From an optimization exercise on the open Yosys and OpenROAD flow, aimed at small area and few clock cycles; shortcuts taken in it are not production practice. In this exercise RTL edits were held to simulation tests only and were not proved equivalent to the original. No activity file was given, so power comes from the tool's default toggle rates.

### flow/config.mk
export PLATFORM = sky130hd
export DESIGN_NAME = rv64_core
export DESIGN_NICKNAME = rv64_core
export VERILOG_FILES = /design/flow/design.v
export SDC_FILE = /design/flow/constraint.sdc
export NUM_CORES = 4
export LEC_CHECK = 0
export CAP_MARGIN = 20
export CELL_PAD_IN_SITES_DETAIL_PLACEMENT = 1
export CELL_PAD_IN_SITES_GLOBAL_PLACEMENT = 2
export CORE_MARGIN = 2
export CORE_UTILIZATION = 35
export SETUP_SLACK_MARGIN = 0.3
export SLEW_MARGIN = 20
### flow/constraint.sdc
create_clock -name core_clock -period 12.0 [get_ports {clk}]
set_input_delay 2.4000 -clock core_clock [delete_from_list [all_inputs] [get_ports {clk}]]
set_output_delay 2.4000 -clock core_clock [all_outputs]
set_load 0.01 [all_outputs]
### flow/design.v
module controller(
    input                  ex_jump_i,
    input [64-1:0]  ex_jump_pc_i,
    input                  wb_trap_i,
    input [64-1:0]  wb_trap_handle_pc_i,
    output                 if_flush_o,
    output                 id_flush_o,
    output                 ex_flush_o,
    output                 mem_flush_o,
    output [64-1:0] flush_pc_o
);
    assign if_flush_o  = ex_jump_i | wb_trap_i;
    assign id_flush_o  = ex_jump_i | wb_trap_i;
    assign ex_flush_o  = wb_trap_i;
    assign mem_flush_o = wb_trap_i;
    assign flush_pc_o = wb_trap_i ? wb_trap_handle_pc_i : ex_jump_pc_i;
endmodule
module if_bus(
    input  [64-1:0]    pc_i,
    input  [32-1:0] if_bus_rdata_i,
    output [32-1:0] if_bus_instr_o,
    output                    if_bus_pc_misalign_o,
    output                    if_bus_bus_err_o
);
    assign if_bus_pc_misalign_o = |(pc_i[1:0]);
    assign if_bus_bus_err_o = 0;
    assign if_bus_instr_o = if_bus_rdata_i;
endmodule
module if_mini_dec(
    input [32-1:0] instr_i,
    output                   mini_dec_jal_o,
    output                   mini_dec_jalr_o,
    output                   mini_dec_branch_o,
    output [4:0]             mini_dec_rs1_idx_o,
    output [64-1:0]       mini_dec_imm_o 
);
    wire [12-1:0] optype_info;
    assign mini_dec_jal_o    = optype_info[6];
    assign mini_dec_jalr_o   = optype_info[5];
    assign mini_dec_branch_o = optype_info[7];
    id idu(
        .id_flush_i       (),
        .instr_i          ( instr_i ),
        .id_rs1_idx_o     ( mini_dec_rs1_idx_o ),
        .id_rs2_idx_o     (),
        .rf_rs1_rdata_i   (),
        .rf_rs2_rdata_i   (),
        .EX_op_load_i     (),
        .EX_rd_idx_i      (),
        .id_csr_ren_o     (),
        .id_csr_wen_o     (),
        .id_csr_idx_o     (),
        .id_optype_info_o ( optype_info ),
        .id_alu_info_o    (),
        .id_branch_info_o (),
        .id_ld_st_info_o  (),
        .id_csr_info_o    (),
        .id_rs1_rdata_o   (),
        .id_rs2_rdata_o   (),
        .id_imm_o         (mini_dec_imm_o),
        .id_rd_wen_o      (),
        .id_rd_idx_o      (),
        .id_load_use_o    (),
        .id_ilegl_instr_o (),
        .id_ecall_o       (),
        .id_ebreak_o      (),
        .id_mret_o        ()
    );
endmodule
module ifu(
    input  [64-1:0]    IF_pc_i,
    input  [32-1:0] imem_rdata_i,
    input                     if_flush_i,
    input  [64-1:0]    flush_pc_i,
    output [64-1:0]    ifu_pc_next_o,
    output [32-1:0] ifu_instr_o,
    output                    ifu_prdt_taken_o,
    output                    ifu_pc_misalign_o,  
    output                    ifu_bus_err_o       
);
    if_bus u_if_bus(
        .pc_i                 ( IF_pc_i           ),
        .if_bus_rdata_i       ( imem_rdata_i      ),
        .if_bus_instr_o       ( ifu_instr_o       ),
        .if_bus_pc_misalign_o ( ifu_pc_misalign_o ),
        .if_bus_bus_err_o     ( ifu_bus_err_o     )
    );
    wire             jal;
    wire             jalr;
    wire             branch;
    wire [64-1:0] imm;
    if_mini_dec u_if_mini_dec_u(
        .instr_i                 ( ifu_instr_o  ),
        .mini_dec_jal_o          ( jal          ),
        .mini_dec_jalr_o         ( jalr         ),
        .mini_dec_branch_o       ( branch       ),
        .mini_dec_rs1_idx_o      (              ),
        .mini_dec_imm_o          ( imm          )   
    );
    assign ifu_prdt_taken_o = (branch & imm[63]);
    wire jump;
    assign jump = ifu_prdt_taken_o | jal;
    wire [64-1:0] pc_add_src2;
    assign pc_add_src2 = jump ? imm : 64'd4;
    assign ifu_pc_next_o = if_flush_i ? flush_pc_i 
                         : (IF_pc_i + pc_add_src2);
endmodule
module IF(
    input                  clk,
    input                  rst,
    input                  if_flush_i,
    input  [64-1:0] ifu_pc_next_i,
    output [64-1:0] IF_pc_o,
    input                  ID_ready_i,
    output                 IF_valid_o
);
    wire run;
    assign run = 1;
    assign IF_valid_o = !if_flush_i && run;
    reg [64-1:0] pc_r;
    assign IF_pc_o = pc_r;
    always @(posedge clk) begin
        if(rst) begin
            pc_r <= 64'b0;
        end else if(ID_ready_i) begin
            pc_r <= ifu_pc_next_i;
        end
    end
endmodule
module ID(
    input                     clk,
    input                     rst,
    input                     id_flush_i,
    input  [64-1:0]    IF_pc_i,
    input  [32-1:0] ifu_instr_i,
    input                     ifu_prdt_taken_i,
    input                     ifu_pc_misalign_i,
    input                     ifu_bus_err_i,
    input                     id_load_use_i,
    output [64-1:0]    ID_pc_o,
    output [32-1:0] ID_instr_o,
    output                    ID_prdt_taken_o,
    output                    ID_pc_misalign_o,
    output                    ID_if_bus_err_o,
    input                     IF_valid_i,
    input                     EX_ready_i,
    output                    ID_valid_o,
    output                    ID_ready_o
);
    wire run;
    assign run = (!id_load_use_i);
    assign ID_valid_o = (ID_data_valid && run && !id_flush_i);
    assign ID_ready_o = (EX_ready_i && run);
    reg                    ID_data_valid;
    reg [64-1:0]    ID_pc_r;
    reg [32-1:0] ID_instr_r;
    reg                    ID_prdt_taken_r;
    reg                    ID_pc_misalign_r;
    reg                    ID_if_bus_err_r;
    assign ID_pc_o          = ID_pc_r          & {64{ID_data_valid}};
    assign ID_instr_o       = ID_instr_r       & {32{ID_data_valid}};
    assign ID_prdt_taken_o  = ID_prdt_taken_r  & ID_data_valid;
    assign ID_pc_misalign_o = ID_pc_misalign_r & ID_data_valid;
    assign ID_if_bus_err_o  = ID_if_bus_err_r  & ID_data_valid;
    always @(posedge clk) begin
        if(rst) begin
            ID_data_valid <= 1'b0;
        end else if(ID_ready_o) begin
            ID_data_valid <= IF_valid_i;
        end
    end
    always @(posedge clk) begin
        if(ID_ready_o && IF_valid_i) begin
            ID_pc_r          <= IF_pc_i;
            ID_instr_r       <= ifu_instr_i;
            ID_prdt_taken_r  <= ifu_prdt_taken_i;
            ID_pc_misalign_r <= ifu_pc_misalign_i;
            ID_if_bus_err_r  <= ifu_bus_err_i;
        end
    end
endmodule
module id(
    input                           id_flush_i,
    input [32-1:0]        instr_i,
    output [4:0]                    id_rs1_idx_o,
    output [4:0]                    id_rs2_idx_o,
    input  [64-1:0]              rf_rs1_rdata_i,
    input  [64-1:0]              rf_rs2_rdata_i,
    input                           EX_op_load_i,   
    input  [4:0]                    EX_rd_idx_i,
    output [12-1:0]     id_optype_info_o,
    output [10-1:0]    id_alu_info_o,
    output [6-1:0] id_branch_info_o,
    output [11-1:0]  id_ld_st_info_o,
    output [6-1:0]    id_csr_info_o,
    output [64-1:0]              id_rs1_rdata_o,
    output [64-1:0]              id_rs2_rdata_o,
    output [64-1:0]              id_imm_o,
    output                          id_csr_ren_o,
    output                          id_csr_wen_o,
    output [11:0]                   id_csr_idx_o,
    output                          id_rd_wen_o,
    output [4:0]                    id_rd_idx_o,
    output                          id_load_use_o,
    output                          id_ilegl_instr_o,
    output                          id_ecall_o,
    output                          id_ebreak_o,
    output                          id_mret_o
);
    assign id_load_use_o =  !id_flush_i && EX_op_load_i 
                         && ((need_rs1 && EX_rd_idx_i == id_rs1_idx_o) || (need_rs2 && EX_rd_idx_i == id_rs2_idx_o));
    assign id_rs1_rdata_o = rf_rs1_rdata_i;
    assign id_rs2_rdata_o = rf_rs2_rdata_i;
    wire [6:0] opcode = instr_i[6:0];
    wire [4:0] rd     = instr_i[11:7];
    wire [2:0] fun3   = instr_i[14:12];
    wire [4:0] rs1    = instr_i[19:15];
    wire [4:0] rs2    = instr_i[24:20];
    wire [6:0] fun7   = instr_i[31:25];
    assign id_rs1_idx_o = rs1;
    assign id_rs2_idx_o = rs2;
    assign id_rd_idx_o  = rd;
    assign id_csr_idx_o = instr_i[31:20];
    wire rv64_alu_imm   = (opcode == 7'b00_100_11);
    wire rv64_alu_imm_w = (opcode == 7'b00_110_11);
    wire rv64_alu       = (opcode == 7'b01_100_11);
    wire rv64_alu_w     = (opcode == 7'b01_110_11);
    wire rv64_branch    = (opcode == 7'b11_000_11);
    wire rv64_jal       = (opcode == 7'b11_011_11);
    wire rv64_jalr      = (opcode == 7'b11_001_11);
    wire rv64_load      = (opcode == 7'b00_000_11);
    wire rv64_store     = (opcode == 7'b01_000_11);
    wire rv64_lui       = (opcode == 7'b01_101_11);
    wire rv64_auipc     = (opcode == 7'b00_101_11);
    wire rv64_system    = (opcode == 7'b11_100_11);
    wire rv64_addi  = rv64_alu_imm   & (fun3 == 3'b000);
    wire rv64_addiw = rv64_alu_imm_w & (fun3 == 3'b000);
    wire rv64_slli  = rv64_alu_imm   & (fun3 == 3'b001) & (fun7[6:1] == 6'b000000);
    wire rv64_slliw = rv64_alu_imm_w & (fun3 == 3'b001) & (fun7 == 7'b00_000_00);
    wire rv64_slti  = rv64_alu_imm   & (fun3 == 3'b010);
    wire rv64_sltui = rv64_alu_imm   & (fun3 == 3'b011);
    wire rv64_xori  = rv64_alu_imm   & (fun3 == 3'b100);
    wire rv64_srli  = rv64_alu_imm   & (fun3 == 3'b101) & (fun7[6:1] == 6'b000000);
    wire rv64_srliw = rv64_alu_imm_w & (fun3 == 3'b101) & (fun7 == 7'b00_000_00);
    wire rv64_srai  = rv64_alu_imm   & (fun3 == 3'b101) & (fun7[6:1] == 6'b010000);
    wire rv64_sraiw = rv64_alu_imm_w & (fun3 == 3'b101) & (fun7 == 7'b01_000_00);
    wire rv64_ori   = rv64_alu_imm   & (fun3 == 3'b110);
    wire rv64_andi  = rv64_alu_imm   & (fun3 == 3'b111);
    wire rv64_add  = rv64_alu   & (fun3 == 3'b000) & (fun7 == 7'b00_000_00);
    wire rv64_addw = rv64_alu_w & (fun3 == 3'b000) & (fun7 == 7'b00_000_00);
    wire rv64_sub  = rv64_alu   & (fun3 == 3'b000) & (fun7 == 7'b01_000_00);
    wire rv64_subw = rv64_alu_w & (fun3 == 3'b000) & (fun7 == 7'b01_000_00);
    wire rv64_sll  = rv64_alu   & (fun3 == 3'b001) & (fun7 == 7'b00_000_00);
    wire rv64_sllw = rv64_alu_w & (fun3 == 3'b001) & (fun7 == 7'b00_000_00);
    wire rv64_slt  = rv64_alu   & (fun3 == 3'b010) & (fun7 == 7'b00_000_00);
    wire rv64_sltu = rv64_alu   & (fun3 == 3'b011) & (fun7 == 7'b00_000_00);
    wire rv64_xor  = rv64_alu   & (fun3 == 3'b100) & (fun7 == 7'b00_000_00);
    wire rv64_srl  = rv64_alu   & (fun3 == 3'b101) & (fun7 == 7'b00_000_00);
    wire rv64_srlw = rv64_alu_w & (fun3 == 3'b101) & (fun7 == 7'b00_000_00);
    wire rv64_sra  = rv64_alu   & (fun3 == 3'b101) & (fun7 == 7'b01_000_00);
    wire rv64_sraw = rv64_alu_w & (fun3 == 3'b101) & (fun7 == 7'b01_000_00);
    wire rv64_or   = rv64_alu   & (fun3 == 3'b110) & (fun7 == 7'b00_000_00);
    wire rv64_and  = rv64_alu   & (fun3 == 3'b111) & (fun7 == 7'b00_000_00);
    wire rv64_beq  = rv64_branch & (fun3 == 3'b000);
    wire rv64_bne  = rv64_branch & (fun3 == 3'b001);
    wire rv64_blt  = rv64_branch & (fun3 == 3'b100);
    wire rv64_bge  = rv64_branch & (fun3 == 3'b101);
    wire rv64_bltu = rv64_branch & (fun3 == 3'b110);
    wire rv64_bgeu = rv64_branch & (fun3 == 3'b111);
    wire rv64_lb  = rv64_load & (fun3 == 3'b000);
    wire rv64_lh  = rv64_load & (fun3 == 3'b001);
    wire rv64_lw  = rv64_load & (fun3 == 3'b010);
    wire rv64_ld  = rv64_load & (fun3 == 3'b011);
    wire rv64_lbu = rv64_load & (fun3 == 3'b100);
    wire rv64_lhu = rv64_load & (fun3 == 3'b101);
    wire rv64_lwu = rv64_load & (fun3 == 3'b110);
    wire rv64_sb = rv64_store & (fun3 == 3'b000);
    wire rv64_sh = rv64_store & (fun3 == 3'b001);
    wire rv64_sw = rv64_store & (fun3 == 3'b010);
    wire rv64_sd = rv64_store & (fun3 == 3'b011);
    wire rv64_ecall  = rv64_system & (fun3 == 3'b000) & (instr_i[31:20] == 12'b0000_0000_0000);
    wire rv64_ebreak = rv64_system & (fun3 == 3'b000) & (instr_i[31:20] == 12'b0000_0000_0001);
    wire rv64_mret   = rv64_system & (fun3 == 3'b000) & (instr_i[31:20] == 12'b0011_0000_0010);
    wire rv64_csrrw  = rv64_system & (fun3 == 3'b001);
    wire rv64_csrrs  = rv64_system & (fun3 == 3'b010);
    wire rv64_csrrc  = rv64_system & (fun3 == 3'b011);
    wire rv64_csrrwi = rv64_system & (fun3 == 3'b101);
    wire rv64_csrrsi = rv64_system & (fun3 == 3'b110);
    wire rv64_csrrci = rv64_system & (fun3 == 3'b111);
    assign id_optype_info_o = {
                               rv64_alu_imm  ,  
                               rv64_alu_imm_w,  
                               rv64_alu      ,  
                               rv64_alu_w    ,  
                               rv64_branch   ,  
                               rv64_jal      ,  
                               rv64_jalr     ,  
                               rv64_load     ,  
                               rv64_store    ,  
                               rv64_lui      ,  
                               rv64_auipc    ,  
                               rv64_system      
                            };
    assign id_alu_info_o = {
                            (rv64_add  | rv64_addi | rv64_addw | rv64_addiw),    
                            (rv64_sub  | rv64_subw),                             
                            (rv64_sll  | rv64_slli | rv64_sllw | rv64_slliw),    
                            (rv64_slt  | rv64_slti),                             
                            (rv64_sltu | rv64_sltui),                            
                            (rv64_xor  | rv64_xori),                             
                            (rv64_srl  | rv64_srli | rv64_srlw | rv64_srliw),    
                            (rv64_sra  | rv64_srai | rv64_sraw | rv64_sraiw),    
                            (rv64_or   | rv64_ori),                              
                            (rv64_and  | rv64_andi)                              
                        };
    assign id_branch_info_o = {
                               rv64_beq ,  
                               rv64_bne ,  
                               rv64_blt ,  
                               rv64_bge ,  
                               rv64_bltu,  
                               rv64_bgeu   
                            };
    assign id_ld_st_info_o = {
                              rv64_lb ,  
                              rv64_lh ,  
                              rv64_lw ,  
                              rv64_ld ,  
                              rv64_lbu,  
                              rv64_lhu,  
                              rv64_lwu,  
                              rv64_sb ,  
                              rv64_sh ,  
                              rv64_sw ,  
                              rv64_sd    
                            };
    assign id_csr_info_o = {
                            rv64_csrrw ,  
                            rv64_csrrs ,  
                            rv64_csrrc ,  
                            rv64_csrrwi,  
                            rv64_csrrsi,  
                            rv64_csrrci   
                        };
    wire rv64_need_rs1 = (~rv64_lui)    & (~rv64_auipc)  & (~rv64_jal)
                       & (~rv64_csrrwi) & (~rv64_csrrsi) & (~rv64_csrrci)
                       & (~rv64_ecall)  & (~rv64_ebreak) & (~rv64_mret);
    wire rv64_need_rs2 = (rv64_alu | rv64_alu_w | rv64_branch | rv64_store);
    wire rv64_need_rd = (~rv64_ecall)  & (~rv64_ebreak) & (~rv64_mret)
                      & (~rv64_branch) & (~rv64_store);
    wire rv64_need_csr = rv64_csrrw  | rv64_csrrs  | rv64_csrrc
                       | rv64_csrrwi | rv64_csrrsi | rv64_csrrci;
    assign id_rd_wen_o  = rv64_need_rd;
    assign id_csr_ren_o = rv64_need_csr;
    assign id_csr_wen_o = rv64_need_csr && (rv64_csrrw || rv64_csrrwi || (rs1 != 5'b0));
    wire need_rs1 = rv64_need_rs1;
    wire need_rs2 = rv64_need_rs2;
    wire [64-1:0] rv64_i_imm = { {52{instr_i[31]}}, instr_i[31:20] };
    wire [64-1:0] rv64_s_imm = { {52{instr_i[31]}}, instr_i[31:25], instr_i[11:7 ]}; 
    wire [64-1:0] rv64_b_imm = { {51{instr_i[31]}}, instr_i[31],    instr_i[7],     instr_i[30:25], instr_i[11:8 ], 1'b0};
    wire [64-1:0] rv64_j_imm = { {43{instr_i[31]}}, instr_i[31],    instr_i[19:12], instr_i[20],    instr_i[30:21], 1'b0};
    wire [64-1:0] rv64_u_imm = { {32{instr_i[31]}}, instr_i[31:12], 12'b0 };
    wire rv64_imm_sel_i = rv64_alu_imm | rv64_alu_imm_w | rv64_load | rv64_jalr;
    wire rv64_imm_sel_s = rv64_store;
    wire rv64_imm_sel_b = rv64_branch;
    wire rv64_imm_sel_j = rv64_jal;
    wire rv64_imm_sel_u = rv64_lui | rv64_auipc;
    wire [64-1:0] rv64_imm = ({64{rv64_imm_sel_i}} & rv64_i_imm)
                              | ({64{rv64_imm_sel_s}} & rv64_s_imm)
                              | ({64{rv64_imm_sel_b}} & rv64_b_imm)
                              | ({64{rv64_imm_sel_j}} & rv64_j_imm)
                              | ({64{rv64_imm_sel_u}} & rv64_u_imm);
    assign id_imm_o = rv64_imm;
    assign id_ilegl_instr_o = 0;
    assign id_ecall_o  = rv64_ecall;
    assign id_ebreak_o = rv64_ebreak;
    assign id_mret_o   = rv64_mret;
endmodule
module regfile(
    input                      clk,
    input                      rd_wen_i,
    input [4:0]                rd_idx_i,
    input [64-1:0]          rd_wdata_i,
    input [4:0]                rs1_idx_i,
    input [4:0]                rs2_idx_i,
    output     [64-1:0]     rf_rs1_rdata_o,
    output     [64-1:0]     rf_rs2_rdata_o
);
    reg [64-1:0] reg_data [1:31];
    always @(posedge clk) begin
        if(rd_wen_i && (rd_idx_i != 5'b0)) begin
            reg_data[rd_idx_i] <= rd_wdata_i;
        end
    end
    assign rf_rs1_rdata_o = (rs1_idx_i == 5'b0) ? 64'b0 
                          : (rd_wen_i && (rs1_idx_i == rd_idx_i)) ? rd_wdata_i
                          : reg_data[rs1_idx_i];
    assign rf_rs2_rdata_o = (rs2_idx_i == 5'b0) ? 64'b0 
                          : (rd_wen_i && (rs2_idx_i == rd_idx_i)) ? rd_wdata_i
                          : reg_data[rs2_idx_i];
endmodule
module alu(
    input [12-1:0]     optype_info_i,
    input [10-1:0]    alu_info_i,
    input [6-1:0] branch_info_i,
    input [64-1:0] pc_i,
    input [64-1:0]     rs1_rdata_i,
    input [64-1:0]     rs2_rdata_i,
    input [64-1:0]     imm_i,
    output [64-1:0]    alu_res_o,
    output                alu_branch_jump_o
);
    wire op_alu_imm   = optype_info_i[11];
    wire op_alu_imm_w = optype_info_i[10];
    wire op_alu       = optype_info_i[9];
    wire op_alu_w     = optype_info_i[8];
    wire op_branch    = optype_info_i[7];
    wire op_jal       = optype_info_i[6];
    wire op_jalr      = optype_info_i[5];
    wire op_load      = optype_info_i[4];
    wire op_store     = optype_info_i[3];
    wire op_lui       = optype_info_i[2];
    wire op_auipc     = optype_info_i[1];
    wire alu_add   = alu_info_i[9];
    wire alu_sub   = alu_info_i[8];
    wire alu_sll   = alu_info_i[7];
    wire alu_slt   = alu_info_i[6];
    wire alu_sltu  = alu_info_i[5];
    wire alu_xor   = alu_info_i[4];
    wire alu_srl   = alu_info_i[3];
    wire alu_sra   = alu_info_i[2];
    wire alu_or    = alu_info_i[1];
    wire alu_and   = alu_info_i[0];
    wire branch_beq  = branch_info_i[5];
    wire branch_bne  = branch_info_i[4];
    wire branch_blt  = branch_info_i[3];
    wire branch_bge  = branch_info_i[2];
    wire branch_bltu = branch_info_i[1];
    wire branch_bgeu = branch_info_i[0];
    wire res_sel_add     = alu_add | op_load | op_store | op_jal | op_jalr | op_lui | op_auipc;
    wire res_sel_sub     = alu_sub | op_branch;
    wire res_sel_add_sub = res_sel_add | res_sel_sub;
    wire res_sel_sll     = alu_sll;
    wire res_sel_slt     = alu_slt;
    wire res_sel_sltu    = alu_sltu;
    wire res_sel_xor     = alu_xor;
    wire res_sel_srl     = alu_srl;
    wire res_sel_sra     = alu_sra;
    wire res_sel_or      = alu_or;
    wire res_sel_and     = alu_and;
    wire [64-1:0] alu_op1;
    wire [64-1:0] alu_op2;
    assign alu_op1 = (op_jal | op_jalr | op_auipc) ? pc_i
                   :  op_lui ? 0
                   :  rs1_rdata_i;
    assign alu_op2 = (op_lui | op_auipc | op_alu_imm | op_alu_imm_w | op_load | op_store) ? imm_i
                   : (op_jal | op_jalr) ? 4
                   : rs2_rdata_i;
    wire [64-1:0] alu_add_sub_res;
    wire [64-1:0] alu_sll_res;
    wire [64-1:0] alu_slt_res;
    wire [64-1:0] alu_sltu_res;
    wire [64-1:0] alu_xor_res;
    wire [64-1:0] alu_srl_res;
    wire [64-1:0] alu_sra_res;
    wire [64-1:0] alu_or_res;
    wire [64-1:0] alu_and_res;
    wire [64-1:0] adder_op1 = alu_op1;
    wire adder_sub = res_sel_sub | alu_slt | alu_sltu;
    wire [64-1:0] adder_op2 = {64{adder_sub}} ^ alu_op2;
    wire adder_cin = adder_sub;
    wire adder_cout;
    assign {adder_cout, alu_add_sub_res} = adder_op1 + adder_op2 + {63'b0, adder_cin};
    assign alu_slt_res  = {63'b0, lt};
    assign alu_sltu_res = {63'b0, ltu};
    wire [5:0] shift_op2 = (op_alu_imm_w | op_alu_w) ? {1'b0, alu_op2[4:0]} : alu_op2[5:0];
    assign alu_sll_res   = alu_op1 << shift_op2;
    wire op_w = op_alu_imm_w | op_alu_w;
    wire [64-1:0] shift_src = op_w ? {{32{alu_sra & alu_op1[31]}}, alu_op1[31:0]} : alu_op1;
    assign alu_srl_res   = shift_src >> shift_op2;
    assign alu_sra_res   = $signed(shift_src) >>> shift_op2;
    assign alu_and_res   = alu_op1 & alu_op2;
    assign alu_or_res    = alu_op1 | alu_op2;
    assign alu_xor_res   = alu_op1 ^ alu_op2;
    wire [64-1:0] alu_res = ({64{res_sel_add_sub}} & alu_add_sub_res) 
                             | ({64{res_sel_sll}}     & alu_sll_res)
                             | ({64{res_sel_slt}}     & alu_slt_res)
                             | ({64{res_sel_sltu}}    & alu_sltu_res)
                             | ({64{res_sel_xor}}     & alu_xor_res)
                             | ({64{res_sel_srl}}     & alu_srl_res)
                             | ({64{res_sel_sra}}     & alu_sra_res)
                             | ({64{res_sel_or}}      & alu_or_res)
                             | ({64{res_sel_and}}     & alu_and_res);
    wire [64-1:0] alu_res_w = { {32{alu_res[31]}}, alu_res[31:0] };
    assign alu_res_o = (op_alu_w | op_alu_imm_w) ? alu_res_w : alu_res;
    wire ne  = (|alu_xor_res);
    wire eq  = ~ne;
    wire lt  = ((alu_op1[63] & ~alu_op2[63]) | (~(alu_op1[63] ^ alu_op2[63]) & alu_add_sub_res[63]));
    wire ltu = ~adder_cout;
    wire ge  = ~lt;
    wire geu = ~ltu;
    assign alu_branch_jump_o = (branch_beq  & eq)
                             | (branch_bne  & ne)
                             | (branch_blt  & lt)
                             | (branch_bge  & ge)
                             | (branch_bltu & ltu)
                             | (branch_bgeu & geu);
endmodule
module ex(
    input  [12-1:0]     optype_info_i,
    input  [10-1:0]    alu_info_i,
    input  [6-1:0] branch_info_i,
    input  [11-1:0]  ld_st_info_i,
    input  [6-1:0]    csr_info_i,
    input  [4:0]                    EX_rs1_idx_i,
    input  [4:0]                    EX_rs2_idx_i,
    input                           EX_prdt_taken_i,
    input  [64-1:0]          pc_i,
    input  [64-1:0]              rs1_rdata_i,
    input  [64-1:0]              rs2_rdata_i,
    input  [64-1:0]              imm_i,
    input  [64-1:0]              csr_rdata_i,
    output [64-1:0]              ex_alu_res_o,
    output [64-1:0]              ex_csr_rdata_o,
    output [64-1:0]              ex_csr_wdata_o,
    output                          ex_jump_o,
    output [64-1:0]          ex_jump_pc_o
);
    wire branch_jump;
    alu alu_u(
        .optype_info_i      ( optype_info_i     ),
        .alu_info_i         ( alu_info_i        ),
        .branch_info_i      ( branch_info_i     ),
        .pc_i               ( pc_i              ),
        .rs1_rdata_i        ( rs1_rdata_i       ),
        .rs2_rdata_i        ( rs2_rdata_i       ),
        .imm_i              ( imm_i             ),
        .alu_res_o          ( ex_alu_res_o      ),      
        .alu_branch_jump_o  ( branch_jump       )
    );
    wire op_jalr   = optype_info_i[5];
    wire mis_prdt = branch_jump ^ EX_prdt_taken_i;
    wire [64-1:0] jump_pc_src1;
    wire [64-1:0] jump_pc_src2;
    assign jump_pc_src1 = op_jalr ? rs1_rdata_i : pc_i;
    assign jump_pc_src2 = (op_jalr || branch_jump) ? imm_i : 64'd4;
    assign ex_jump_pc_o = jump_pc_src1 + jump_pc_src2;
    assign ex_jump_o = mis_prdt || op_jalr;
    assign ex_csr_rdata_o = csr_rdata_i;
    wire csr_csrrw = csr_info_i[5];
    wire csr_csrrs = csr_info_i[4];
    wire csr_csrrc = csr_info_i[3];
    wire csr_csrrwi = csr_info_i[2];
    wire csr_csrrsi = csr_info_i[1];
    wire csr_csrrci = csr_info_i[0];
    wire [64-1:0] csr_src2;
    assign csr_src2 = (csr_csrrw | csr_csrrs | csr_csrrc) ? rs1_rdata_i : {59'b0, EX_rs1_idx_i};
    wire [64-1:0] csrrw_res = csr_src2;
    wire [64-1:0] csrrs_res = csr_rdata_i |   csr_src2;
    wire [64-1:0] csrrc_res = csr_rdata_i & (~csr_src2);
    assign ex_csr_wdata_o = {64{(csr_csrrw | csr_csrrwi)}} & csrrw_res
                          | {64{(csr_csrrs | csr_csrrsi)}} & csrrs_res
                          | {64{(csr_csrrc | csr_csrrci)}} & csrrc_res;
endmodule
module EX(
    input                           clk,
    input                           rst,
    input                           ex_flush_i,
    input  [64-1:0]              ID_pc_i,
    input                           ID_prdt_taken_i,
    input  [12-1:0]     id_optype_info_i,
    input  [10-1:0]    id_alu_info_i,
    input  [6-1:0] id_branch_info_i,
    input  [11-1:0]  id_ld_st_info_i,
    input  [6-1:0]    id_csr_info_i,
    input  [4:0]                    id_rs1_idx_i,
    input  [4:0]                    id_rs2_idx_i,
    input  [64-1:0]              id_rs1_rdata_i,
    input  [64-1:0]              id_rs2_rdata_i,
    input  [64-1:0]              id_imm_i,
    input                           MEM_rd_wen_i,
    input  [4:0]                    MEM_rd_idx_i,
    input  [64-1:0]              MEM_fwd_data_i,
    input                           WB_rd_wen_i,
    input  [4:0]                    WB_rd_idx_i,
    input  [64-1:0]              wb_rd_wdata_i,
    input                           MEM_csr_wen_i,
    input [11:0]                    MEM_csr_idx_i,
    input                           WB_csr_wen_i,
    input [11:0]                    WB_csr_idx_i,
    input                           id_csr_ren_i,
    input                           id_csr_wen_i,
    input  [11:0]                   id_csr_idx_i,
    input                           id_rd_wen_i,
    input  [4:0]                    id_rd_idx_i,
    input                           ID_pc_misalign_i,
    input                           ID_if_bus_err_i,
    input                           id_ilegl_instr_i,
    input                           id_ecall_i,
    input                           id_ebreak_i,
    input                           id_mret_i,
    output [64-1:0]              EX_pc_o,
    output                          EX_prdt_taken_o,
    output [12-1:0]     EX_optype_info_o,
    output [10-1:0]    EX_alu_info_o,
    output [6-1:0] EX_branch_info_o,
    output [11-1:0]  EX_ld_st_info_o,
    output [6-1:0]    EX_csr_info_o,
    output                          EX_op_load_o,
    output [4:0]                    EX_rs1_idx_o,
    output [4:0]                    EX_rs2_idx_o,
    output [64-1:0]              EX_rs1_rdata_o,
    output [64-1:0]              EX_rs2_rdata_o,
    output [64-1:0]              EX_imm_o,
    output                          EX_csr_wen_o,
    output [11:0]                   EX_csr_idx_o,
    output                          EX_rd_wen_o,
    output [4:0]                    EX_rd_idx_o,
    output                          EX_pc_misalign_o,
    output                          EX_if_bus_err_o,
    output                          EX_ilegl_instr_o,
    output                          EX_ecall_o,
    output                          EX_ebreak_o,
    output                          EX_mret_o,
    input                           ID_valid_i,
    input                           MEM_ready_i,
    output                          EX_valid_o,
    output                          EX_ready_o
);
    reg EX_data_valid;
    wire run;
    assign run = (!csr_hazard);
    assign EX_valid_o = EX_data_valid && run && !ex_flush_i;
    assign EX_ready_o = MEM_ready_i && run;
    wire rs1_MEM_fwd = MEM_rd_wen_i && (EX_rs1_idx_o != 5'b0) && (EX_rs1_idx_o == MEM_rd_idx_i);
    wire rs2_MEM_fwd = MEM_rd_wen_i && (EX_rs2_idx_o != 5'b0) && (EX_rs2_idx_o == MEM_rd_idx_i);
    wire rs1_WB_fwd = WB_rd_wen_i && (EX_rs1_idx_o != 5'b0) && (EX_rs1_idx_o == WB_rd_idx_i);
    wire rs2_WB_fwd = WB_rd_wen_i && (EX_rs2_idx_o != 5'b0) && (EX_rs2_idx_o == WB_rd_idx_i);
    assign EX_rs1_rdata_o = rs1_MEM_fwd ? MEM_fwd_data_i
                          : rs1_WB_fwd  ? wb_rd_wdata_i
                          : EX_rs1_rdata_r & {64{EX_data_valid}};
    assign EX_rs2_rdata_o = rs2_MEM_fwd ? MEM_fwd_data_i
                          : rs2_WB_fwd  ? wb_rd_wdata_i
                          : EX_rs2_rdata_r & {64{EX_data_valid}};
    wire EX_csr_ren;
    wire csr_hazard = EX_csr_ren && !ex_flush_i
                    && ((MEM_csr_wen_i && MEM_csr_idx_i == EX_csr_idx_o) || (WB_csr_wen_i  && WB_csr_idx_i  == EX_csr_idx_o));
    reg [64-1:0]              EX_pc_r;
    reg                          EX_prdt_taken_r;
    reg [12-1:0]     EX_optype_info_r;
    reg [10-1:0]    EX_alu_info_r;
    reg [6-1:0] EX_branch_info_r;
    reg [11-1:0]  EX_ld_st_info_r;
    reg [6-1:0]    EX_csr_info_r;
    reg [4:0]                    EX_rs1_idx_r;
    reg [4:0]                    EX_rs2_idx_r;
    reg [64-1:0]              EX_rs1_rdata_r;
    reg [64-1:0]              EX_rs2_rdata_r;
    reg [64-1:0]              EX_imm_r;
    reg                          EX_csr_ren_r;
    reg                          EX_csr_wen_r;
    reg [11:0]                   EX_csr_idx_r;
    reg                          EX_rd_wen_r;
    reg [4:0]                    EX_rd_idx_r;
    reg                          EX_pc_misalign_r;
    reg                          EX_if_bus_err_r;
    reg                          EX_ilegl_instr_r;
    reg                          EX_ecall_r;
    reg                          EX_ebreak_r;
    reg                          EX_mret_r;
    assign EX_pc_o          = EX_pc_r                    & {64{EX_data_valid}};
    assign EX_prdt_taken_o  = EX_prdt_taken_r            & EX_data_valid;
    assign EX_optype_info_o = EX_optype_info_r           & {12{EX_data_valid}};
    assign EX_alu_info_o    = EX_alu_info_r              & {10{EX_data_valid}};
    assign EX_branch_info_o = EX_branch_info_r           & {6{EX_data_valid}};
    assign EX_ld_st_info_o  = EX_ld_st_info_r            & {11{EX_data_valid}};
    assign EX_csr_info_o    = EX_csr_info_r              & {6{EX_data_valid}};
    assign EX_op_load_o     = EX_optype_info_o[4] & EX_data_valid;
    assign EX_rs1_idx_o     = EX_rs1_idx_r               & {5{EX_data_valid}};
    assign EX_rs2_idx_o     = EX_rs2_idx_r               & {5{EX_data_valid}};
    assign EX_imm_o         = EX_imm_r                   & {64{EX_data_valid}};
    assign EX_csr_ren       = EX_csr_ren_r               & EX_data_valid;
    assign EX_csr_wen_o     = EX_csr_wen_r               & EX_data_valid;
    assign EX_csr_idx_o     = EX_csr_idx_r               & {12{EX_data_valid}};
    assign EX_rd_wen_o      = EX_rd_wen_r                & EX_data_valid;
    assign EX_rd_idx_o      = EX_rd_idx_r                & {5{EX_data_valid}};
    assign EX_pc_misalign_o = EX_pc_misalign_r           & EX_data_valid;
    assign EX_if_bus_err_o  = EX_if_bus_err_r            & EX_data_valid;
    assign EX_ilegl_instr_o = EX_ilegl_instr_r           & EX_data_valid;
    assign EX_ecall_o       = EX_ecall_r                 & EX_data_valid;
    assign EX_ebreak_o      = EX_ebreak_r                & EX_data_valid;
    assign EX_mret_o        = EX_mret_r                  & EX_data_valid;
    always @(posedge clk) begin
        if(rst) begin
            EX_data_valid <= 1'b0;
        end else if(EX_ready_o) begin
            EX_data_valid <= ID_valid_i;
        end 
    end
    always @(posedge clk) begin
        if(EX_data_valid && !EX_ready_o) begin
            EX_rs1_rdata_r   <= EX_rs1_rdata_o;
            EX_rs2_rdata_r   <= EX_rs2_rdata_o;
        end else if(EX_ready_o && ID_valid_i) begin
            EX_pc_r          <= ID_pc_i;
            EX_prdt_taken_r  <= ID_prdt_taken_i;
            EX_optype_info_r <= id_optype_info_i;
            EX_alu_info_r    <= id_alu_info_i;
            EX_branch_info_r <= id_branch_info_i;
            EX_ld_st_info_r  <= id_ld_st_info_i;
            EX_csr_info_r    <= id_csr_info_i;
            EX_rs1_idx_r     <= id_rs1_idx_i;
            EX_rs2_idx_r     <= id_rs2_idx_i;
            EX_rs1_rdata_r   <= id_rs1_rdata_i;
            EX_rs2_rdata_r   <= id_rs2_rdata_i;
            EX_imm_r         <= id_imm_i;
            EX_csr_ren_r     <= id_csr_ren_i;
            EX_csr_wen_r     <= id_csr_wen_i;
            EX_csr_idx_r     <= id_csr_idx_i;
            EX_rd_wen_r      <= id_rd_wen_i;
            EX_rd_idx_r      <= id_rd_idx_i;
            EX_pc_misalign_r <= ID_pc_misalign_i;
            EX_if_bus_err_r  <= ID_if_bus_err_i;
            EX_ilegl_instr_r <= id_ilegl_instr_i;
            EX_ecall_r       <= id_ecall_i;
            EX_ebreak_r      <= id_ebreak_i;
            EX_mret_r        <= id_mret_i;
        end
    end
endmodule
module mem(
    input                          mem_flush_i,
    input  [11-1:0] ld_st_info_i,
    input  [64-1:0]             mem_addr_i,
    input  [64-1:0]             mem_wdata_i,
    output [64-1:0]             mem_rdata_o,
    input                          MEM_pc_misalign_i,
    input                          MEM_if_bus_err_i,
    input                          MEM_ilegl_instr_i,
    input                          MEM_ecall_i,
    input                          MEM_ebreak_i,
    input                          MEM_mret_i,
    output                         mem_ld_misalign_o,
    output                         mem_ld_bus_err_o,
    output                         mem_st_misalign_o,
    output                         mem_st_bus_err_o,
    output [64-1:0]             ram_addr_o,
    output                         ram_wen_o,
    output [7:0]                   ram_byte_en_o,
    output [64-1:0]             ram_wdata_o,
    output                         ram_ren_o,
    input  [64-1:0]             ram_rdata_i
);
    wire lb  = ld_st_info_i[10];
    wire lh  = ld_st_info_i[9];
    wire lw  = ld_st_info_i[8];
    wire ld  = ld_st_info_i[7];
    wire lbu = ld_st_info_i[6];
    wire lhu = ld_st_info_i[5];
    wire lwu = ld_st_info_i[4];
    wire sb  = ld_st_info_i[3];
    wire sh  = ld_st_info_i[2];
    wire sw  = ld_st_info_i[1];
    wire sd  = ld_st_info_i[0];
    assign mem_ld_misalign_o = (lh | lhu) & ( mem_addr_i[0])
                             | (lw | lwu) & (|mem_addr_i[1:0])
                             |  ld        & (|mem_addr_i[2:0]);
    assign mem_ld_bus_err_o = 0;
    assign mem_st_misalign_o = sh & ( mem_addr_i[0])
                             | sw & (|mem_addr_i[1:0])
                             | sd & (|mem_addr_i[2:0]);
    assign mem_st_bus_err_o = 0;
    wire mem_excp = MEM_pc_misalign_i | MEM_if_bus_err_i | MEM_ecall_i       | MEM_ebreak_i     | MEM_mret_i
                  | mem_ld_misalign_o | mem_ld_bus_err_o | mem_st_misalign_o | mem_st_bus_err_o;
    assign ram_addr_o = {mem_addr_i[63:3], 3'b0};
    assign ram_ren_o   = !mem_flush_i && !mem_excp && (lb || lh || lw || ld || lbu || lhu || lwu);
    reg [7:0] lb_rdata;
    always @(*) begin
        case(mem_addr_i[2:0])
            3'b000: lb_rdata = ram_rdata_i[7 :0 ];
            3'b001: lb_rdata = ram_rdata_i[15:8 ];
            3'b010: lb_rdata = ram_rdata_i[23:16];
            3'b011: lb_rdata = ram_rdata_i[31:24];
            3'b100: lb_rdata = ram_rdata_i[39:32];
            3'b101: lb_rdata = ram_rdata_i[47:40];
            3'b110: lb_rdata = ram_rdata_i[55:48];
            3'b111: lb_rdata = ram_rdata_i[63:56];
            default: lb_rdata = 8'b0;
        endcase
    end
    reg [15:0] lh_rdata;
    always @(*) begin
        case(mem_addr_i[2:1])
            2'b00: lh_rdata = ram_rdata_i[15:0];
            2'b01: lh_rdata = ram_rdata_i[31:16];
            2'b10: lh_rdata = ram_rdata_i[47:32];
            2'b11: lh_rdata = ram_rdata_i[63:48];
            default lh_rdata = 16'b0;
        endcase
    end
    reg [31:0] lw_rdata;
    always @(*) begin
        if(mem_addr_i[2] == 1'b0)
            lw_rdata = ram_rdata_i[31:0];
        else
            lw_rdata = ram_rdata_i[63:32];
    end
    wire [64-1:0] mem_rdata_lb  = {{56{lb_rdata[7 ]}}, lb_rdata};
    wire [64-1:0] mem_rdata_lh  = {{48{lh_rdata[15]}}, lh_rdata};
    wire [64-1:0] mem_rdata_lw  = {{32{lw_rdata[31]}}, lw_rdata};
    wire [64-1:0] mem_rdata_ld  = ram_rdata_i;
    wire [64-1:0] mem_rdata_lbu = {{56'b0}, lb_rdata};
    wire [64-1:0] mem_rdata_lhu = {{48'b0}, lh_rdata};
    wire [64-1:0] mem_rdata_lwu = {{32'b0}, lw_rdata};
    assign mem_rdata_o = {{64{lb}}  & mem_rdata_lb}
                       | {{64{lh}}  & mem_rdata_lh}
                       | {{64{lw}}  & mem_rdata_lw}
                       | {{64{ld}}  & mem_rdata_ld}
                       | {{64{lbu}} & mem_rdata_lbu}
                       | {{64{lhu}} & mem_rdata_lhu}
                       | {{64{lwu}} & mem_rdata_lwu};
    assign ram_wen_o   = !mem_flush_i && !mem_excp && (sb || sh || sw || sd);
    reg [7:0] sb_byte_en;
    always @(*) begin
        case(mem_addr_i[2:0])
            3'b000: sb_byte_en = 8'b0000_0001;
            3'b001: sb_byte_en = 8'b0000_0010;
            3'b010: sb_byte_en = 8'b0000_0100;
            3'b011: sb_byte_en = 8'b0000_1000;
            3'b100: sb_byte_en = 8'b0001_0000;
            3'b101: sb_byte_en = 8'b0010_0000;
            3'b110: sb_byte_en = 8'b0100_0000;
            3'b111: sb_byte_en = 8'b1000_0000;
            default: sb_byte_en = 8'b0000_0000;
        endcase
    end
    reg [7:0] sh_byte_en;
    always @(*) begin
        case(mem_addr_i[2:1])
            2'b00: sh_byte_en = 8'b0000_0011;
            2'b01: sh_byte_en = 8'b0000_1100;
            2'b10: sh_byte_en = 8'b0011_0000;
            2'b11: sh_byte_en = 8'b1100_0000;
            default: sh_byte_en = 8'b0000_0000;
        endcase
    end
    reg [7:0] sw_byte_en;
    always @(*) begin
        case(mem_addr_i[2])
            1'b0: sw_byte_en = 8'b0000_1111;
            1'b1: sw_byte_en = 8'b1111_0000;
            default: sw_byte_en = 8'b0000_0000;
        endcase
    end
    assign ram_byte_en_o = ({8{sb}} & sb_byte_en)
                         | ({8{sh}} & sh_byte_en)
                         | ({8{sw}} & sw_byte_en)
                         | ({8{sd}} & 8'b1111_1111);
    assign ram_wdata_o = ({64{sb}} & {8{mem_wdata_i[7:0]}})
                       | ({64{sh}} & {4{mem_wdata_i[15:0]}})
                       | ({64{sw}} & {2{mem_wdata_i[31:0]}})
                       | ({64{sd}} & mem_wdata_i);
endmodule
module MEM(
    input                              clk,
    input                              rst,
    input                              mem_flush_i,
    input  [64-1:0]                 EX_pc_i,
    input  [12-1:0]        EX_optype_info_i,
    input  [11-1:0]     EX_ld_st_info_i,
    input                              EX_csr_wen_i,
    input  [11:0]                      EX_csr_idx_i,
    input                              EX_rd_wen_i,
    input  [4:0]                       EX_rd_idx_i,
    input  [64-1:0]                 EX_rs2_rdata_i,
    input  [64-1:0]                 ex_alu_res_i,
    input  [64-1:0]                 ex_csr_rdata_i,
    input  [64-1:0]                 ex_csr_wdata_i,
    input                              EX_pc_misalign_i,
    input                              EX_if_bus_err_i,
    input                              EX_ilegl_instr_i,
    input                              EX_ecall_i,
    input                              EX_ebreak_i,
    input                              EX_mret_i,
    output [64-1:0]                 MEM_pc_o,
    output [12-1:0]        MEM_optype_info_o,
    output [11-1:0]     MEM_ld_st_info_o,
    output                             MEM_csr_wen_o,
    output [11:0]                      MEM_csr_idx_o,
    output                             MEM_rd_wen_o,
    output [4:0]                       MEM_rd_idx_o,
    output [64-1:0]                 MEM_fwd_data_o,
    output [64-1:0]                 MEM_rs2_rdata_o,
    output [64-1:0]                 MEM_alu_res_o,
    output [64-1:0]                 MEM_csr_rdata_o,
    output [64-1:0]                 MEM_csr_wdata_o,
    output                             MEM_pc_misalign_o,
    output                             MEM_if_bus_err_o,
    output                             MEM_ilegl_instr_o,
    output                             MEM_ecall_o,
    output                             MEM_ebreak_o,
    output                             MEM_mret_o,
    input                              EX_valid_i,
    input                              WB_ready_i,
    output                             MEM_valid_o,
    output                             MEM_ready_o
);
    reg MEM_data_valid;
    wire run;
    assign run = 1;
    assign MEM_valid_o = MEM_data_valid && run && !mem_flush_i;
    assign MEM_ready_o = WB_ready_i && run;
    reg [64-1:0]             MEM_pc_r;
    reg [12-1:0]    MEM_optype_info_r;
    reg [11-1:0] MEM_ld_st_info_r;
    reg                         MEM_csr_wen_r;
    reg [11:0]                  MEM_csr_idx_r;
    reg                         MEM_rd_wen_r;
    reg [4:0]                   MEM_rd_idx_r;
    reg [64-1:0]             MEM_rs2_rdata_r;
    reg [64-1:0]             MEM_alu_res_r;
    reg [64-1:0]             MEM_csr_rdata_r;
    reg [64-1:0]             MEM_csr_wdata_r;
    reg                         MEM_pc_misalign_r;
    reg                         MEM_if_bus_err_r;
    reg                         MEM_ilegl_instr_r;
    reg                         MEM_ecall_r;
    reg                         MEM_ebreak_r;
    reg                         MEM_mret_r;
    wire op_system        = MEM_optype_info_o[0];
    assign MEM_fwd_data_o = op_system ? MEM_csr_rdata_o : MEM_alu_res_o;
    assign MEM_pc_o          = MEM_pc_r          & {64{MEM_data_valid}};
    assign MEM_optype_info_o = MEM_optype_info_r & {12{MEM_data_valid}};
    assign MEM_ld_st_info_o  = MEM_ld_st_info_r  & {11{MEM_data_valid}};
    assign MEM_csr_wen_o     = MEM_csr_wen_r     & MEM_data_valid;
    assign MEM_csr_idx_o     = MEM_csr_idx_r     & {12{MEM_data_valid}};
    assign MEM_rd_wen_o      = MEM_rd_wen_r      & MEM_data_valid;
    assign MEM_rd_idx_o      = MEM_rd_idx_r      & {5{MEM_data_valid}};
    assign MEM_rs2_rdata_o   = MEM_rs2_rdata_r   & {64{MEM_data_valid}};
    assign MEM_alu_res_o     = MEM_alu_res_r     & {64{MEM_data_valid}};
    assign MEM_csr_rdata_o   = MEM_csr_rdata_r   & {64{MEM_data_valid}};
    assign MEM_csr_wdata_o   = MEM_csr_wdata_r   & {64{MEM_data_valid}};
    assign MEM_pc_misalign_o = MEM_pc_misalign_r & MEM_data_valid;
    assign MEM_if_bus_err_o  = MEM_if_bus_err_r  & MEM_data_valid;
    assign MEM_ilegl_instr_o = MEM_ilegl_instr_r & MEM_data_valid;
    assign MEM_ecall_o       = MEM_ecall_r       & MEM_data_valid;
    assign MEM_ebreak_o      = MEM_ebreak_r      & MEM_data_valid;
    assign MEM_mret_o        = MEM_mret_r        & MEM_data_valid;
    always @(posedge clk) begin
        if(rst) begin
            MEM_data_valid <= 1'b0;
        end else if(MEM_ready_o) begin
            MEM_data_valid <= EX_valid_i;
        end
    end
    always @(posedge clk) begin
        if(MEM_ready_o && EX_valid_i) begin
            MEM_pc_r          <= EX_pc_i;
            MEM_optype_info_r <= EX_optype_info_i;
            MEM_ld_st_info_r  <= EX_ld_st_info_i;
            MEM_csr_wen_r     <= EX_csr_wen_i;
            MEM_csr_idx_r     <= EX_csr_idx_i;
            MEM_rd_wen_r      <= EX_rd_wen_i;
            MEM_rd_idx_r      <= EX_rd_idx_i;
            MEM_rs2_rdata_r   <= EX_rs2_rdata_i;
            MEM_alu_res_r     <= ex_alu_res_i;
            MEM_csr_rdata_r   <= ex_csr_rdata_i;
            MEM_csr_wdata_r   <= ex_csr_wdata_i;
            MEM_pc_misalign_r <= EX_pc_misalign_i;
            MEM_if_bus_err_r  <= EX_if_bus_err_i;
            MEM_ilegl_instr_r <= EX_ilegl_instr_i;
            MEM_ecall_r       <= EX_ecall_i;
            MEM_ebreak_r      <= EX_ebreak_i;
            MEM_mret_r        <= EX_mret_i;
        end
    end
endmodule
module wb(
    input [64-1:0]      WB_pc_i,
    input [32-1:0]   WB_instr_i,
    input [12-1:0] WB_optype_info_i,
    input                      WB_csr_wen_i,
    input [11:0]               WB_csr_idx_i,
    input [64-1:0]          WB_csr_wdata_i,
    input                      WB_rd_wen_i,
    input [4:0]                WB_rd_idx_i,
    input [64-1:0]          WB_alu_res_i,
    input [64-1:0]          WB_csr_rdata_i,
    input [64-1:0]          WB_mem_rdata_i,
    output                     wb_rd_wen_o,
    output [4:0]               wb_rd_idx_o,
    output [64-1:0]         wb_rd_wdata_o,
    output                     wb_csr_wen_o,
    output [11:0]              wb_csr_idx_o,
    output [64-1:0]         wb_csr_wdata_o,
    input                      WB_pc_misalign_i,
    input                      WB_if_bus_err_i,
    input                      WB_ilegl_instr_i,
    input                      WB_ecall_i,
    input                      WB_ebreak_i,
    input                      WB_mret_i,
    input                      WB_ld_misalign_i,
    input                      WB_ld_bus_err_i,
    input                      WB_st_misalign_i,
    input                      WB_st_bus_err_i,
    input                      mstatus_mie_rdata_i,
    input                      mie_meie_rdata_i,
    input                      mie_mtie_rdata_i,
    input                      mie_msie_rdata_i,
    input                      mip_meip_rdata_i,
    input                      mip_mtip_rdata_i,
    input                      mip_msip_rdata_i,
    input [64-1:0]          mtvec_rdata_i,  
    input [64-1:0]          mepc_rdata_i,  
    output                     mcause_wen_o,
    output [64-1:0]         mcause_wdata_o,
    output                     mtval_wen_o,
    output [64-1:0]         mtval_wdata_o,
    output                     mepc_wen_o,
    output [64-1:0]         mepc_wdata_o,
    output                     mstatus_mie_set_o,
    output                     mstatus_mie_clear_o,
    output                     wb_trap_o,
    output [64-1:0]         wb_trap_handle_pc_o
);
    wire op_load   = WB_optype_info_i[4];
    wire op_system = WB_optype_info_i[0];    
    assign wb_rd_wdata_o = op_load   ? WB_mem_rdata_i
                         : op_system ? WB_csr_rdata_i
                         : WB_alu_res_i;
    assign wb_rd_wen_o   = WB_rd_wen_i && !wb_excp;
    assign wb_rd_idx_o   = WB_rd_idx_i;
    assign wb_csr_wen_o   = WB_csr_wen_i && !wb_excp;
    assign wb_csr_idx_o   = WB_csr_idx_i;
    assign wb_csr_wdata_o = WB_csr_wdata_i;
    wire wb_excp;
    wire wb_int;
    wire int_exter;
    wire int_time;
    wire int_soft;
    assign int_exter = mstatus_mie_rdata_i && mie_meie_rdata_i && mip_meip_rdata_i;
    assign int_time  = mstatus_mie_rdata_i && mie_mtie_rdata_i && mip_mtip_rdata_i;
    assign int_soft  = mstatus_mie_rdata_i && mie_msie_rdata_i && mip_msip_rdata_i;
    assign wb_excp = WB_pc_misalign_i | WB_if_bus_err_i 
                   | WB_ilegl_instr_i | WB_ecall_i      | WB_ebreak_i      | WB_mret_i
                   | WB_ld_misalign_i | WB_ld_bus_err_i | WB_st_misalign_i | WB_st_bus_err_i;
    assign wb_int = int_exter | int_time | int_soft;
    assign wb_trap_o = wb_excp | wb_int;
    assign wb_trap_handle_pc_o = WB_mret_i ? mepc_rdata_i : mtvec_rdata_i;
    assign mcause_wen_o   = wb_trap_o && !WB_mret_i;
    wire [3:0] excp_code;
    assign excp_code = WB_pc_misalign_i ? 4'd0    
                    : WB_if_bus_err_i   ? 4'd1    
                    : WB_ilegl_instr_i  ? 4'd2    
                    : WB_ebreak_i       ? 4'd3    
                    : WB_ld_misalign_i  ? 4'd4    
                    : WB_ld_bus_err_i   ? 4'd5    
                    : WB_st_misalign_i  ? 4'd6    
                    : WB_st_bus_err_i   ? 4'd7    
                    : WB_ecall_i        ? 4'd11   
                    : 4'd0;
    wire [3:0] int_code;
    assign int_code = int_soft  ? 4'd3
                    : int_time  ? 4'd7
                    : int_exter ? 4'd11
                    : 4'd0;
    assign mcause_wdata_o = wb_int ? {1'b1, 59'b0, int_code} : {60'b0, excp_code};
    assign mtval_wen_o = wb_trap_o && !WB_mret_i;
    assign mtval_wdata_o = (WB_pc_misalign_i | WB_if_bus_err_i) ? WB_pc_i
                         : WB_ilegl_instr_i ? {32'b0, WB_instr_i} 
                         : WB_alu_res_i;
    assign mepc_wen_o  =  wb_trap_o && !WB_mret_i;
    assign mepc_wdata_o = wb_excp ? WB_pc_i : WB_pc_i + 4;
    assign mstatus_mie_set_o   = wb_trap_o && !WB_mret_i;
    assign mstatus_mie_clear_o = WB_mret_i;
endmodule
module WB(
    input                              clk,
    input                              rst,
    input  [64-1:0]             MEM_pc_i,
    input  [12-1:0]        MEM_optype_info_i,
    input                              MEM_csr_wen_i,
    input  [11:0]                      MEM_csr_idx_i,
    input                              MEM_rd_wen_i,
    input  [4:0]                       MEM_rd_idx_i,
    input  [64-1:0]                 MEM_alu_res_i,
    input  [64-1:0]                 MEM_csr_rdata_i,
    input  [64-1:0]                 MEM_csr_wdata_i,
    input  [64-1:0]                 mem_rdata_i,
    input                              MEM_pc_misalign_i,
    input                              MEM_if_bus_err_i,
    input                              MEM_ilegl_instr_i,
    input                              MEM_ecall_i,
    input                              MEM_ebreak_i,
    input                              MEM_mret_i,
    input                              mem_ld_misalign_i,
    input                              mem_ld_bus_err_i,
    input                              mem_st_misalign_i,
    input                              mem_st_bus_err_i,
    output [64-1:0]             WB_pc_o,
    output [12-1:0]        WB_optype_info_o,
    output                             WB_csr_wen_o,
    output [11:0]                      WB_csr_idx_o,
    output                             WB_rd_wen_o,
    output [4:0]                       WB_rd_idx_o,
    output [64-1:0]                 WB_alu_res_o,
    output [64-1:0]                 WB_csr_rdata_o,
    output [64-1:0]                 WB_csr_wdata_o,
    output [64-1:0]                 WB_mem_rdata_o,
    output                             WB_pc_misalign_o,
    output                             WB_if_bus_err_o,
    output                             WB_ilegl_instr_o,
    output                             WB_ecall_o,
    output                             WB_ebreak_o,
    output                             WB_mret_o,
    output                             WB_ld_misalign_o,
    output                             WB_ld_bus_err_o,
    output                             WB_st_misalign_o,
    output                             WB_st_bus_err_o,
    input                              MEM_valid_i,
    output                             WB_ready_o
);
    reg WB_data_valid;
    wire run;
    assign run = 1;
    assign WB_ready_o = run;
    reg [64-1:0]         WB_pc_r;
    reg [12-1:0]    WB_optype_info_r;
    reg                         WB_csr_wen_r;
    reg  [11:0]                 WB_csr_idx_r;
    reg                         WB_rd_wen_r;
    reg  [4:0]                  WB_rd_idx_r;
    reg  [64-1:0]            WB_alu_res_r;
    reg  [64-1:0]            WB_csr_rdata_r;
    reg  [64-1:0]            WB_csr_wdata_r;
    reg  [64-1:0]            WB_mem_rdata_r;
    reg                         WB_pc_misalign_r;
    reg                         WB_if_bus_err_r;
    reg                         WB_ilegl_instr_r;
    reg                         WB_ecall_r;
    reg                         WB_ebreak_r;
    reg                         WB_mret_r;
    reg                         WB_ld_misalign_r;
    reg                         WB_ld_bus_err_r;
    reg                         WB_st_misalign_r;
    reg                         WB_st_bus_err_r;
    assign WB_pc_o           = WB_pc_r          & {64{WB_data_valid}};
    assign WB_optype_info_o  = WB_optype_info_r & {12{WB_data_valid}};
    assign WB_csr_wen_o      = WB_csr_wen_r     & WB_data_valid;
    assign WB_csr_idx_o      = WB_csr_idx_r     & {12{WB_data_valid}};
    assign WB_rd_wen_o       = WB_rd_wen_r      & WB_data_valid;
    assign WB_rd_idx_o       = WB_rd_idx_r      & {5{WB_data_valid}};
    assign WB_alu_res_o      = WB_alu_res_r     & {64{WB_data_valid}};
    assign WB_csr_rdata_o    = WB_csr_rdata_r   & {64{WB_data_valid}};
    assign WB_csr_wdata_o    = WB_csr_wdata_r   & {64{WB_data_valid}};
    assign WB_mem_rdata_o    = WB_mem_rdata_r   & {64{WB_data_valid}};
    assign WB_pc_misalign_o  = WB_pc_misalign_r & WB_data_valid;
    assign WB_if_bus_err_o   = WB_if_bus_err_r  & WB_data_valid; 
    assign WB_ilegl_instr_o  = WB_ilegl_instr_r & WB_data_valid;
    assign WB_ecall_o        = WB_ecall_r       & WB_data_valid;
    assign WB_ebreak_o       = WB_ebreak_r      & WB_data_valid;
    assign WB_mret_o         = WB_mret_r        & WB_data_valid;
    assign WB_ld_misalign_o  = WB_ld_misalign_r & WB_data_valid;
    assign WB_ld_bus_err_o   = WB_ld_bus_err_r  & WB_data_valid;
    assign WB_st_misalign_o  = WB_st_misalign_r & WB_data_valid;
    assign WB_st_bus_err_o   = WB_st_bus_err_r  & WB_data_valid;
    always @(posedge clk) begin
        if(rst) begin
            WB_data_valid <= 1'b0;
        end else begin
            WB_data_valid <= MEM_valid_i;
        end
    end
    always @(posedge clk) begin
        if(WB_ready_o && MEM_valid_i) begin
            WB_pc_r          <= MEM_pc_i;
            WB_optype_info_r <= MEM_optype_info_i;
            WB_csr_wen_r     <= MEM_csr_wen_i;
            WB_csr_idx_r     <= MEM_csr_idx_i;
            WB_rd_wen_r      <= MEM_rd_wen_i;
            WB_rd_idx_r      <= MEM_rd_idx_i;
            WB_alu_res_r     <= MEM_alu_res_i;
            WB_csr_rdata_r   <= MEM_csr_rdata_i;
            WB_csr_wdata_r   <= MEM_csr_wdata_i;
            WB_mem_rdata_r   <= mem_rdata_i;
            WB_pc_misalign_r <= MEM_pc_misalign_i;
            WB_if_bus_err_r  <= MEM_if_bus_err_i;
            WB_ilegl_instr_r <= MEM_ilegl_instr_i;
            WB_ecall_r       <= MEM_ecall_i;
            WB_ebreak_r      <= MEM_ebreak_i;
            WB_mret_r        <= MEM_mret_i;
            WB_ld_misalign_r <= mem_ld_misalign_i;
            WB_ld_bus_err_r  <= mem_ld_bus_err_i;
            WB_st_misalign_r <= mem_st_misalign_i;
            WB_st_bus_err_r  <= mem_st_bus_err_i;
        end
    end
endmodule
module csr(
    input              clk,
    input  [11:0]      EX_csr_idx_i,
    output [64-1:0] csr_rdata_o,
    input              wb_csr_wen_i,
    input  [11:0]      wb_csr_idx_i,
    input  [64-1:0] wb_csr_wdata_i,
    input              int_soft_i,
    input              int_timer_i,
    input              int_exter_i,
    input              mcause_wen_i,
    input  [64-1:0] mcause_wdata_i,
    input              mtval_wen_i,
    input  [64-1:0] mtval_wdata_i,
    input              mepc_wen_i,
    input  [64-1:0] mepc_wdata_i,
    input              mstatus_mie_set_i,
    input              mstatus_mie_clear_i,
    output             mstatus_mie_rdata_o,
    output             mie_meie_rdata_o,
    output             mie_mtie_rdata_o,
    output             mie_msie_rdata_o,
    output             mip_meip_rdata_o,
    output             mip_mtip_rdata_o,
    output             mip_msip_rdata_o,
    output [64-1:0] mtvec_rdata_o,
    output [64-1:0] mepc_rdata_o
);
    wire [64-1:0] mstatus;
    assign mstatus = {56'b0, mstatus_mpie, 3'b0, mstatus_mie, 3'b0};
    reg mstatus_mie;
    reg mstatus_mpie;
    assign mstatus_mie_rdata_o = mstatus_mie;
    always @(posedge clk) begin
        if(wb_csr_wen_i && wb_csr_idx_i == 12'h300) begin
            mstatus_mie  <= wb_csr_wdata_i[3];
            mstatus_mpie <= wb_csr_wdata_i[7];
        end else if(mstatus_mie_set_i) begin
            mstatus_mie  <= 1'b0;
            mstatus_mpie <= mstatus_mie;
        end else if(mstatus_mie_clear_i) begin
            mstatus_mie  <= mstatus_mpie;
            mstatus_mpie <= 1'b1;
        end
    end
    reg [64-1:0] mtvec;
    assign mtvec_rdata_o = mtvec;
    always @(posedge clk) begin
        if(wb_csr_wen_i && wb_csr_idx_i == 12'h305) begin
            mtvec <= wb_csr_wdata_i;
        end
    end
    reg [64-1:0] mcause;
    always @(posedge clk) begin
        if(mcause_wen_i) begin
            mcause <= mcause_wdata_i;
        end
    end
    reg [64-1:0] mtval;
    always @(posedge clk) begin
        if(mtval_wen_i) begin
            mtval <= mtval_wdata_i;
        end else if(wb_csr_wen_i && wb_csr_idx_i == 12'h343) begin
            mtval <= wb_csr_wdata_i;
        end
    end
    reg [64-1:0] mepc;
    assign mepc_rdata_o = mepc;
    always @(posedge clk) begin
        if(mepc_wen_i) begin
            mepc <= mepc_wdata_i;
        end else if(wb_csr_wen_i && wb_csr_idx_i == 12'h341) begin
            mepc <= wb_csr_wdata_i;
        end
    end
    reg mie_meie;
    reg mie_mtie;
    reg mie_msie;
    wire [64-1:0] mie = {52'b0, mie_meie, 3'b0, mie_mtie, 3'b0, mie_msie, 3'b0};
    assign mie_meie_rdata_o = mie_meie;
    assign mie_mtie_rdata_o = mie_mtie;
    assign mie_msie_rdata_o = mie_msie;
    always @(posedge clk) begin
        if(wb_csr_wen_i && wb_csr_idx_i == 12'h304) begin
            mie_meie <= wb_csr_wdata_i[11];
            mie_mtie <= wb_csr_wdata_i[7];
            mie_msie <= wb_csr_wdata_i[3];
        end
    end
    reg mip_meip;
    reg mip_mtip;
    reg mip_msip;
    wire [64-1:0] mip = {52'b0, mip_meip, 3'b0, mip_mtip, 3'b0, mip_msip, 3'b0};
    assign mip_meip_rdata_o = mip_meip;
    assign mip_mtip_rdata_o = mip_mtip;
    assign mip_msip_rdata_o = mip_msip;
    always @(posedge clk) begin
        mip_meip <= int_exter_i;
        mip_mtip <= int_timer_i;
        mip_msip <= int_soft_i;
    end
    wire read_mstatus   = EX_csr_idx_i == 12'h300;
    wire read_mie       = EX_csr_idx_i == 12'h304;
    wire read_mtvec     = EX_csr_idx_i == 12'h305;
    wire read_mscratch  = EX_csr_idx_i == 12'h340;
    wire read_mepc      = EX_csr_idx_i == 12'h341;
    wire read_mcause    = EX_csr_idx_i == 12'h342;
    wire read_mtval     = EX_csr_idx_i == 12'h343;
    wire read_mip       = EX_csr_idx_i == 12'h344;  
    assign csr_rdata_o = ({64{read_mstatus}}  & mstatus)
                       | ({64{read_mtvec}}    & mtvec)
                       | ({64{read_mepc}}     & mepc)
                       | ({64{read_mcause}}   & mcause)
                       | ({64{read_mtval}}    & mtval)
                       | ({64{read_mie}}      & mie)
                       | ({64{read_mip}}      & mip);
endmodule
module rv64_core(
    input                     clk,
    input                     rst,
    output [64-1:0]    imem_addr_o,
    input  [32-1:0] imem_rdata_i,
    output [64-1:0]        dmem_addr_o,
    output                    dmem_ren_o,
    output                    dmem_wen_o,
    output [7:0]              dmem_byte_en_o,
    output [64-1:0]        dmem_wdata_o,
    input  [64-1:0]        dmem_rdata_i
);
    wire [64-1:0]    IF_pc;
    wire                    IF_valid;
    wire [64-1:0]    ifu_pc_next;
    wire [32-1:0] ifu_instr;
    wire                    ifu_prdt_taken;
    wire                    ifu_pc_misalign;
    wire                    ifu_bus_err;
    assign imem_addr_o = IF_pc;
    wire [64-1:0]    ID_pc;
    wire [32-1:0] ID_instr;
    wire                    ID_prdt_taken;
    wire                    ID_pc_misalign;
    wire                    ID_if_bus_err;
    wire                    ID_ready;
    wire                    ID_valid;
    wire [4:0]       id_rs1_idx;
    wire [4:0]       id_rs2_idx;
    wire [64-1:0] rf_rs1_rdata;
    wire [64-1:0] rf_rs2_rdata;
    wire [11:0]      id_csr_idx;
    wire             id_csr_ren;
    wire             id_csr_wen;
    wire [12-1:0]     id_optype_info;
    wire [10-1:0]    id_alu_info;
    wire [6-1:0] id_branch_info;
    wire [11-1:0]  id_ld_st_info;
    wire [6-1:0]    id_csr_info;
    wire [64-1:0]              id_rs1_rdata;
    wire [64-1:0]              id_rs2_rdata;
    wire [64-1:0]              id_imm;
    wire             id_rd_wen;
    wire [4:0]       id_rd_idx;
    wire             id_load_use;
    wire id_ilegl_instr;
    wire id_ecall;
    wire id_ebreak;
    wire id_mret;
    wire [64-1:0]          EX_pc;
    wire                          EX_prdt_taken;
    wire [12-1:0]     EX_optype_info;
    wire [10-1:0]    EX_alu_info;
    wire [6-1:0] EX_branch_info;
    wire [11-1:0]  EX_ld_st_info;
    wire [6-1:0]    EX_csr_info;
    wire                          EX_op_load;
    wire [4:0]                    EX_rs1_idx;
    wire [4:0]                    EX_rs2_idx;
    wire [64-1:0]              EX_rs1_rdata;
    wire [64-1:0]              EX_rs2_rdata;
    wire [64-1:0]              EX_imm;
    wire                          EX_csr_wen;
    wire [11:0]                   EX_csr_idx;
    wire                          EX_rd_wen;
    wire [4:0]                    EX_rd_idx;
    wire                          EX_pc_misalign;
    wire                          EX_if_bus_err;
    wire                          EX_ilegl_instr;
    wire                          EX_ecall;
    wire                          EX_ebreak;
    wire                          EX_mret;
    wire                          EX_valid;
    wire                          EX_ready;
    wire [64-1:0]              csr_rdata;
    wire [64-1:0]              ex_csr_rdata;
    wire [64-1:0]              ex_alu_res;
    wire [64-1:0]              ex_csr_wdata;
    wire                          ex_jump;
    wire [64-1:0]          ex_jump_pc;  
    wire [64-1:0]             MEM_pc;
    wire [12-1:0]    MEM_optype_info;
    wire [11-1:0] MEM_ld_st_info;
    wire                         MEM_csr_wen;
    wire [11:0]                  MEM_csr_idx;
    wire                         MEM_rd_wen;
    wire [4:0]                   MEM_rd_idx;
    wire [64-1:0]             MEM_fwd_data;
    wire [64-1:0]             MEM_rs2_rdata;
    wire [64-1:0]             MEM_alu_res;
    wire [64-1:0]             MEM_csr_rdata;
    wire [64-1:0]             MEM_csr_wdata;
    wire                         MEM_pc_misalign;
    wire                         MEM_if_bus_err;
    wire                         MEM_ilegl_instr;
    wire                         MEM_ecall;
    wire                         MEM_ebreak;
    wire                         MEM_mret;
    wire                         MEM_ready;
    wire                         MEM_valid;
    wire [64-1:0] mem_rdata;
    wire mem_ld_misalign;
    wire mem_ld_bus_err;
    wire mem_st_misalign;
    wire mem_st_bus_err;
    wire                      WB_ready;
    wire [64-1:0]      WB_pc;
    wire [12-1:0] WB_optype_info;
    wire                      WB_csr_wen;
    wire [11:0]               WB_csr_idx;
    wire [64-1:0]          WB_csr_wdata;
    wire                      WB_rd_wen;
    wire [4:0]                WB_rd_idx;
    wire [64-1:0]          WB_alu_res;
    wire [64-1:0]          WB_csr_rdata;
    wire [64-1:0]          WB_mem_rdata;
    wire                      WB_pc_misalign;
    wire                      WB_if_bus_err;
    wire                      WB_ilegl_instr;
    wire                      WB_ecall;
    wire                      WB_ebreak;
    wire                      WB_mret;
    wire                      WB_ld_misalign;
    wire                      WB_ld_bus_err;
    wire                      WB_st_misalign;
    wire                      WB_st_bus_err;
    wire                      wb_rd_wen;
    wire [4:0]                wb_rd_idx;
    wire [64-1:0]          wb_rd_wdata;
    wire                      wb_trap;
    wire [64-1:0]      wb_trap_handle_pc;
    wire                 if_flush;
    wire                 id_flush;
    wire                 ex_flush;
    wire                 mem_flush;
    wire [64-1:0] flush_pc;
    controller u_controller(
        .ex_jump_i           ( ex_jump           ),
        .ex_jump_pc_i        ( ex_jump_pc        ),
        .wb_trap_i           ( wb_trap           ),
        .wb_trap_handle_pc_i ( wb_trap_handle_pc ),
        .if_flush_o          ( if_flush          ),
        .id_flush_o          ( id_flush          ),
        .ex_flush_o          ( ex_flush          ),
        .mem_flush_o         ( mem_flush         ),
        .flush_pc_o          ( flush_pc          )
    );
    IF u_IF(
        .clk           ( clk         ),
        .rst           ( rst         ),
        .if_flush_i    ( if_flush    ),
        .ifu_pc_next_i ( ifu_pc_next ),
        .IF_pc_o       ( IF_pc       ),
        .ID_ready_i    ( ID_ready    ),
        .IF_valid_o    ( IF_valid    )
    );
    ifu u_ifu(
        .IF_pc_i           ( IF_pc           ),
        .imem_rdata_i      ( imem_rdata_i    ),
        .if_flush_i        ( if_flush        ),
        .flush_pc_i        ( flush_pc        ),
        .ifu_pc_next_o     ( ifu_pc_next     ),
        .ifu_instr_o       ( ifu_instr       ),
        .ifu_prdt_taken_o  ( ifu_prdt_taken  ),
        .ifu_pc_misalign_o ( ifu_pc_misalign ),
        .ifu_bus_err_o     ( ifu_bus_err     )
    );
    ID u_ID(
        .clk               ( clk             ),
        .rst               ( rst             ),
        .id_flush_i        ( id_flush        ),
        .IF_pc_i           ( IF_pc           ),
        .ifu_instr_i       ( ifu_instr       ),
        .ifu_prdt_taken_i  ( ifu_prdt_taken  ),
        .ifu_pc_misalign_i ( ifu_pc_misalign ),
        .ifu_bus_err_i     ( ifu_bus_err     ),
        .id_load_use_i     ( id_load_use     ),
        .ID_pc_o           ( ID_pc           ),
        .ID_instr_o        ( ID_instr        ),
        .ID_prdt_taken_o   ( ID_prdt_taken   ),
        .ID_pc_misalign_o  ( ID_pc_misalign  ),
        .ID_if_bus_err_o   ( ID_if_bus_err   ),
        .IF_valid_i        ( IF_valid        ),
        .EX_ready_i        ( EX_ready        ),
        .ID_valid_o        ( ID_valid        ),
        .ID_ready_o        ( ID_ready        )
    );
    id u_id(
        .id_flush_i       ( id_flush       ),
        .instr_i          ( ID_instr       ),
        .id_rs1_idx_o     ( id_rs1_idx     ),
        .id_rs2_idx_o     ( id_rs2_idx     ),
        .rf_rs1_rdata_i   ( rf_rs1_rdata   ),
        .rf_rs2_rdata_i   ( rf_rs2_rdata   ),
        .EX_op_load_i     ( EX_op_load     ),
        .EX_rd_idx_i      ( EX_rd_idx      ),
        .id_optype_info_o ( id_optype_info ),
        .id_alu_info_o    ( id_alu_info    ),
        .id_branch_info_o ( id_branch_info ),
        .id_ld_st_info_o  ( id_ld_st_info  ),
        .id_csr_info_o    ( id_csr_info    ),
        .id_rs1_rdata_o   ( id_rs1_rdata   ),
        .id_rs2_rdata_o   ( id_rs2_rdata   ),
        .id_imm_o         ( id_imm         ),
        .id_csr_ren_o     ( id_csr_ren     ),
        .id_csr_wen_o     ( id_csr_wen     ),
        .id_csr_idx_o     ( id_csr_idx     ),
        .id_rd_wen_o      ( id_rd_wen      ),
        .id_rd_idx_o      ( id_rd_idx      ),
        .id_load_use_o    ( id_load_use    ),
        .id_ilegl_instr_o ( id_ilegl_instr ),
        .id_ecall_o       ( id_ecall       ),
        .id_ebreak_o      ( id_ebreak      ),
        .id_mret_o        ( id_mret        )
    );
    regfile u_regfile(
        .clk            ( clk          ),
        .rd_wen_i       ( wb_rd_wen    ),
        .rd_idx_i       ( wb_rd_idx    ),
        .rd_wdata_i     ( wb_rd_wdata  ),
        .rs1_idx_i      ( id_rs1_idx   ),
        .rs2_idx_i      ( id_rs2_idx   ),
        .rf_rs1_rdata_o ( rf_rs1_rdata ),
        .rf_rs2_rdata_o ( rf_rs2_rdata )
    );
    EX u_EX(
        .clk              ( clk            ),
        .rst              ( rst            ),
        .ex_flush_i       ( ex_flush       ),
        .ID_pc_i          ( ID_pc          ),
        .ID_prdt_taken_i  ( ID_prdt_taken  ),
        .id_optype_info_i ( id_optype_info ),
        .id_alu_info_i    ( id_alu_info    ),
        .id_branch_info_i ( id_branch_info ),
        .id_ld_st_info_i  ( id_ld_st_info  ),
        .id_csr_info_i    ( id_csr_info    ),
        .id_rs1_idx_i     ( id_rs1_idx     ),
        .id_rs2_idx_i     ( id_rs2_idx     ),
        .id_rs1_rdata_i   ( id_rs1_rdata   ),
        .id_rs2_rdata_i   ( id_rs2_rdata   ),
        .id_imm_i         ( id_imm         ),
        .MEM_rd_wen_i     ( MEM_rd_wen     ),
        .MEM_rd_idx_i     ( MEM_rd_idx     ),
        .MEM_fwd_data_i   ( MEM_fwd_data   ),
        .WB_rd_wen_i      ( WB_rd_wen      ),
        .WB_rd_idx_i      ( WB_rd_idx      ),
        .wb_rd_wdata_i    ( wb_rd_wdata    ),
        .MEM_csr_wen_i    ( MEM_csr_wen    ),
        .MEM_csr_idx_i    ( MEM_csr_idx    ),
        .WB_csr_wen_i     ( WB_csr_wen     ),
        .WB_csr_idx_i     ( WB_csr_idx     ),
        .id_csr_ren_i     ( id_csr_ren     ),
        .id_csr_wen_i     ( id_csr_wen     ),
        .id_csr_idx_i     ( id_csr_idx     ),
        .id_rd_wen_i      ( id_rd_wen      ),
        .id_rd_idx_i      ( id_rd_idx      ),
        .ID_pc_misalign_i ( ID_pc_misalign ),
        .ID_if_bus_err_i  ( ID_if_bus_err  ),
        .id_ilegl_instr_i ( id_ilegl_instr ),
        .id_ecall_i       ( id_ecall       ),
        .id_ebreak_i      ( id_ebreak      ),
        .id_mret_i        ( id_mret        ),
        .EX_pc_o          ( EX_pc          ),
        .EX_prdt_taken_o  ( EX_prdt_taken  ),
        .EX_optype_info_o ( EX_optype_info ),
        .EX_alu_info_o    ( EX_alu_info    ),
        .EX_branch_info_o ( EX_branch_info ),
        .EX_ld_st_info_o  ( EX_ld_st_info  ),
        .EX_csr_info_o    ( EX_csr_info    ),
        .EX_op_load_o     ( EX_op_load     ),
        .EX_rs1_idx_o     ( EX_rs1_idx     ),
        .EX_rs2_idx_o     ( EX_rs2_idx     ),
        .EX_rs1_rdata_o   ( EX_rs1_rdata   ),
        .EX_rs2_rdata_o   ( EX_rs2_rdata   ),
        .EX_imm_o         ( EX_imm         ),
        .EX_csr_wen_o     ( EX_csr_wen     ),
        .EX_csr_idx_o     ( EX_csr_idx     ),
        .EX_rd_wen_o      ( EX_rd_wen      ),
        .EX_rd_idx_o      ( EX_rd_idx      ),
        .EX_pc_misalign_o ( EX_pc_misalign ),
        .EX_if_bus_err_o  ( EX_if_bus_err  ),
        .EX_ilegl_instr_o ( EX_ilegl_instr ),
        .EX_ecall_o       ( EX_ecall       ),
        .EX_ebreak_o      ( EX_ebreak      ),
        .EX_mret_o        ( EX_mret        ),
        .ID_valid_i       ( ID_valid       ),
        .MEM_ready_i      ( MEM_ready      ),
        .EX_valid_o       ( EX_valid       ),
        .EX_ready_o       ( EX_ready       )
    );
    ex u_ex(
        .optype_info_i      ( EX_optype_info ),
        .alu_info_i         ( EX_alu_info    ),
        .branch_info_i      ( EX_branch_info ),
        .ld_st_info_i       ( EX_ld_st_info  ),
        .csr_info_i         ( EX_csr_info    ),
        .EX_rs1_idx_i       ( EX_rs1_idx     ),
        .EX_rs2_idx_i       ( EX_rs2_idx     ),
        .EX_prdt_taken_i    ( EX_prdt_taken  ),
        .pc_i               ( EX_pc          ),
        .rs1_rdata_i        ( EX_rs1_rdata   ),
        .rs2_rdata_i        ( EX_rs2_rdata   ),
        .imm_i              ( EX_imm         ),
        .csr_rdata_i        ( csr_rdata      ),
        .ex_alu_res_o       ( ex_alu_res     ),
        .ex_csr_rdata_o     ( ex_csr_rdata   ),
        .ex_csr_wdata_o     ( ex_csr_wdata   ),
        .ex_jump_o          ( ex_jump        ),
        .ex_jump_pc_o       ( ex_jump_pc     )
    );
    MEM u_MEM(
        .clk               ( clk             ),
        .rst               ( rst             ),
        .mem_flush_i       ( mem_flush       ),
        .EX_pc_i           ( EX_pc           ),
        .EX_optype_info_i  ( EX_optype_info  ),
        .EX_ld_st_info_i   ( EX_ld_st_info   ),
        .EX_csr_wen_i      ( EX_csr_wen      ),
        .EX_csr_idx_i      ( EX_csr_idx      ),
        .EX_rd_wen_i       ( EX_rd_wen       ),
        .EX_rd_idx_i       ( EX_rd_idx       ),
        .EX_rs2_rdata_i    ( EX_rs2_rdata    ),
        .ex_alu_res_i      ( ex_alu_res      ),
        .ex_csr_rdata_i    ( ex_csr_rdata    ),
        .ex_csr_wdata_i    ( ex_csr_wdata    ),
        .EX_pc_misalign_i  ( EX_pc_misalign  ),
        .EX_if_bus_err_i   ( EX_if_bus_err   ),
        .EX_ilegl_instr_i  ( EX_ilegl_instr  ),
        .EX_ecall_i        ( EX_ecall        ),
        .EX_ebreak_i       ( EX_ebreak       ),
        .EX_mret_i         ( EX_mret         ),
        .MEM_pc_o          ( MEM_pc          ),
        .MEM_optype_info_o ( MEM_optype_info ),
        .MEM_ld_st_info_o  ( MEM_ld_st_info  ),
        .MEM_csr_wen_o     ( MEM_csr_wen     ),
        .MEM_csr_idx_o     ( MEM_csr_idx     ),
        .MEM_rd_wen_o      ( MEM_rd_wen      ),
        .MEM_rd_idx_o      ( MEM_rd_idx      ),
        .MEM_fwd_data_o    ( MEM_fwd_data    ),
        .MEM_rs2_rdata_o   ( MEM_rs2_rdata   ),
        .MEM_alu_res_o     ( MEM_alu_res     ),
        .MEM_csr_rdata_o   ( MEM_csr_rdata   ),
        .MEM_csr_wdata_o   ( MEM_csr_wdata   ),
        .MEM_pc_misalign_o ( MEM_pc_misalign ),
        .MEM_if_bus_err_o  ( MEM_if_bus_err  ),
        .MEM_ilegl_instr_o ( MEM_ilegl_instr ),
        .MEM_ecall_o       ( MEM_ecall       ),
        .MEM_ebreak_o      ( MEM_ebreak      ),
        .MEM_mret_o        ( MEM_mret        ),
        .EX_valid_i        ( EX_valid        ),
        .WB_ready_i        ( WB_ready        ),
        .MEM_valid_o       ( MEM_valid       ),
        .MEM_ready_o       ( MEM_ready       )
    );
    wire [64-1:0] ram_addr;
    wire             ram_wen;
    wire [7:0]       ram_byte_en;
    wire [64-1:0] ram_wdata;
    wire             ram_ren;
    wire [64-1:0] ram_rdata;
    mem u_mem(
        .mem_flush_i       ( mem_flush       ),
        .ld_st_info_i      ( MEM_ld_st_info  ),
        .mem_addr_i        ( MEM_alu_res     ),
        .mem_wdata_i       ( MEM_rs2_rdata   ),
        .mem_rdata_o       ( mem_rdata       ),
        .MEM_pc_misalign_i ( MEM_pc_misalign ),
        .MEM_if_bus_err_i  ( MEM_if_bus_err  ),
        .MEM_ilegl_instr_i ( MEM_ilegl_instr ),
        .MEM_ecall_i       ( MEM_ecall       ),
        .MEM_ebreak_i      ( MEM_ebreak      ),
        .MEM_mret_i        ( MEM_mret        ),
        .mem_ld_misalign_o ( mem_ld_misalign ),
        .mem_ld_bus_err_o  ( mem_ld_bus_err  ),
        .mem_st_misalign_o ( mem_st_misalign ),
        .mem_st_bus_err_o  ( mem_st_bus_err  ),
        .ram_addr_o        ( ram_addr        ),
        .ram_wen_o         ( ram_wen         ),
        .ram_byte_en_o     ( ram_byte_en     ),
        .ram_wdata_o       ( ram_wdata       ),
        .ram_ren_o         ( ram_ren         ),
        .ram_rdata_i       ( ram_rdata       )
    );
    assign dmem_addr_o    = ram_addr;
    assign dmem_ren_o     = ram_ren;
    assign dmem_wen_o     = ram_wen;
    assign dmem_byte_en_o = ram_byte_en;
    assign dmem_wdata_o   = ram_wdata;
    assign ram_rdata      = dmem_rdata_i;
    WB u_WB(
        .clk               ( clk             ),
        .rst               ( rst             ),
        .MEM_pc_i          ( MEM_pc          ),
        .MEM_optype_info_i ( MEM_optype_info ),
        .MEM_csr_wen_i     ( MEM_csr_wen     ),
        .MEM_csr_idx_i     ( MEM_csr_idx     ),
        .MEM_rd_wen_i      ( MEM_rd_wen      ),
        .MEM_rd_idx_i      ( MEM_rd_idx      ),
        .MEM_alu_res_i     ( MEM_alu_res     ),
        .MEM_csr_rdata_i   ( MEM_csr_rdata   ),
        .MEM_csr_wdata_i   ( MEM_csr_wdata   ),
        .mem_rdata_i       ( mem_rdata       ),
        .MEM_pc_misalign_i ( MEM_pc_misalign ),
        .MEM_if_bus_err_i  ( MEM_if_bus_err  ),
        .MEM_ilegl_instr_i ( MEM_ilegl_instr ),
        .MEM_ecall_i       ( MEM_ecall       ),
        .MEM_ebreak_i      ( MEM_ebreak      ),
        .MEM_mret_i        ( MEM_mret        ),
        .mem_ld_misalign_i ( mem_ld_misalign ),
        .mem_ld_bus_err_i  ( mem_ld_bus_err  ),
        .mem_st_misalign_i ( mem_st_misalign ),
        .mem_st_bus_err_i  ( mem_st_bus_err  ),
        .WB_pc_o           ( WB_pc           ),
        .WB_optype_info_o  ( WB_optype_info  ),
        .WB_csr_wen_o      ( WB_csr_wen      ),
        .WB_csr_idx_o      ( WB_csr_idx      ),
        .WB_rd_wen_o       ( WB_rd_wen       ),
        .WB_rd_idx_o       ( WB_rd_idx       ),
        .WB_alu_res_o      ( WB_alu_res      ),
        .WB_csr_rdata_o    ( WB_csr_rdata    ),
        .WB_csr_wdata_o    ( WB_csr_wdata    ),
        .WB_mem_rdata_o    ( WB_mem_rdata    ),
        .WB_pc_misalign_o  ( WB_pc_misalign  ),
        .WB_if_bus_err_o   ( WB_if_bus_err   ),
        .WB_ilegl_instr_o  ( WB_ilegl_instr  ),
        .WB_ecall_o        ( WB_ecall        ),
        .WB_ebreak_o       ( WB_ebreak       ),
        .WB_mret_o         ( WB_mret         ),
        .WB_ld_misalign_o  ( WB_ld_misalign  ),
        .WB_ld_bus_err_o   ( WB_ld_bus_err   ),
        .WB_st_misalign_o  ( WB_st_misalign  ),
        .WB_st_bus_err_o   ( WB_st_bus_err   ),
        .MEM_valid_i       ( MEM_valid       ),
        .WB_ready_o        ( WB_ready        )
    );
    wire             wb_csr_wen;
    wire [11:0]      wb_csr_idx;
    wire [64-1:0] wb_csr_wdata;
    wire             mcause_wen;
    wire [64-1:0] mcause_wdata;
    wire             mtval_wen;
    wire [64-1:0] mtval_wdata;
    wire             mepc_wen;
    wire [64-1:0] mepc_wdata;
    wire             mstatus_mie_set;
    wire             mstatus_mie_clear;
    wire             mstatus_mie_rdata;
    wire             mie_meie_rdata;
    wire             mie_mtie_rdata;
    wire             mie_msie_rdata;
    wire             mip_meip_rdata;
    wire             mip_mtip_rdata;
    wire             mip_msip_rdata;
    wire [64-1:0] mtvec_rdata;
    wire [64-1:0] mepc_rdata;
    wb u_wb(
        .WB_pc_i             ( WB_pc             ),
        .WB_instr_i          ( 32'b0             ),
        .WB_optype_info_i    ( WB_optype_info    ),
        .WB_csr_wen_i        ( WB_csr_wen        ),
        .WB_csr_idx_i        ( WB_csr_idx        ),
        .WB_csr_wdata_i      ( WB_csr_wdata      ),
        .WB_rd_wen_i         ( WB_rd_wen         ),
        .WB_rd_idx_i         ( WB_rd_idx         ),
        .WB_alu_res_i        ( WB_alu_res        ),
        .WB_csr_rdata_i      ( WB_csr_rdata      ),
        .WB_mem_rdata_i      ( WB_mem_rdata      ),
        .wb_rd_wen_o         ( wb_rd_wen         ),
        .wb_rd_idx_o         ( wb_rd_idx         ),
        .wb_rd_wdata_o       ( wb_rd_wdata       ),
        .wb_csr_wen_o        ( wb_csr_wen        ),
        .wb_csr_idx_o        ( wb_csr_idx        ),
        .wb_csr_wdata_o      ( wb_csr_wdata      ),
        .WB_pc_misalign_i    ( WB_pc_misalign    ),
        .WB_if_bus_err_i     ( WB_if_bus_err     ),
        .WB_ilegl_instr_i    ( WB_ilegl_instr    ),
        .WB_ecall_i          ( WB_ecall          ),
        .WB_ebreak_i         ( WB_ebreak         ),
        .WB_mret_i           ( WB_mret           ),
        .WB_ld_misalign_i    ( WB_ld_misalign    ),
        .WB_ld_bus_err_i     ( WB_ld_bus_err     ),
        .WB_st_misalign_i    ( WB_st_misalign    ),
        .WB_st_bus_err_i     ( WB_st_bus_err     ),
        .mstatus_mie_rdata_i ( mstatus_mie_rdata ),
        .mie_meie_rdata_i    ( mie_meie_rdata    ),
        .mie_mtie_rdata_i    ( mie_mtie_rdata    ),
        .mie_msie_rdata_i    ( mie_msie_rdata    ),
        .mip_meip_rdata_i    ( mip_meip_rdata    ),
        .mip_mtip_rdata_i    ( mip_mtip_rdata    ),
        .mip_msip_rdata_i    ( mip_msip_rdata    ),
        .mtvec_rdata_i       ( mtvec_rdata       ),
        .mepc_rdata_i        ( mepc_rdata        ),
        .mcause_wen_o        ( mcause_wen        ),
        .mcause_wdata_o      ( mcause_wdata      ),
        .mtval_wen_o         ( mtval_wen         ),
        .mtval_wdata_o       ( mtval_wdata       ),
        .mepc_wen_o          ( mepc_wen          ),
        .mepc_wdata_o        ( mepc_wdata        ),
        .mstatus_mie_set_o   ( mstatus_mie_set   ),
        .mstatus_mie_clear_o ( mstatus_mie_clear ),
        .wb_trap_o           ( wb_trap           ),
        .wb_trap_handle_pc_o ( wb_trap_handle_pc )
    );
    csr u_csr(
        .clk                ( clk              ),
        .EX_csr_idx_i       ( EX_csr_idx       ),
        .csr_rdata_o        ( csr_rdata        ),
        .wb_csr_wen_i       ( wb_csr_wen       ),
        .wb_csr_idx_i       ( wb_csr_idx       ),
        .wb_csr_wdata_i     ( wb_csr_wdata     ),
        .int_soft_i         ( 1'b0             ),
        .int_timer_i        ( 1'b0             ),
        .int_exter_i        ( 1'b0             ),
        .mcause_wen_i       ( mcause_wen       ),
        .mcause_wdata_i     ( mcause_wdata     ),
        .mtval_wen_i        ( mtval_wen        ),
        .mtval_wdata_i      ( mtval_wdata      ),
        .mepc_wen_i         ( mepc_wen         ),
        .mepc_wdata_i       ( mepc_wdata       ),
        .mstatus_mie_set_i  ( mstatus_mie_set  ),
        .mstatus_mie_clear_i( mstatus_mie_clear),
        .mstatus_mie_rdata_o( mstatus_mie_rdata),
        .mie_meie_rdata_o   ( mie_meie_rdata   ),
        .mie_mtie_rdata_o   ( mie_mtie_rdata   ),
        .mie_msie_rdata_o   ( mie_msie_rdata   ),
        .mip_meip_rdata_o   ( mip_meip_rdata   ),
        .mip_mtip_rdata_o   ( mip_mtip_rdata   ),
        .mip_msip_rdata_o   ( mip_msip_rdata   ),
        .mtvec_rdata_o      ( mtvec_rdata      ),
        .mepc_rdata_o       ( mepc_rdata       )
    );
endmodule
### flow/run.sh
#!/bin/bash
# synth_recipe.tcl (not shown) runs the flow's synth.tcl, then flattens the netlist and writes it again
# the make line also repeats each setting of config.mk as NAME=value (left out here)
make -C /OpenROAD-flow-scripts/flow DESIGN_CONFIG=/design/flow/config.mk WORK_HOME=/design/flow/orfs CLKGATE_MAP_FILE= SYNTH_SCRIPT=/design/flow/synth_recipe.tcl finish
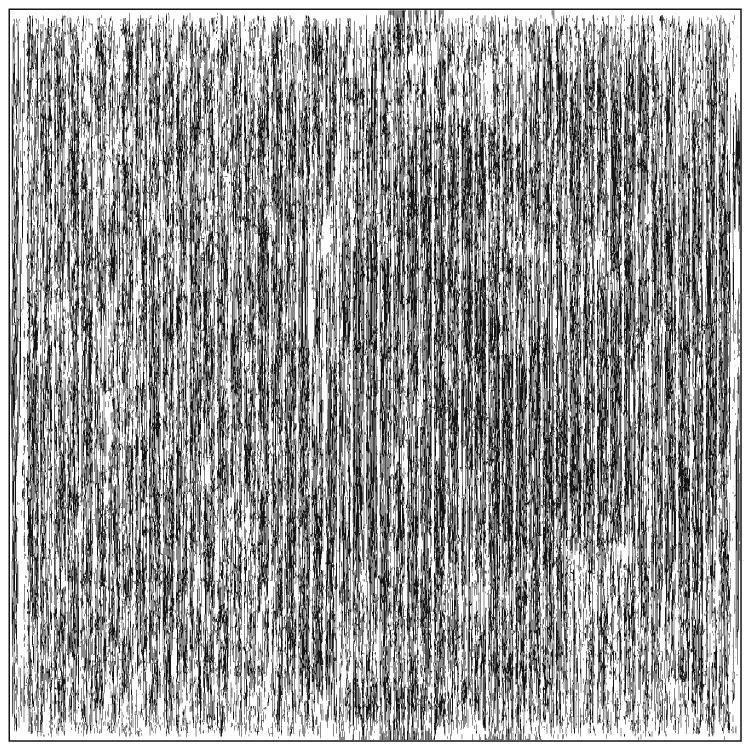
met2.png
Drawn at 1 px/µm.
wire length on this layer = 478 mm
share of all routed wire = 44%
nets with wire on the layer = 14899
longest straight run = 247 µm
main direction = vertical
Post-Route WL: 1080000 µm
met2 usage: 0.606

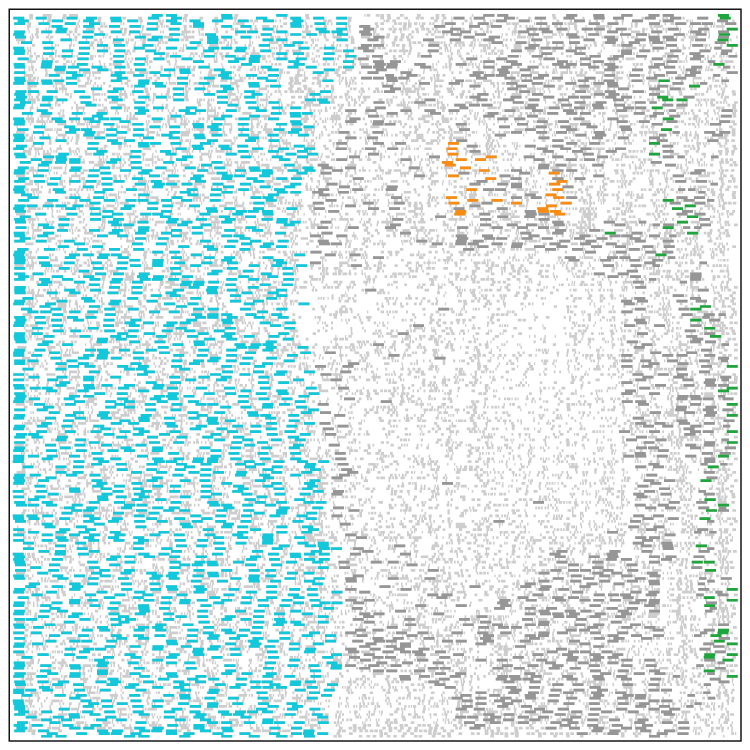
registers.png
Drawn at 1 px/µm. Other sequential cells in the stronger grey, the rest of the logic in the fainter grey.
green -> `u_EX.EX_pc_r`  # flops 64, where a vertical strip on the right
cyan -> `u_regfile.reg_data`  # flops 1984
orange -> `u_EX.EX_imm_r`  # flops 32
not coloured = 1272
register area: 100000 µm²
fraction of area in registers: 0.469
Power Sequential: 13800 µW
Final Util: 0.406

[metrics by stage]
stage / util / instances
2_1_floorplan: - / 16700
3_3_place_gp: 0.379 / 23400
3_5_place_dp: 0.379 / 23400
4_1_cts: 0.404 / 24200
5_1_grt: 0.406 / 24300
6_report: 0.406 / 24400
[how the worst max path moves through the flow]
stage / from / to / slack (ns) / cells past startpoint
3_3_place_gp: u_EX.EX_optype_info_r[1] / u_IF.pc_r[57] / -0.88 / 40
5_1_grt: u_MEM.MEM_data_valid / u_IF.pc_r[57] / 0.32 / 45
4_1_cts: u_EX.EX_data_valid / u_IF.pc_r[57] / 0.30 / 43
6_report: u_WB.WB_optype_info_r[0] / u_IF.pc_r[63] / 0.43 / 44
3_5_place_dp: u_EX.EX_csr_idx_r[3] / u_IF.pc_r[57] / -0.52 / 41
2_1_floorplan: u_WB.WB_optype_info_r[0] / u_EX.EX_alu_info_r[0] / 0.82 / 30
[critical path, delay by kind of cell (launching register included)]
family | cells | cell delay (ns)
AOI/OAI and AO/OA | 23 | 6.61
xor gates and xnor gates | 2 | 0.28
adders and majority gates | 2 | 0.74
buffers and inverters | 7 | 1.38
DFF | 1 | 0.43
muxes | 1 | 0.19
and+or+nand+nor | 9 | 1.79
==> impl_metrics.env <==
export IMPL_buffer_area_frac=0.0485
export IMPL_netlist_instances=16700
export IMPL_tightest_slew_ns=1.27
export IMPL_route_met3_wl_um=79000
export IMPL_inv_count=529
export IMPL_worst_path_max_delay_cell="o211ai_1"
export IMPL_drv_slew=0
export IMPL_r2r_cells=44
export IMPL_cts_tree="built"
export IMPL_worst_ep_required_time_ns=12.93
export IMPL_detailed_place_area_um2=199000
export IMPL_multi_input_area_um2=78600
export IMPL_layout_drive_gt1_share=0.125
export IMPL_dp_slack_ns=-0.524
export IMPL_yosys_area_share_xor_xnor=0.0131
export IMPL_gp_congestion=1.02
export IMPL_syn_area_um2=185000
export IMPL_core_um2=525000
export IMPL_finalClockSkew_ns=0.110
export IMPL_grt_pass1_wl_um=1420000
export IMPL_p_leak_uw=0.0760
export IMPL_die_w_um=730
export IMPL_status="timing/DRC/antenna clean"
export IMPL_multi_input_cells=11500
export IMPL_ys_warn_count=8
export IMPL_dp_hpwl_um=751000
export IMPL_numClockSinks=3352
export IMPL_largest_register_ffs=1984
export IMPL_antenna_found_initial=135
export IMPL_p_seq_frac=0.405
export IMPL_r2r_end="u_IF.pc_r[63]"
export IMPL_peakVddDrop_v=0.000148
Testbench counts, summed over its fixed seeds: cycles 132,125.

-- separate check: timing with driven ports --
How much do the figures lean on ideal ports? The routed layout below was timed once more, with nothing changed but the port constraints.
Step 1 (the two cells are an assumption about what drives the block):
set clk [get_ports {clk}]
set_driving_cell -lib_cell sky130_fd_sc_hd__clkbuf_16 $clk
set_driving_cell -lib_cell sky130_fd_sc_hd__buf_2 [delete_from_list [all_inputs] $clk]
Step 2 also shifts input and output timing later by t, the mid clock arrival at the registers, as if the neighbouring blocks saw the same clock.
a / b / c = ideal ports / drivers / drivers and shift; a / b = the first two.
t, ns: 1.183
setup slack, ns: 0.427 / 0.427 / 0.427
clock arrival spread, ns: 0.115 / 0.115
worst register clock-pin slew, ns: 0.08 / 0.08
After both steps setup and hold are still met in this run. The setup slack of this run moves by 0.000 ns with the drivers and by 0.000 ns with both steps.
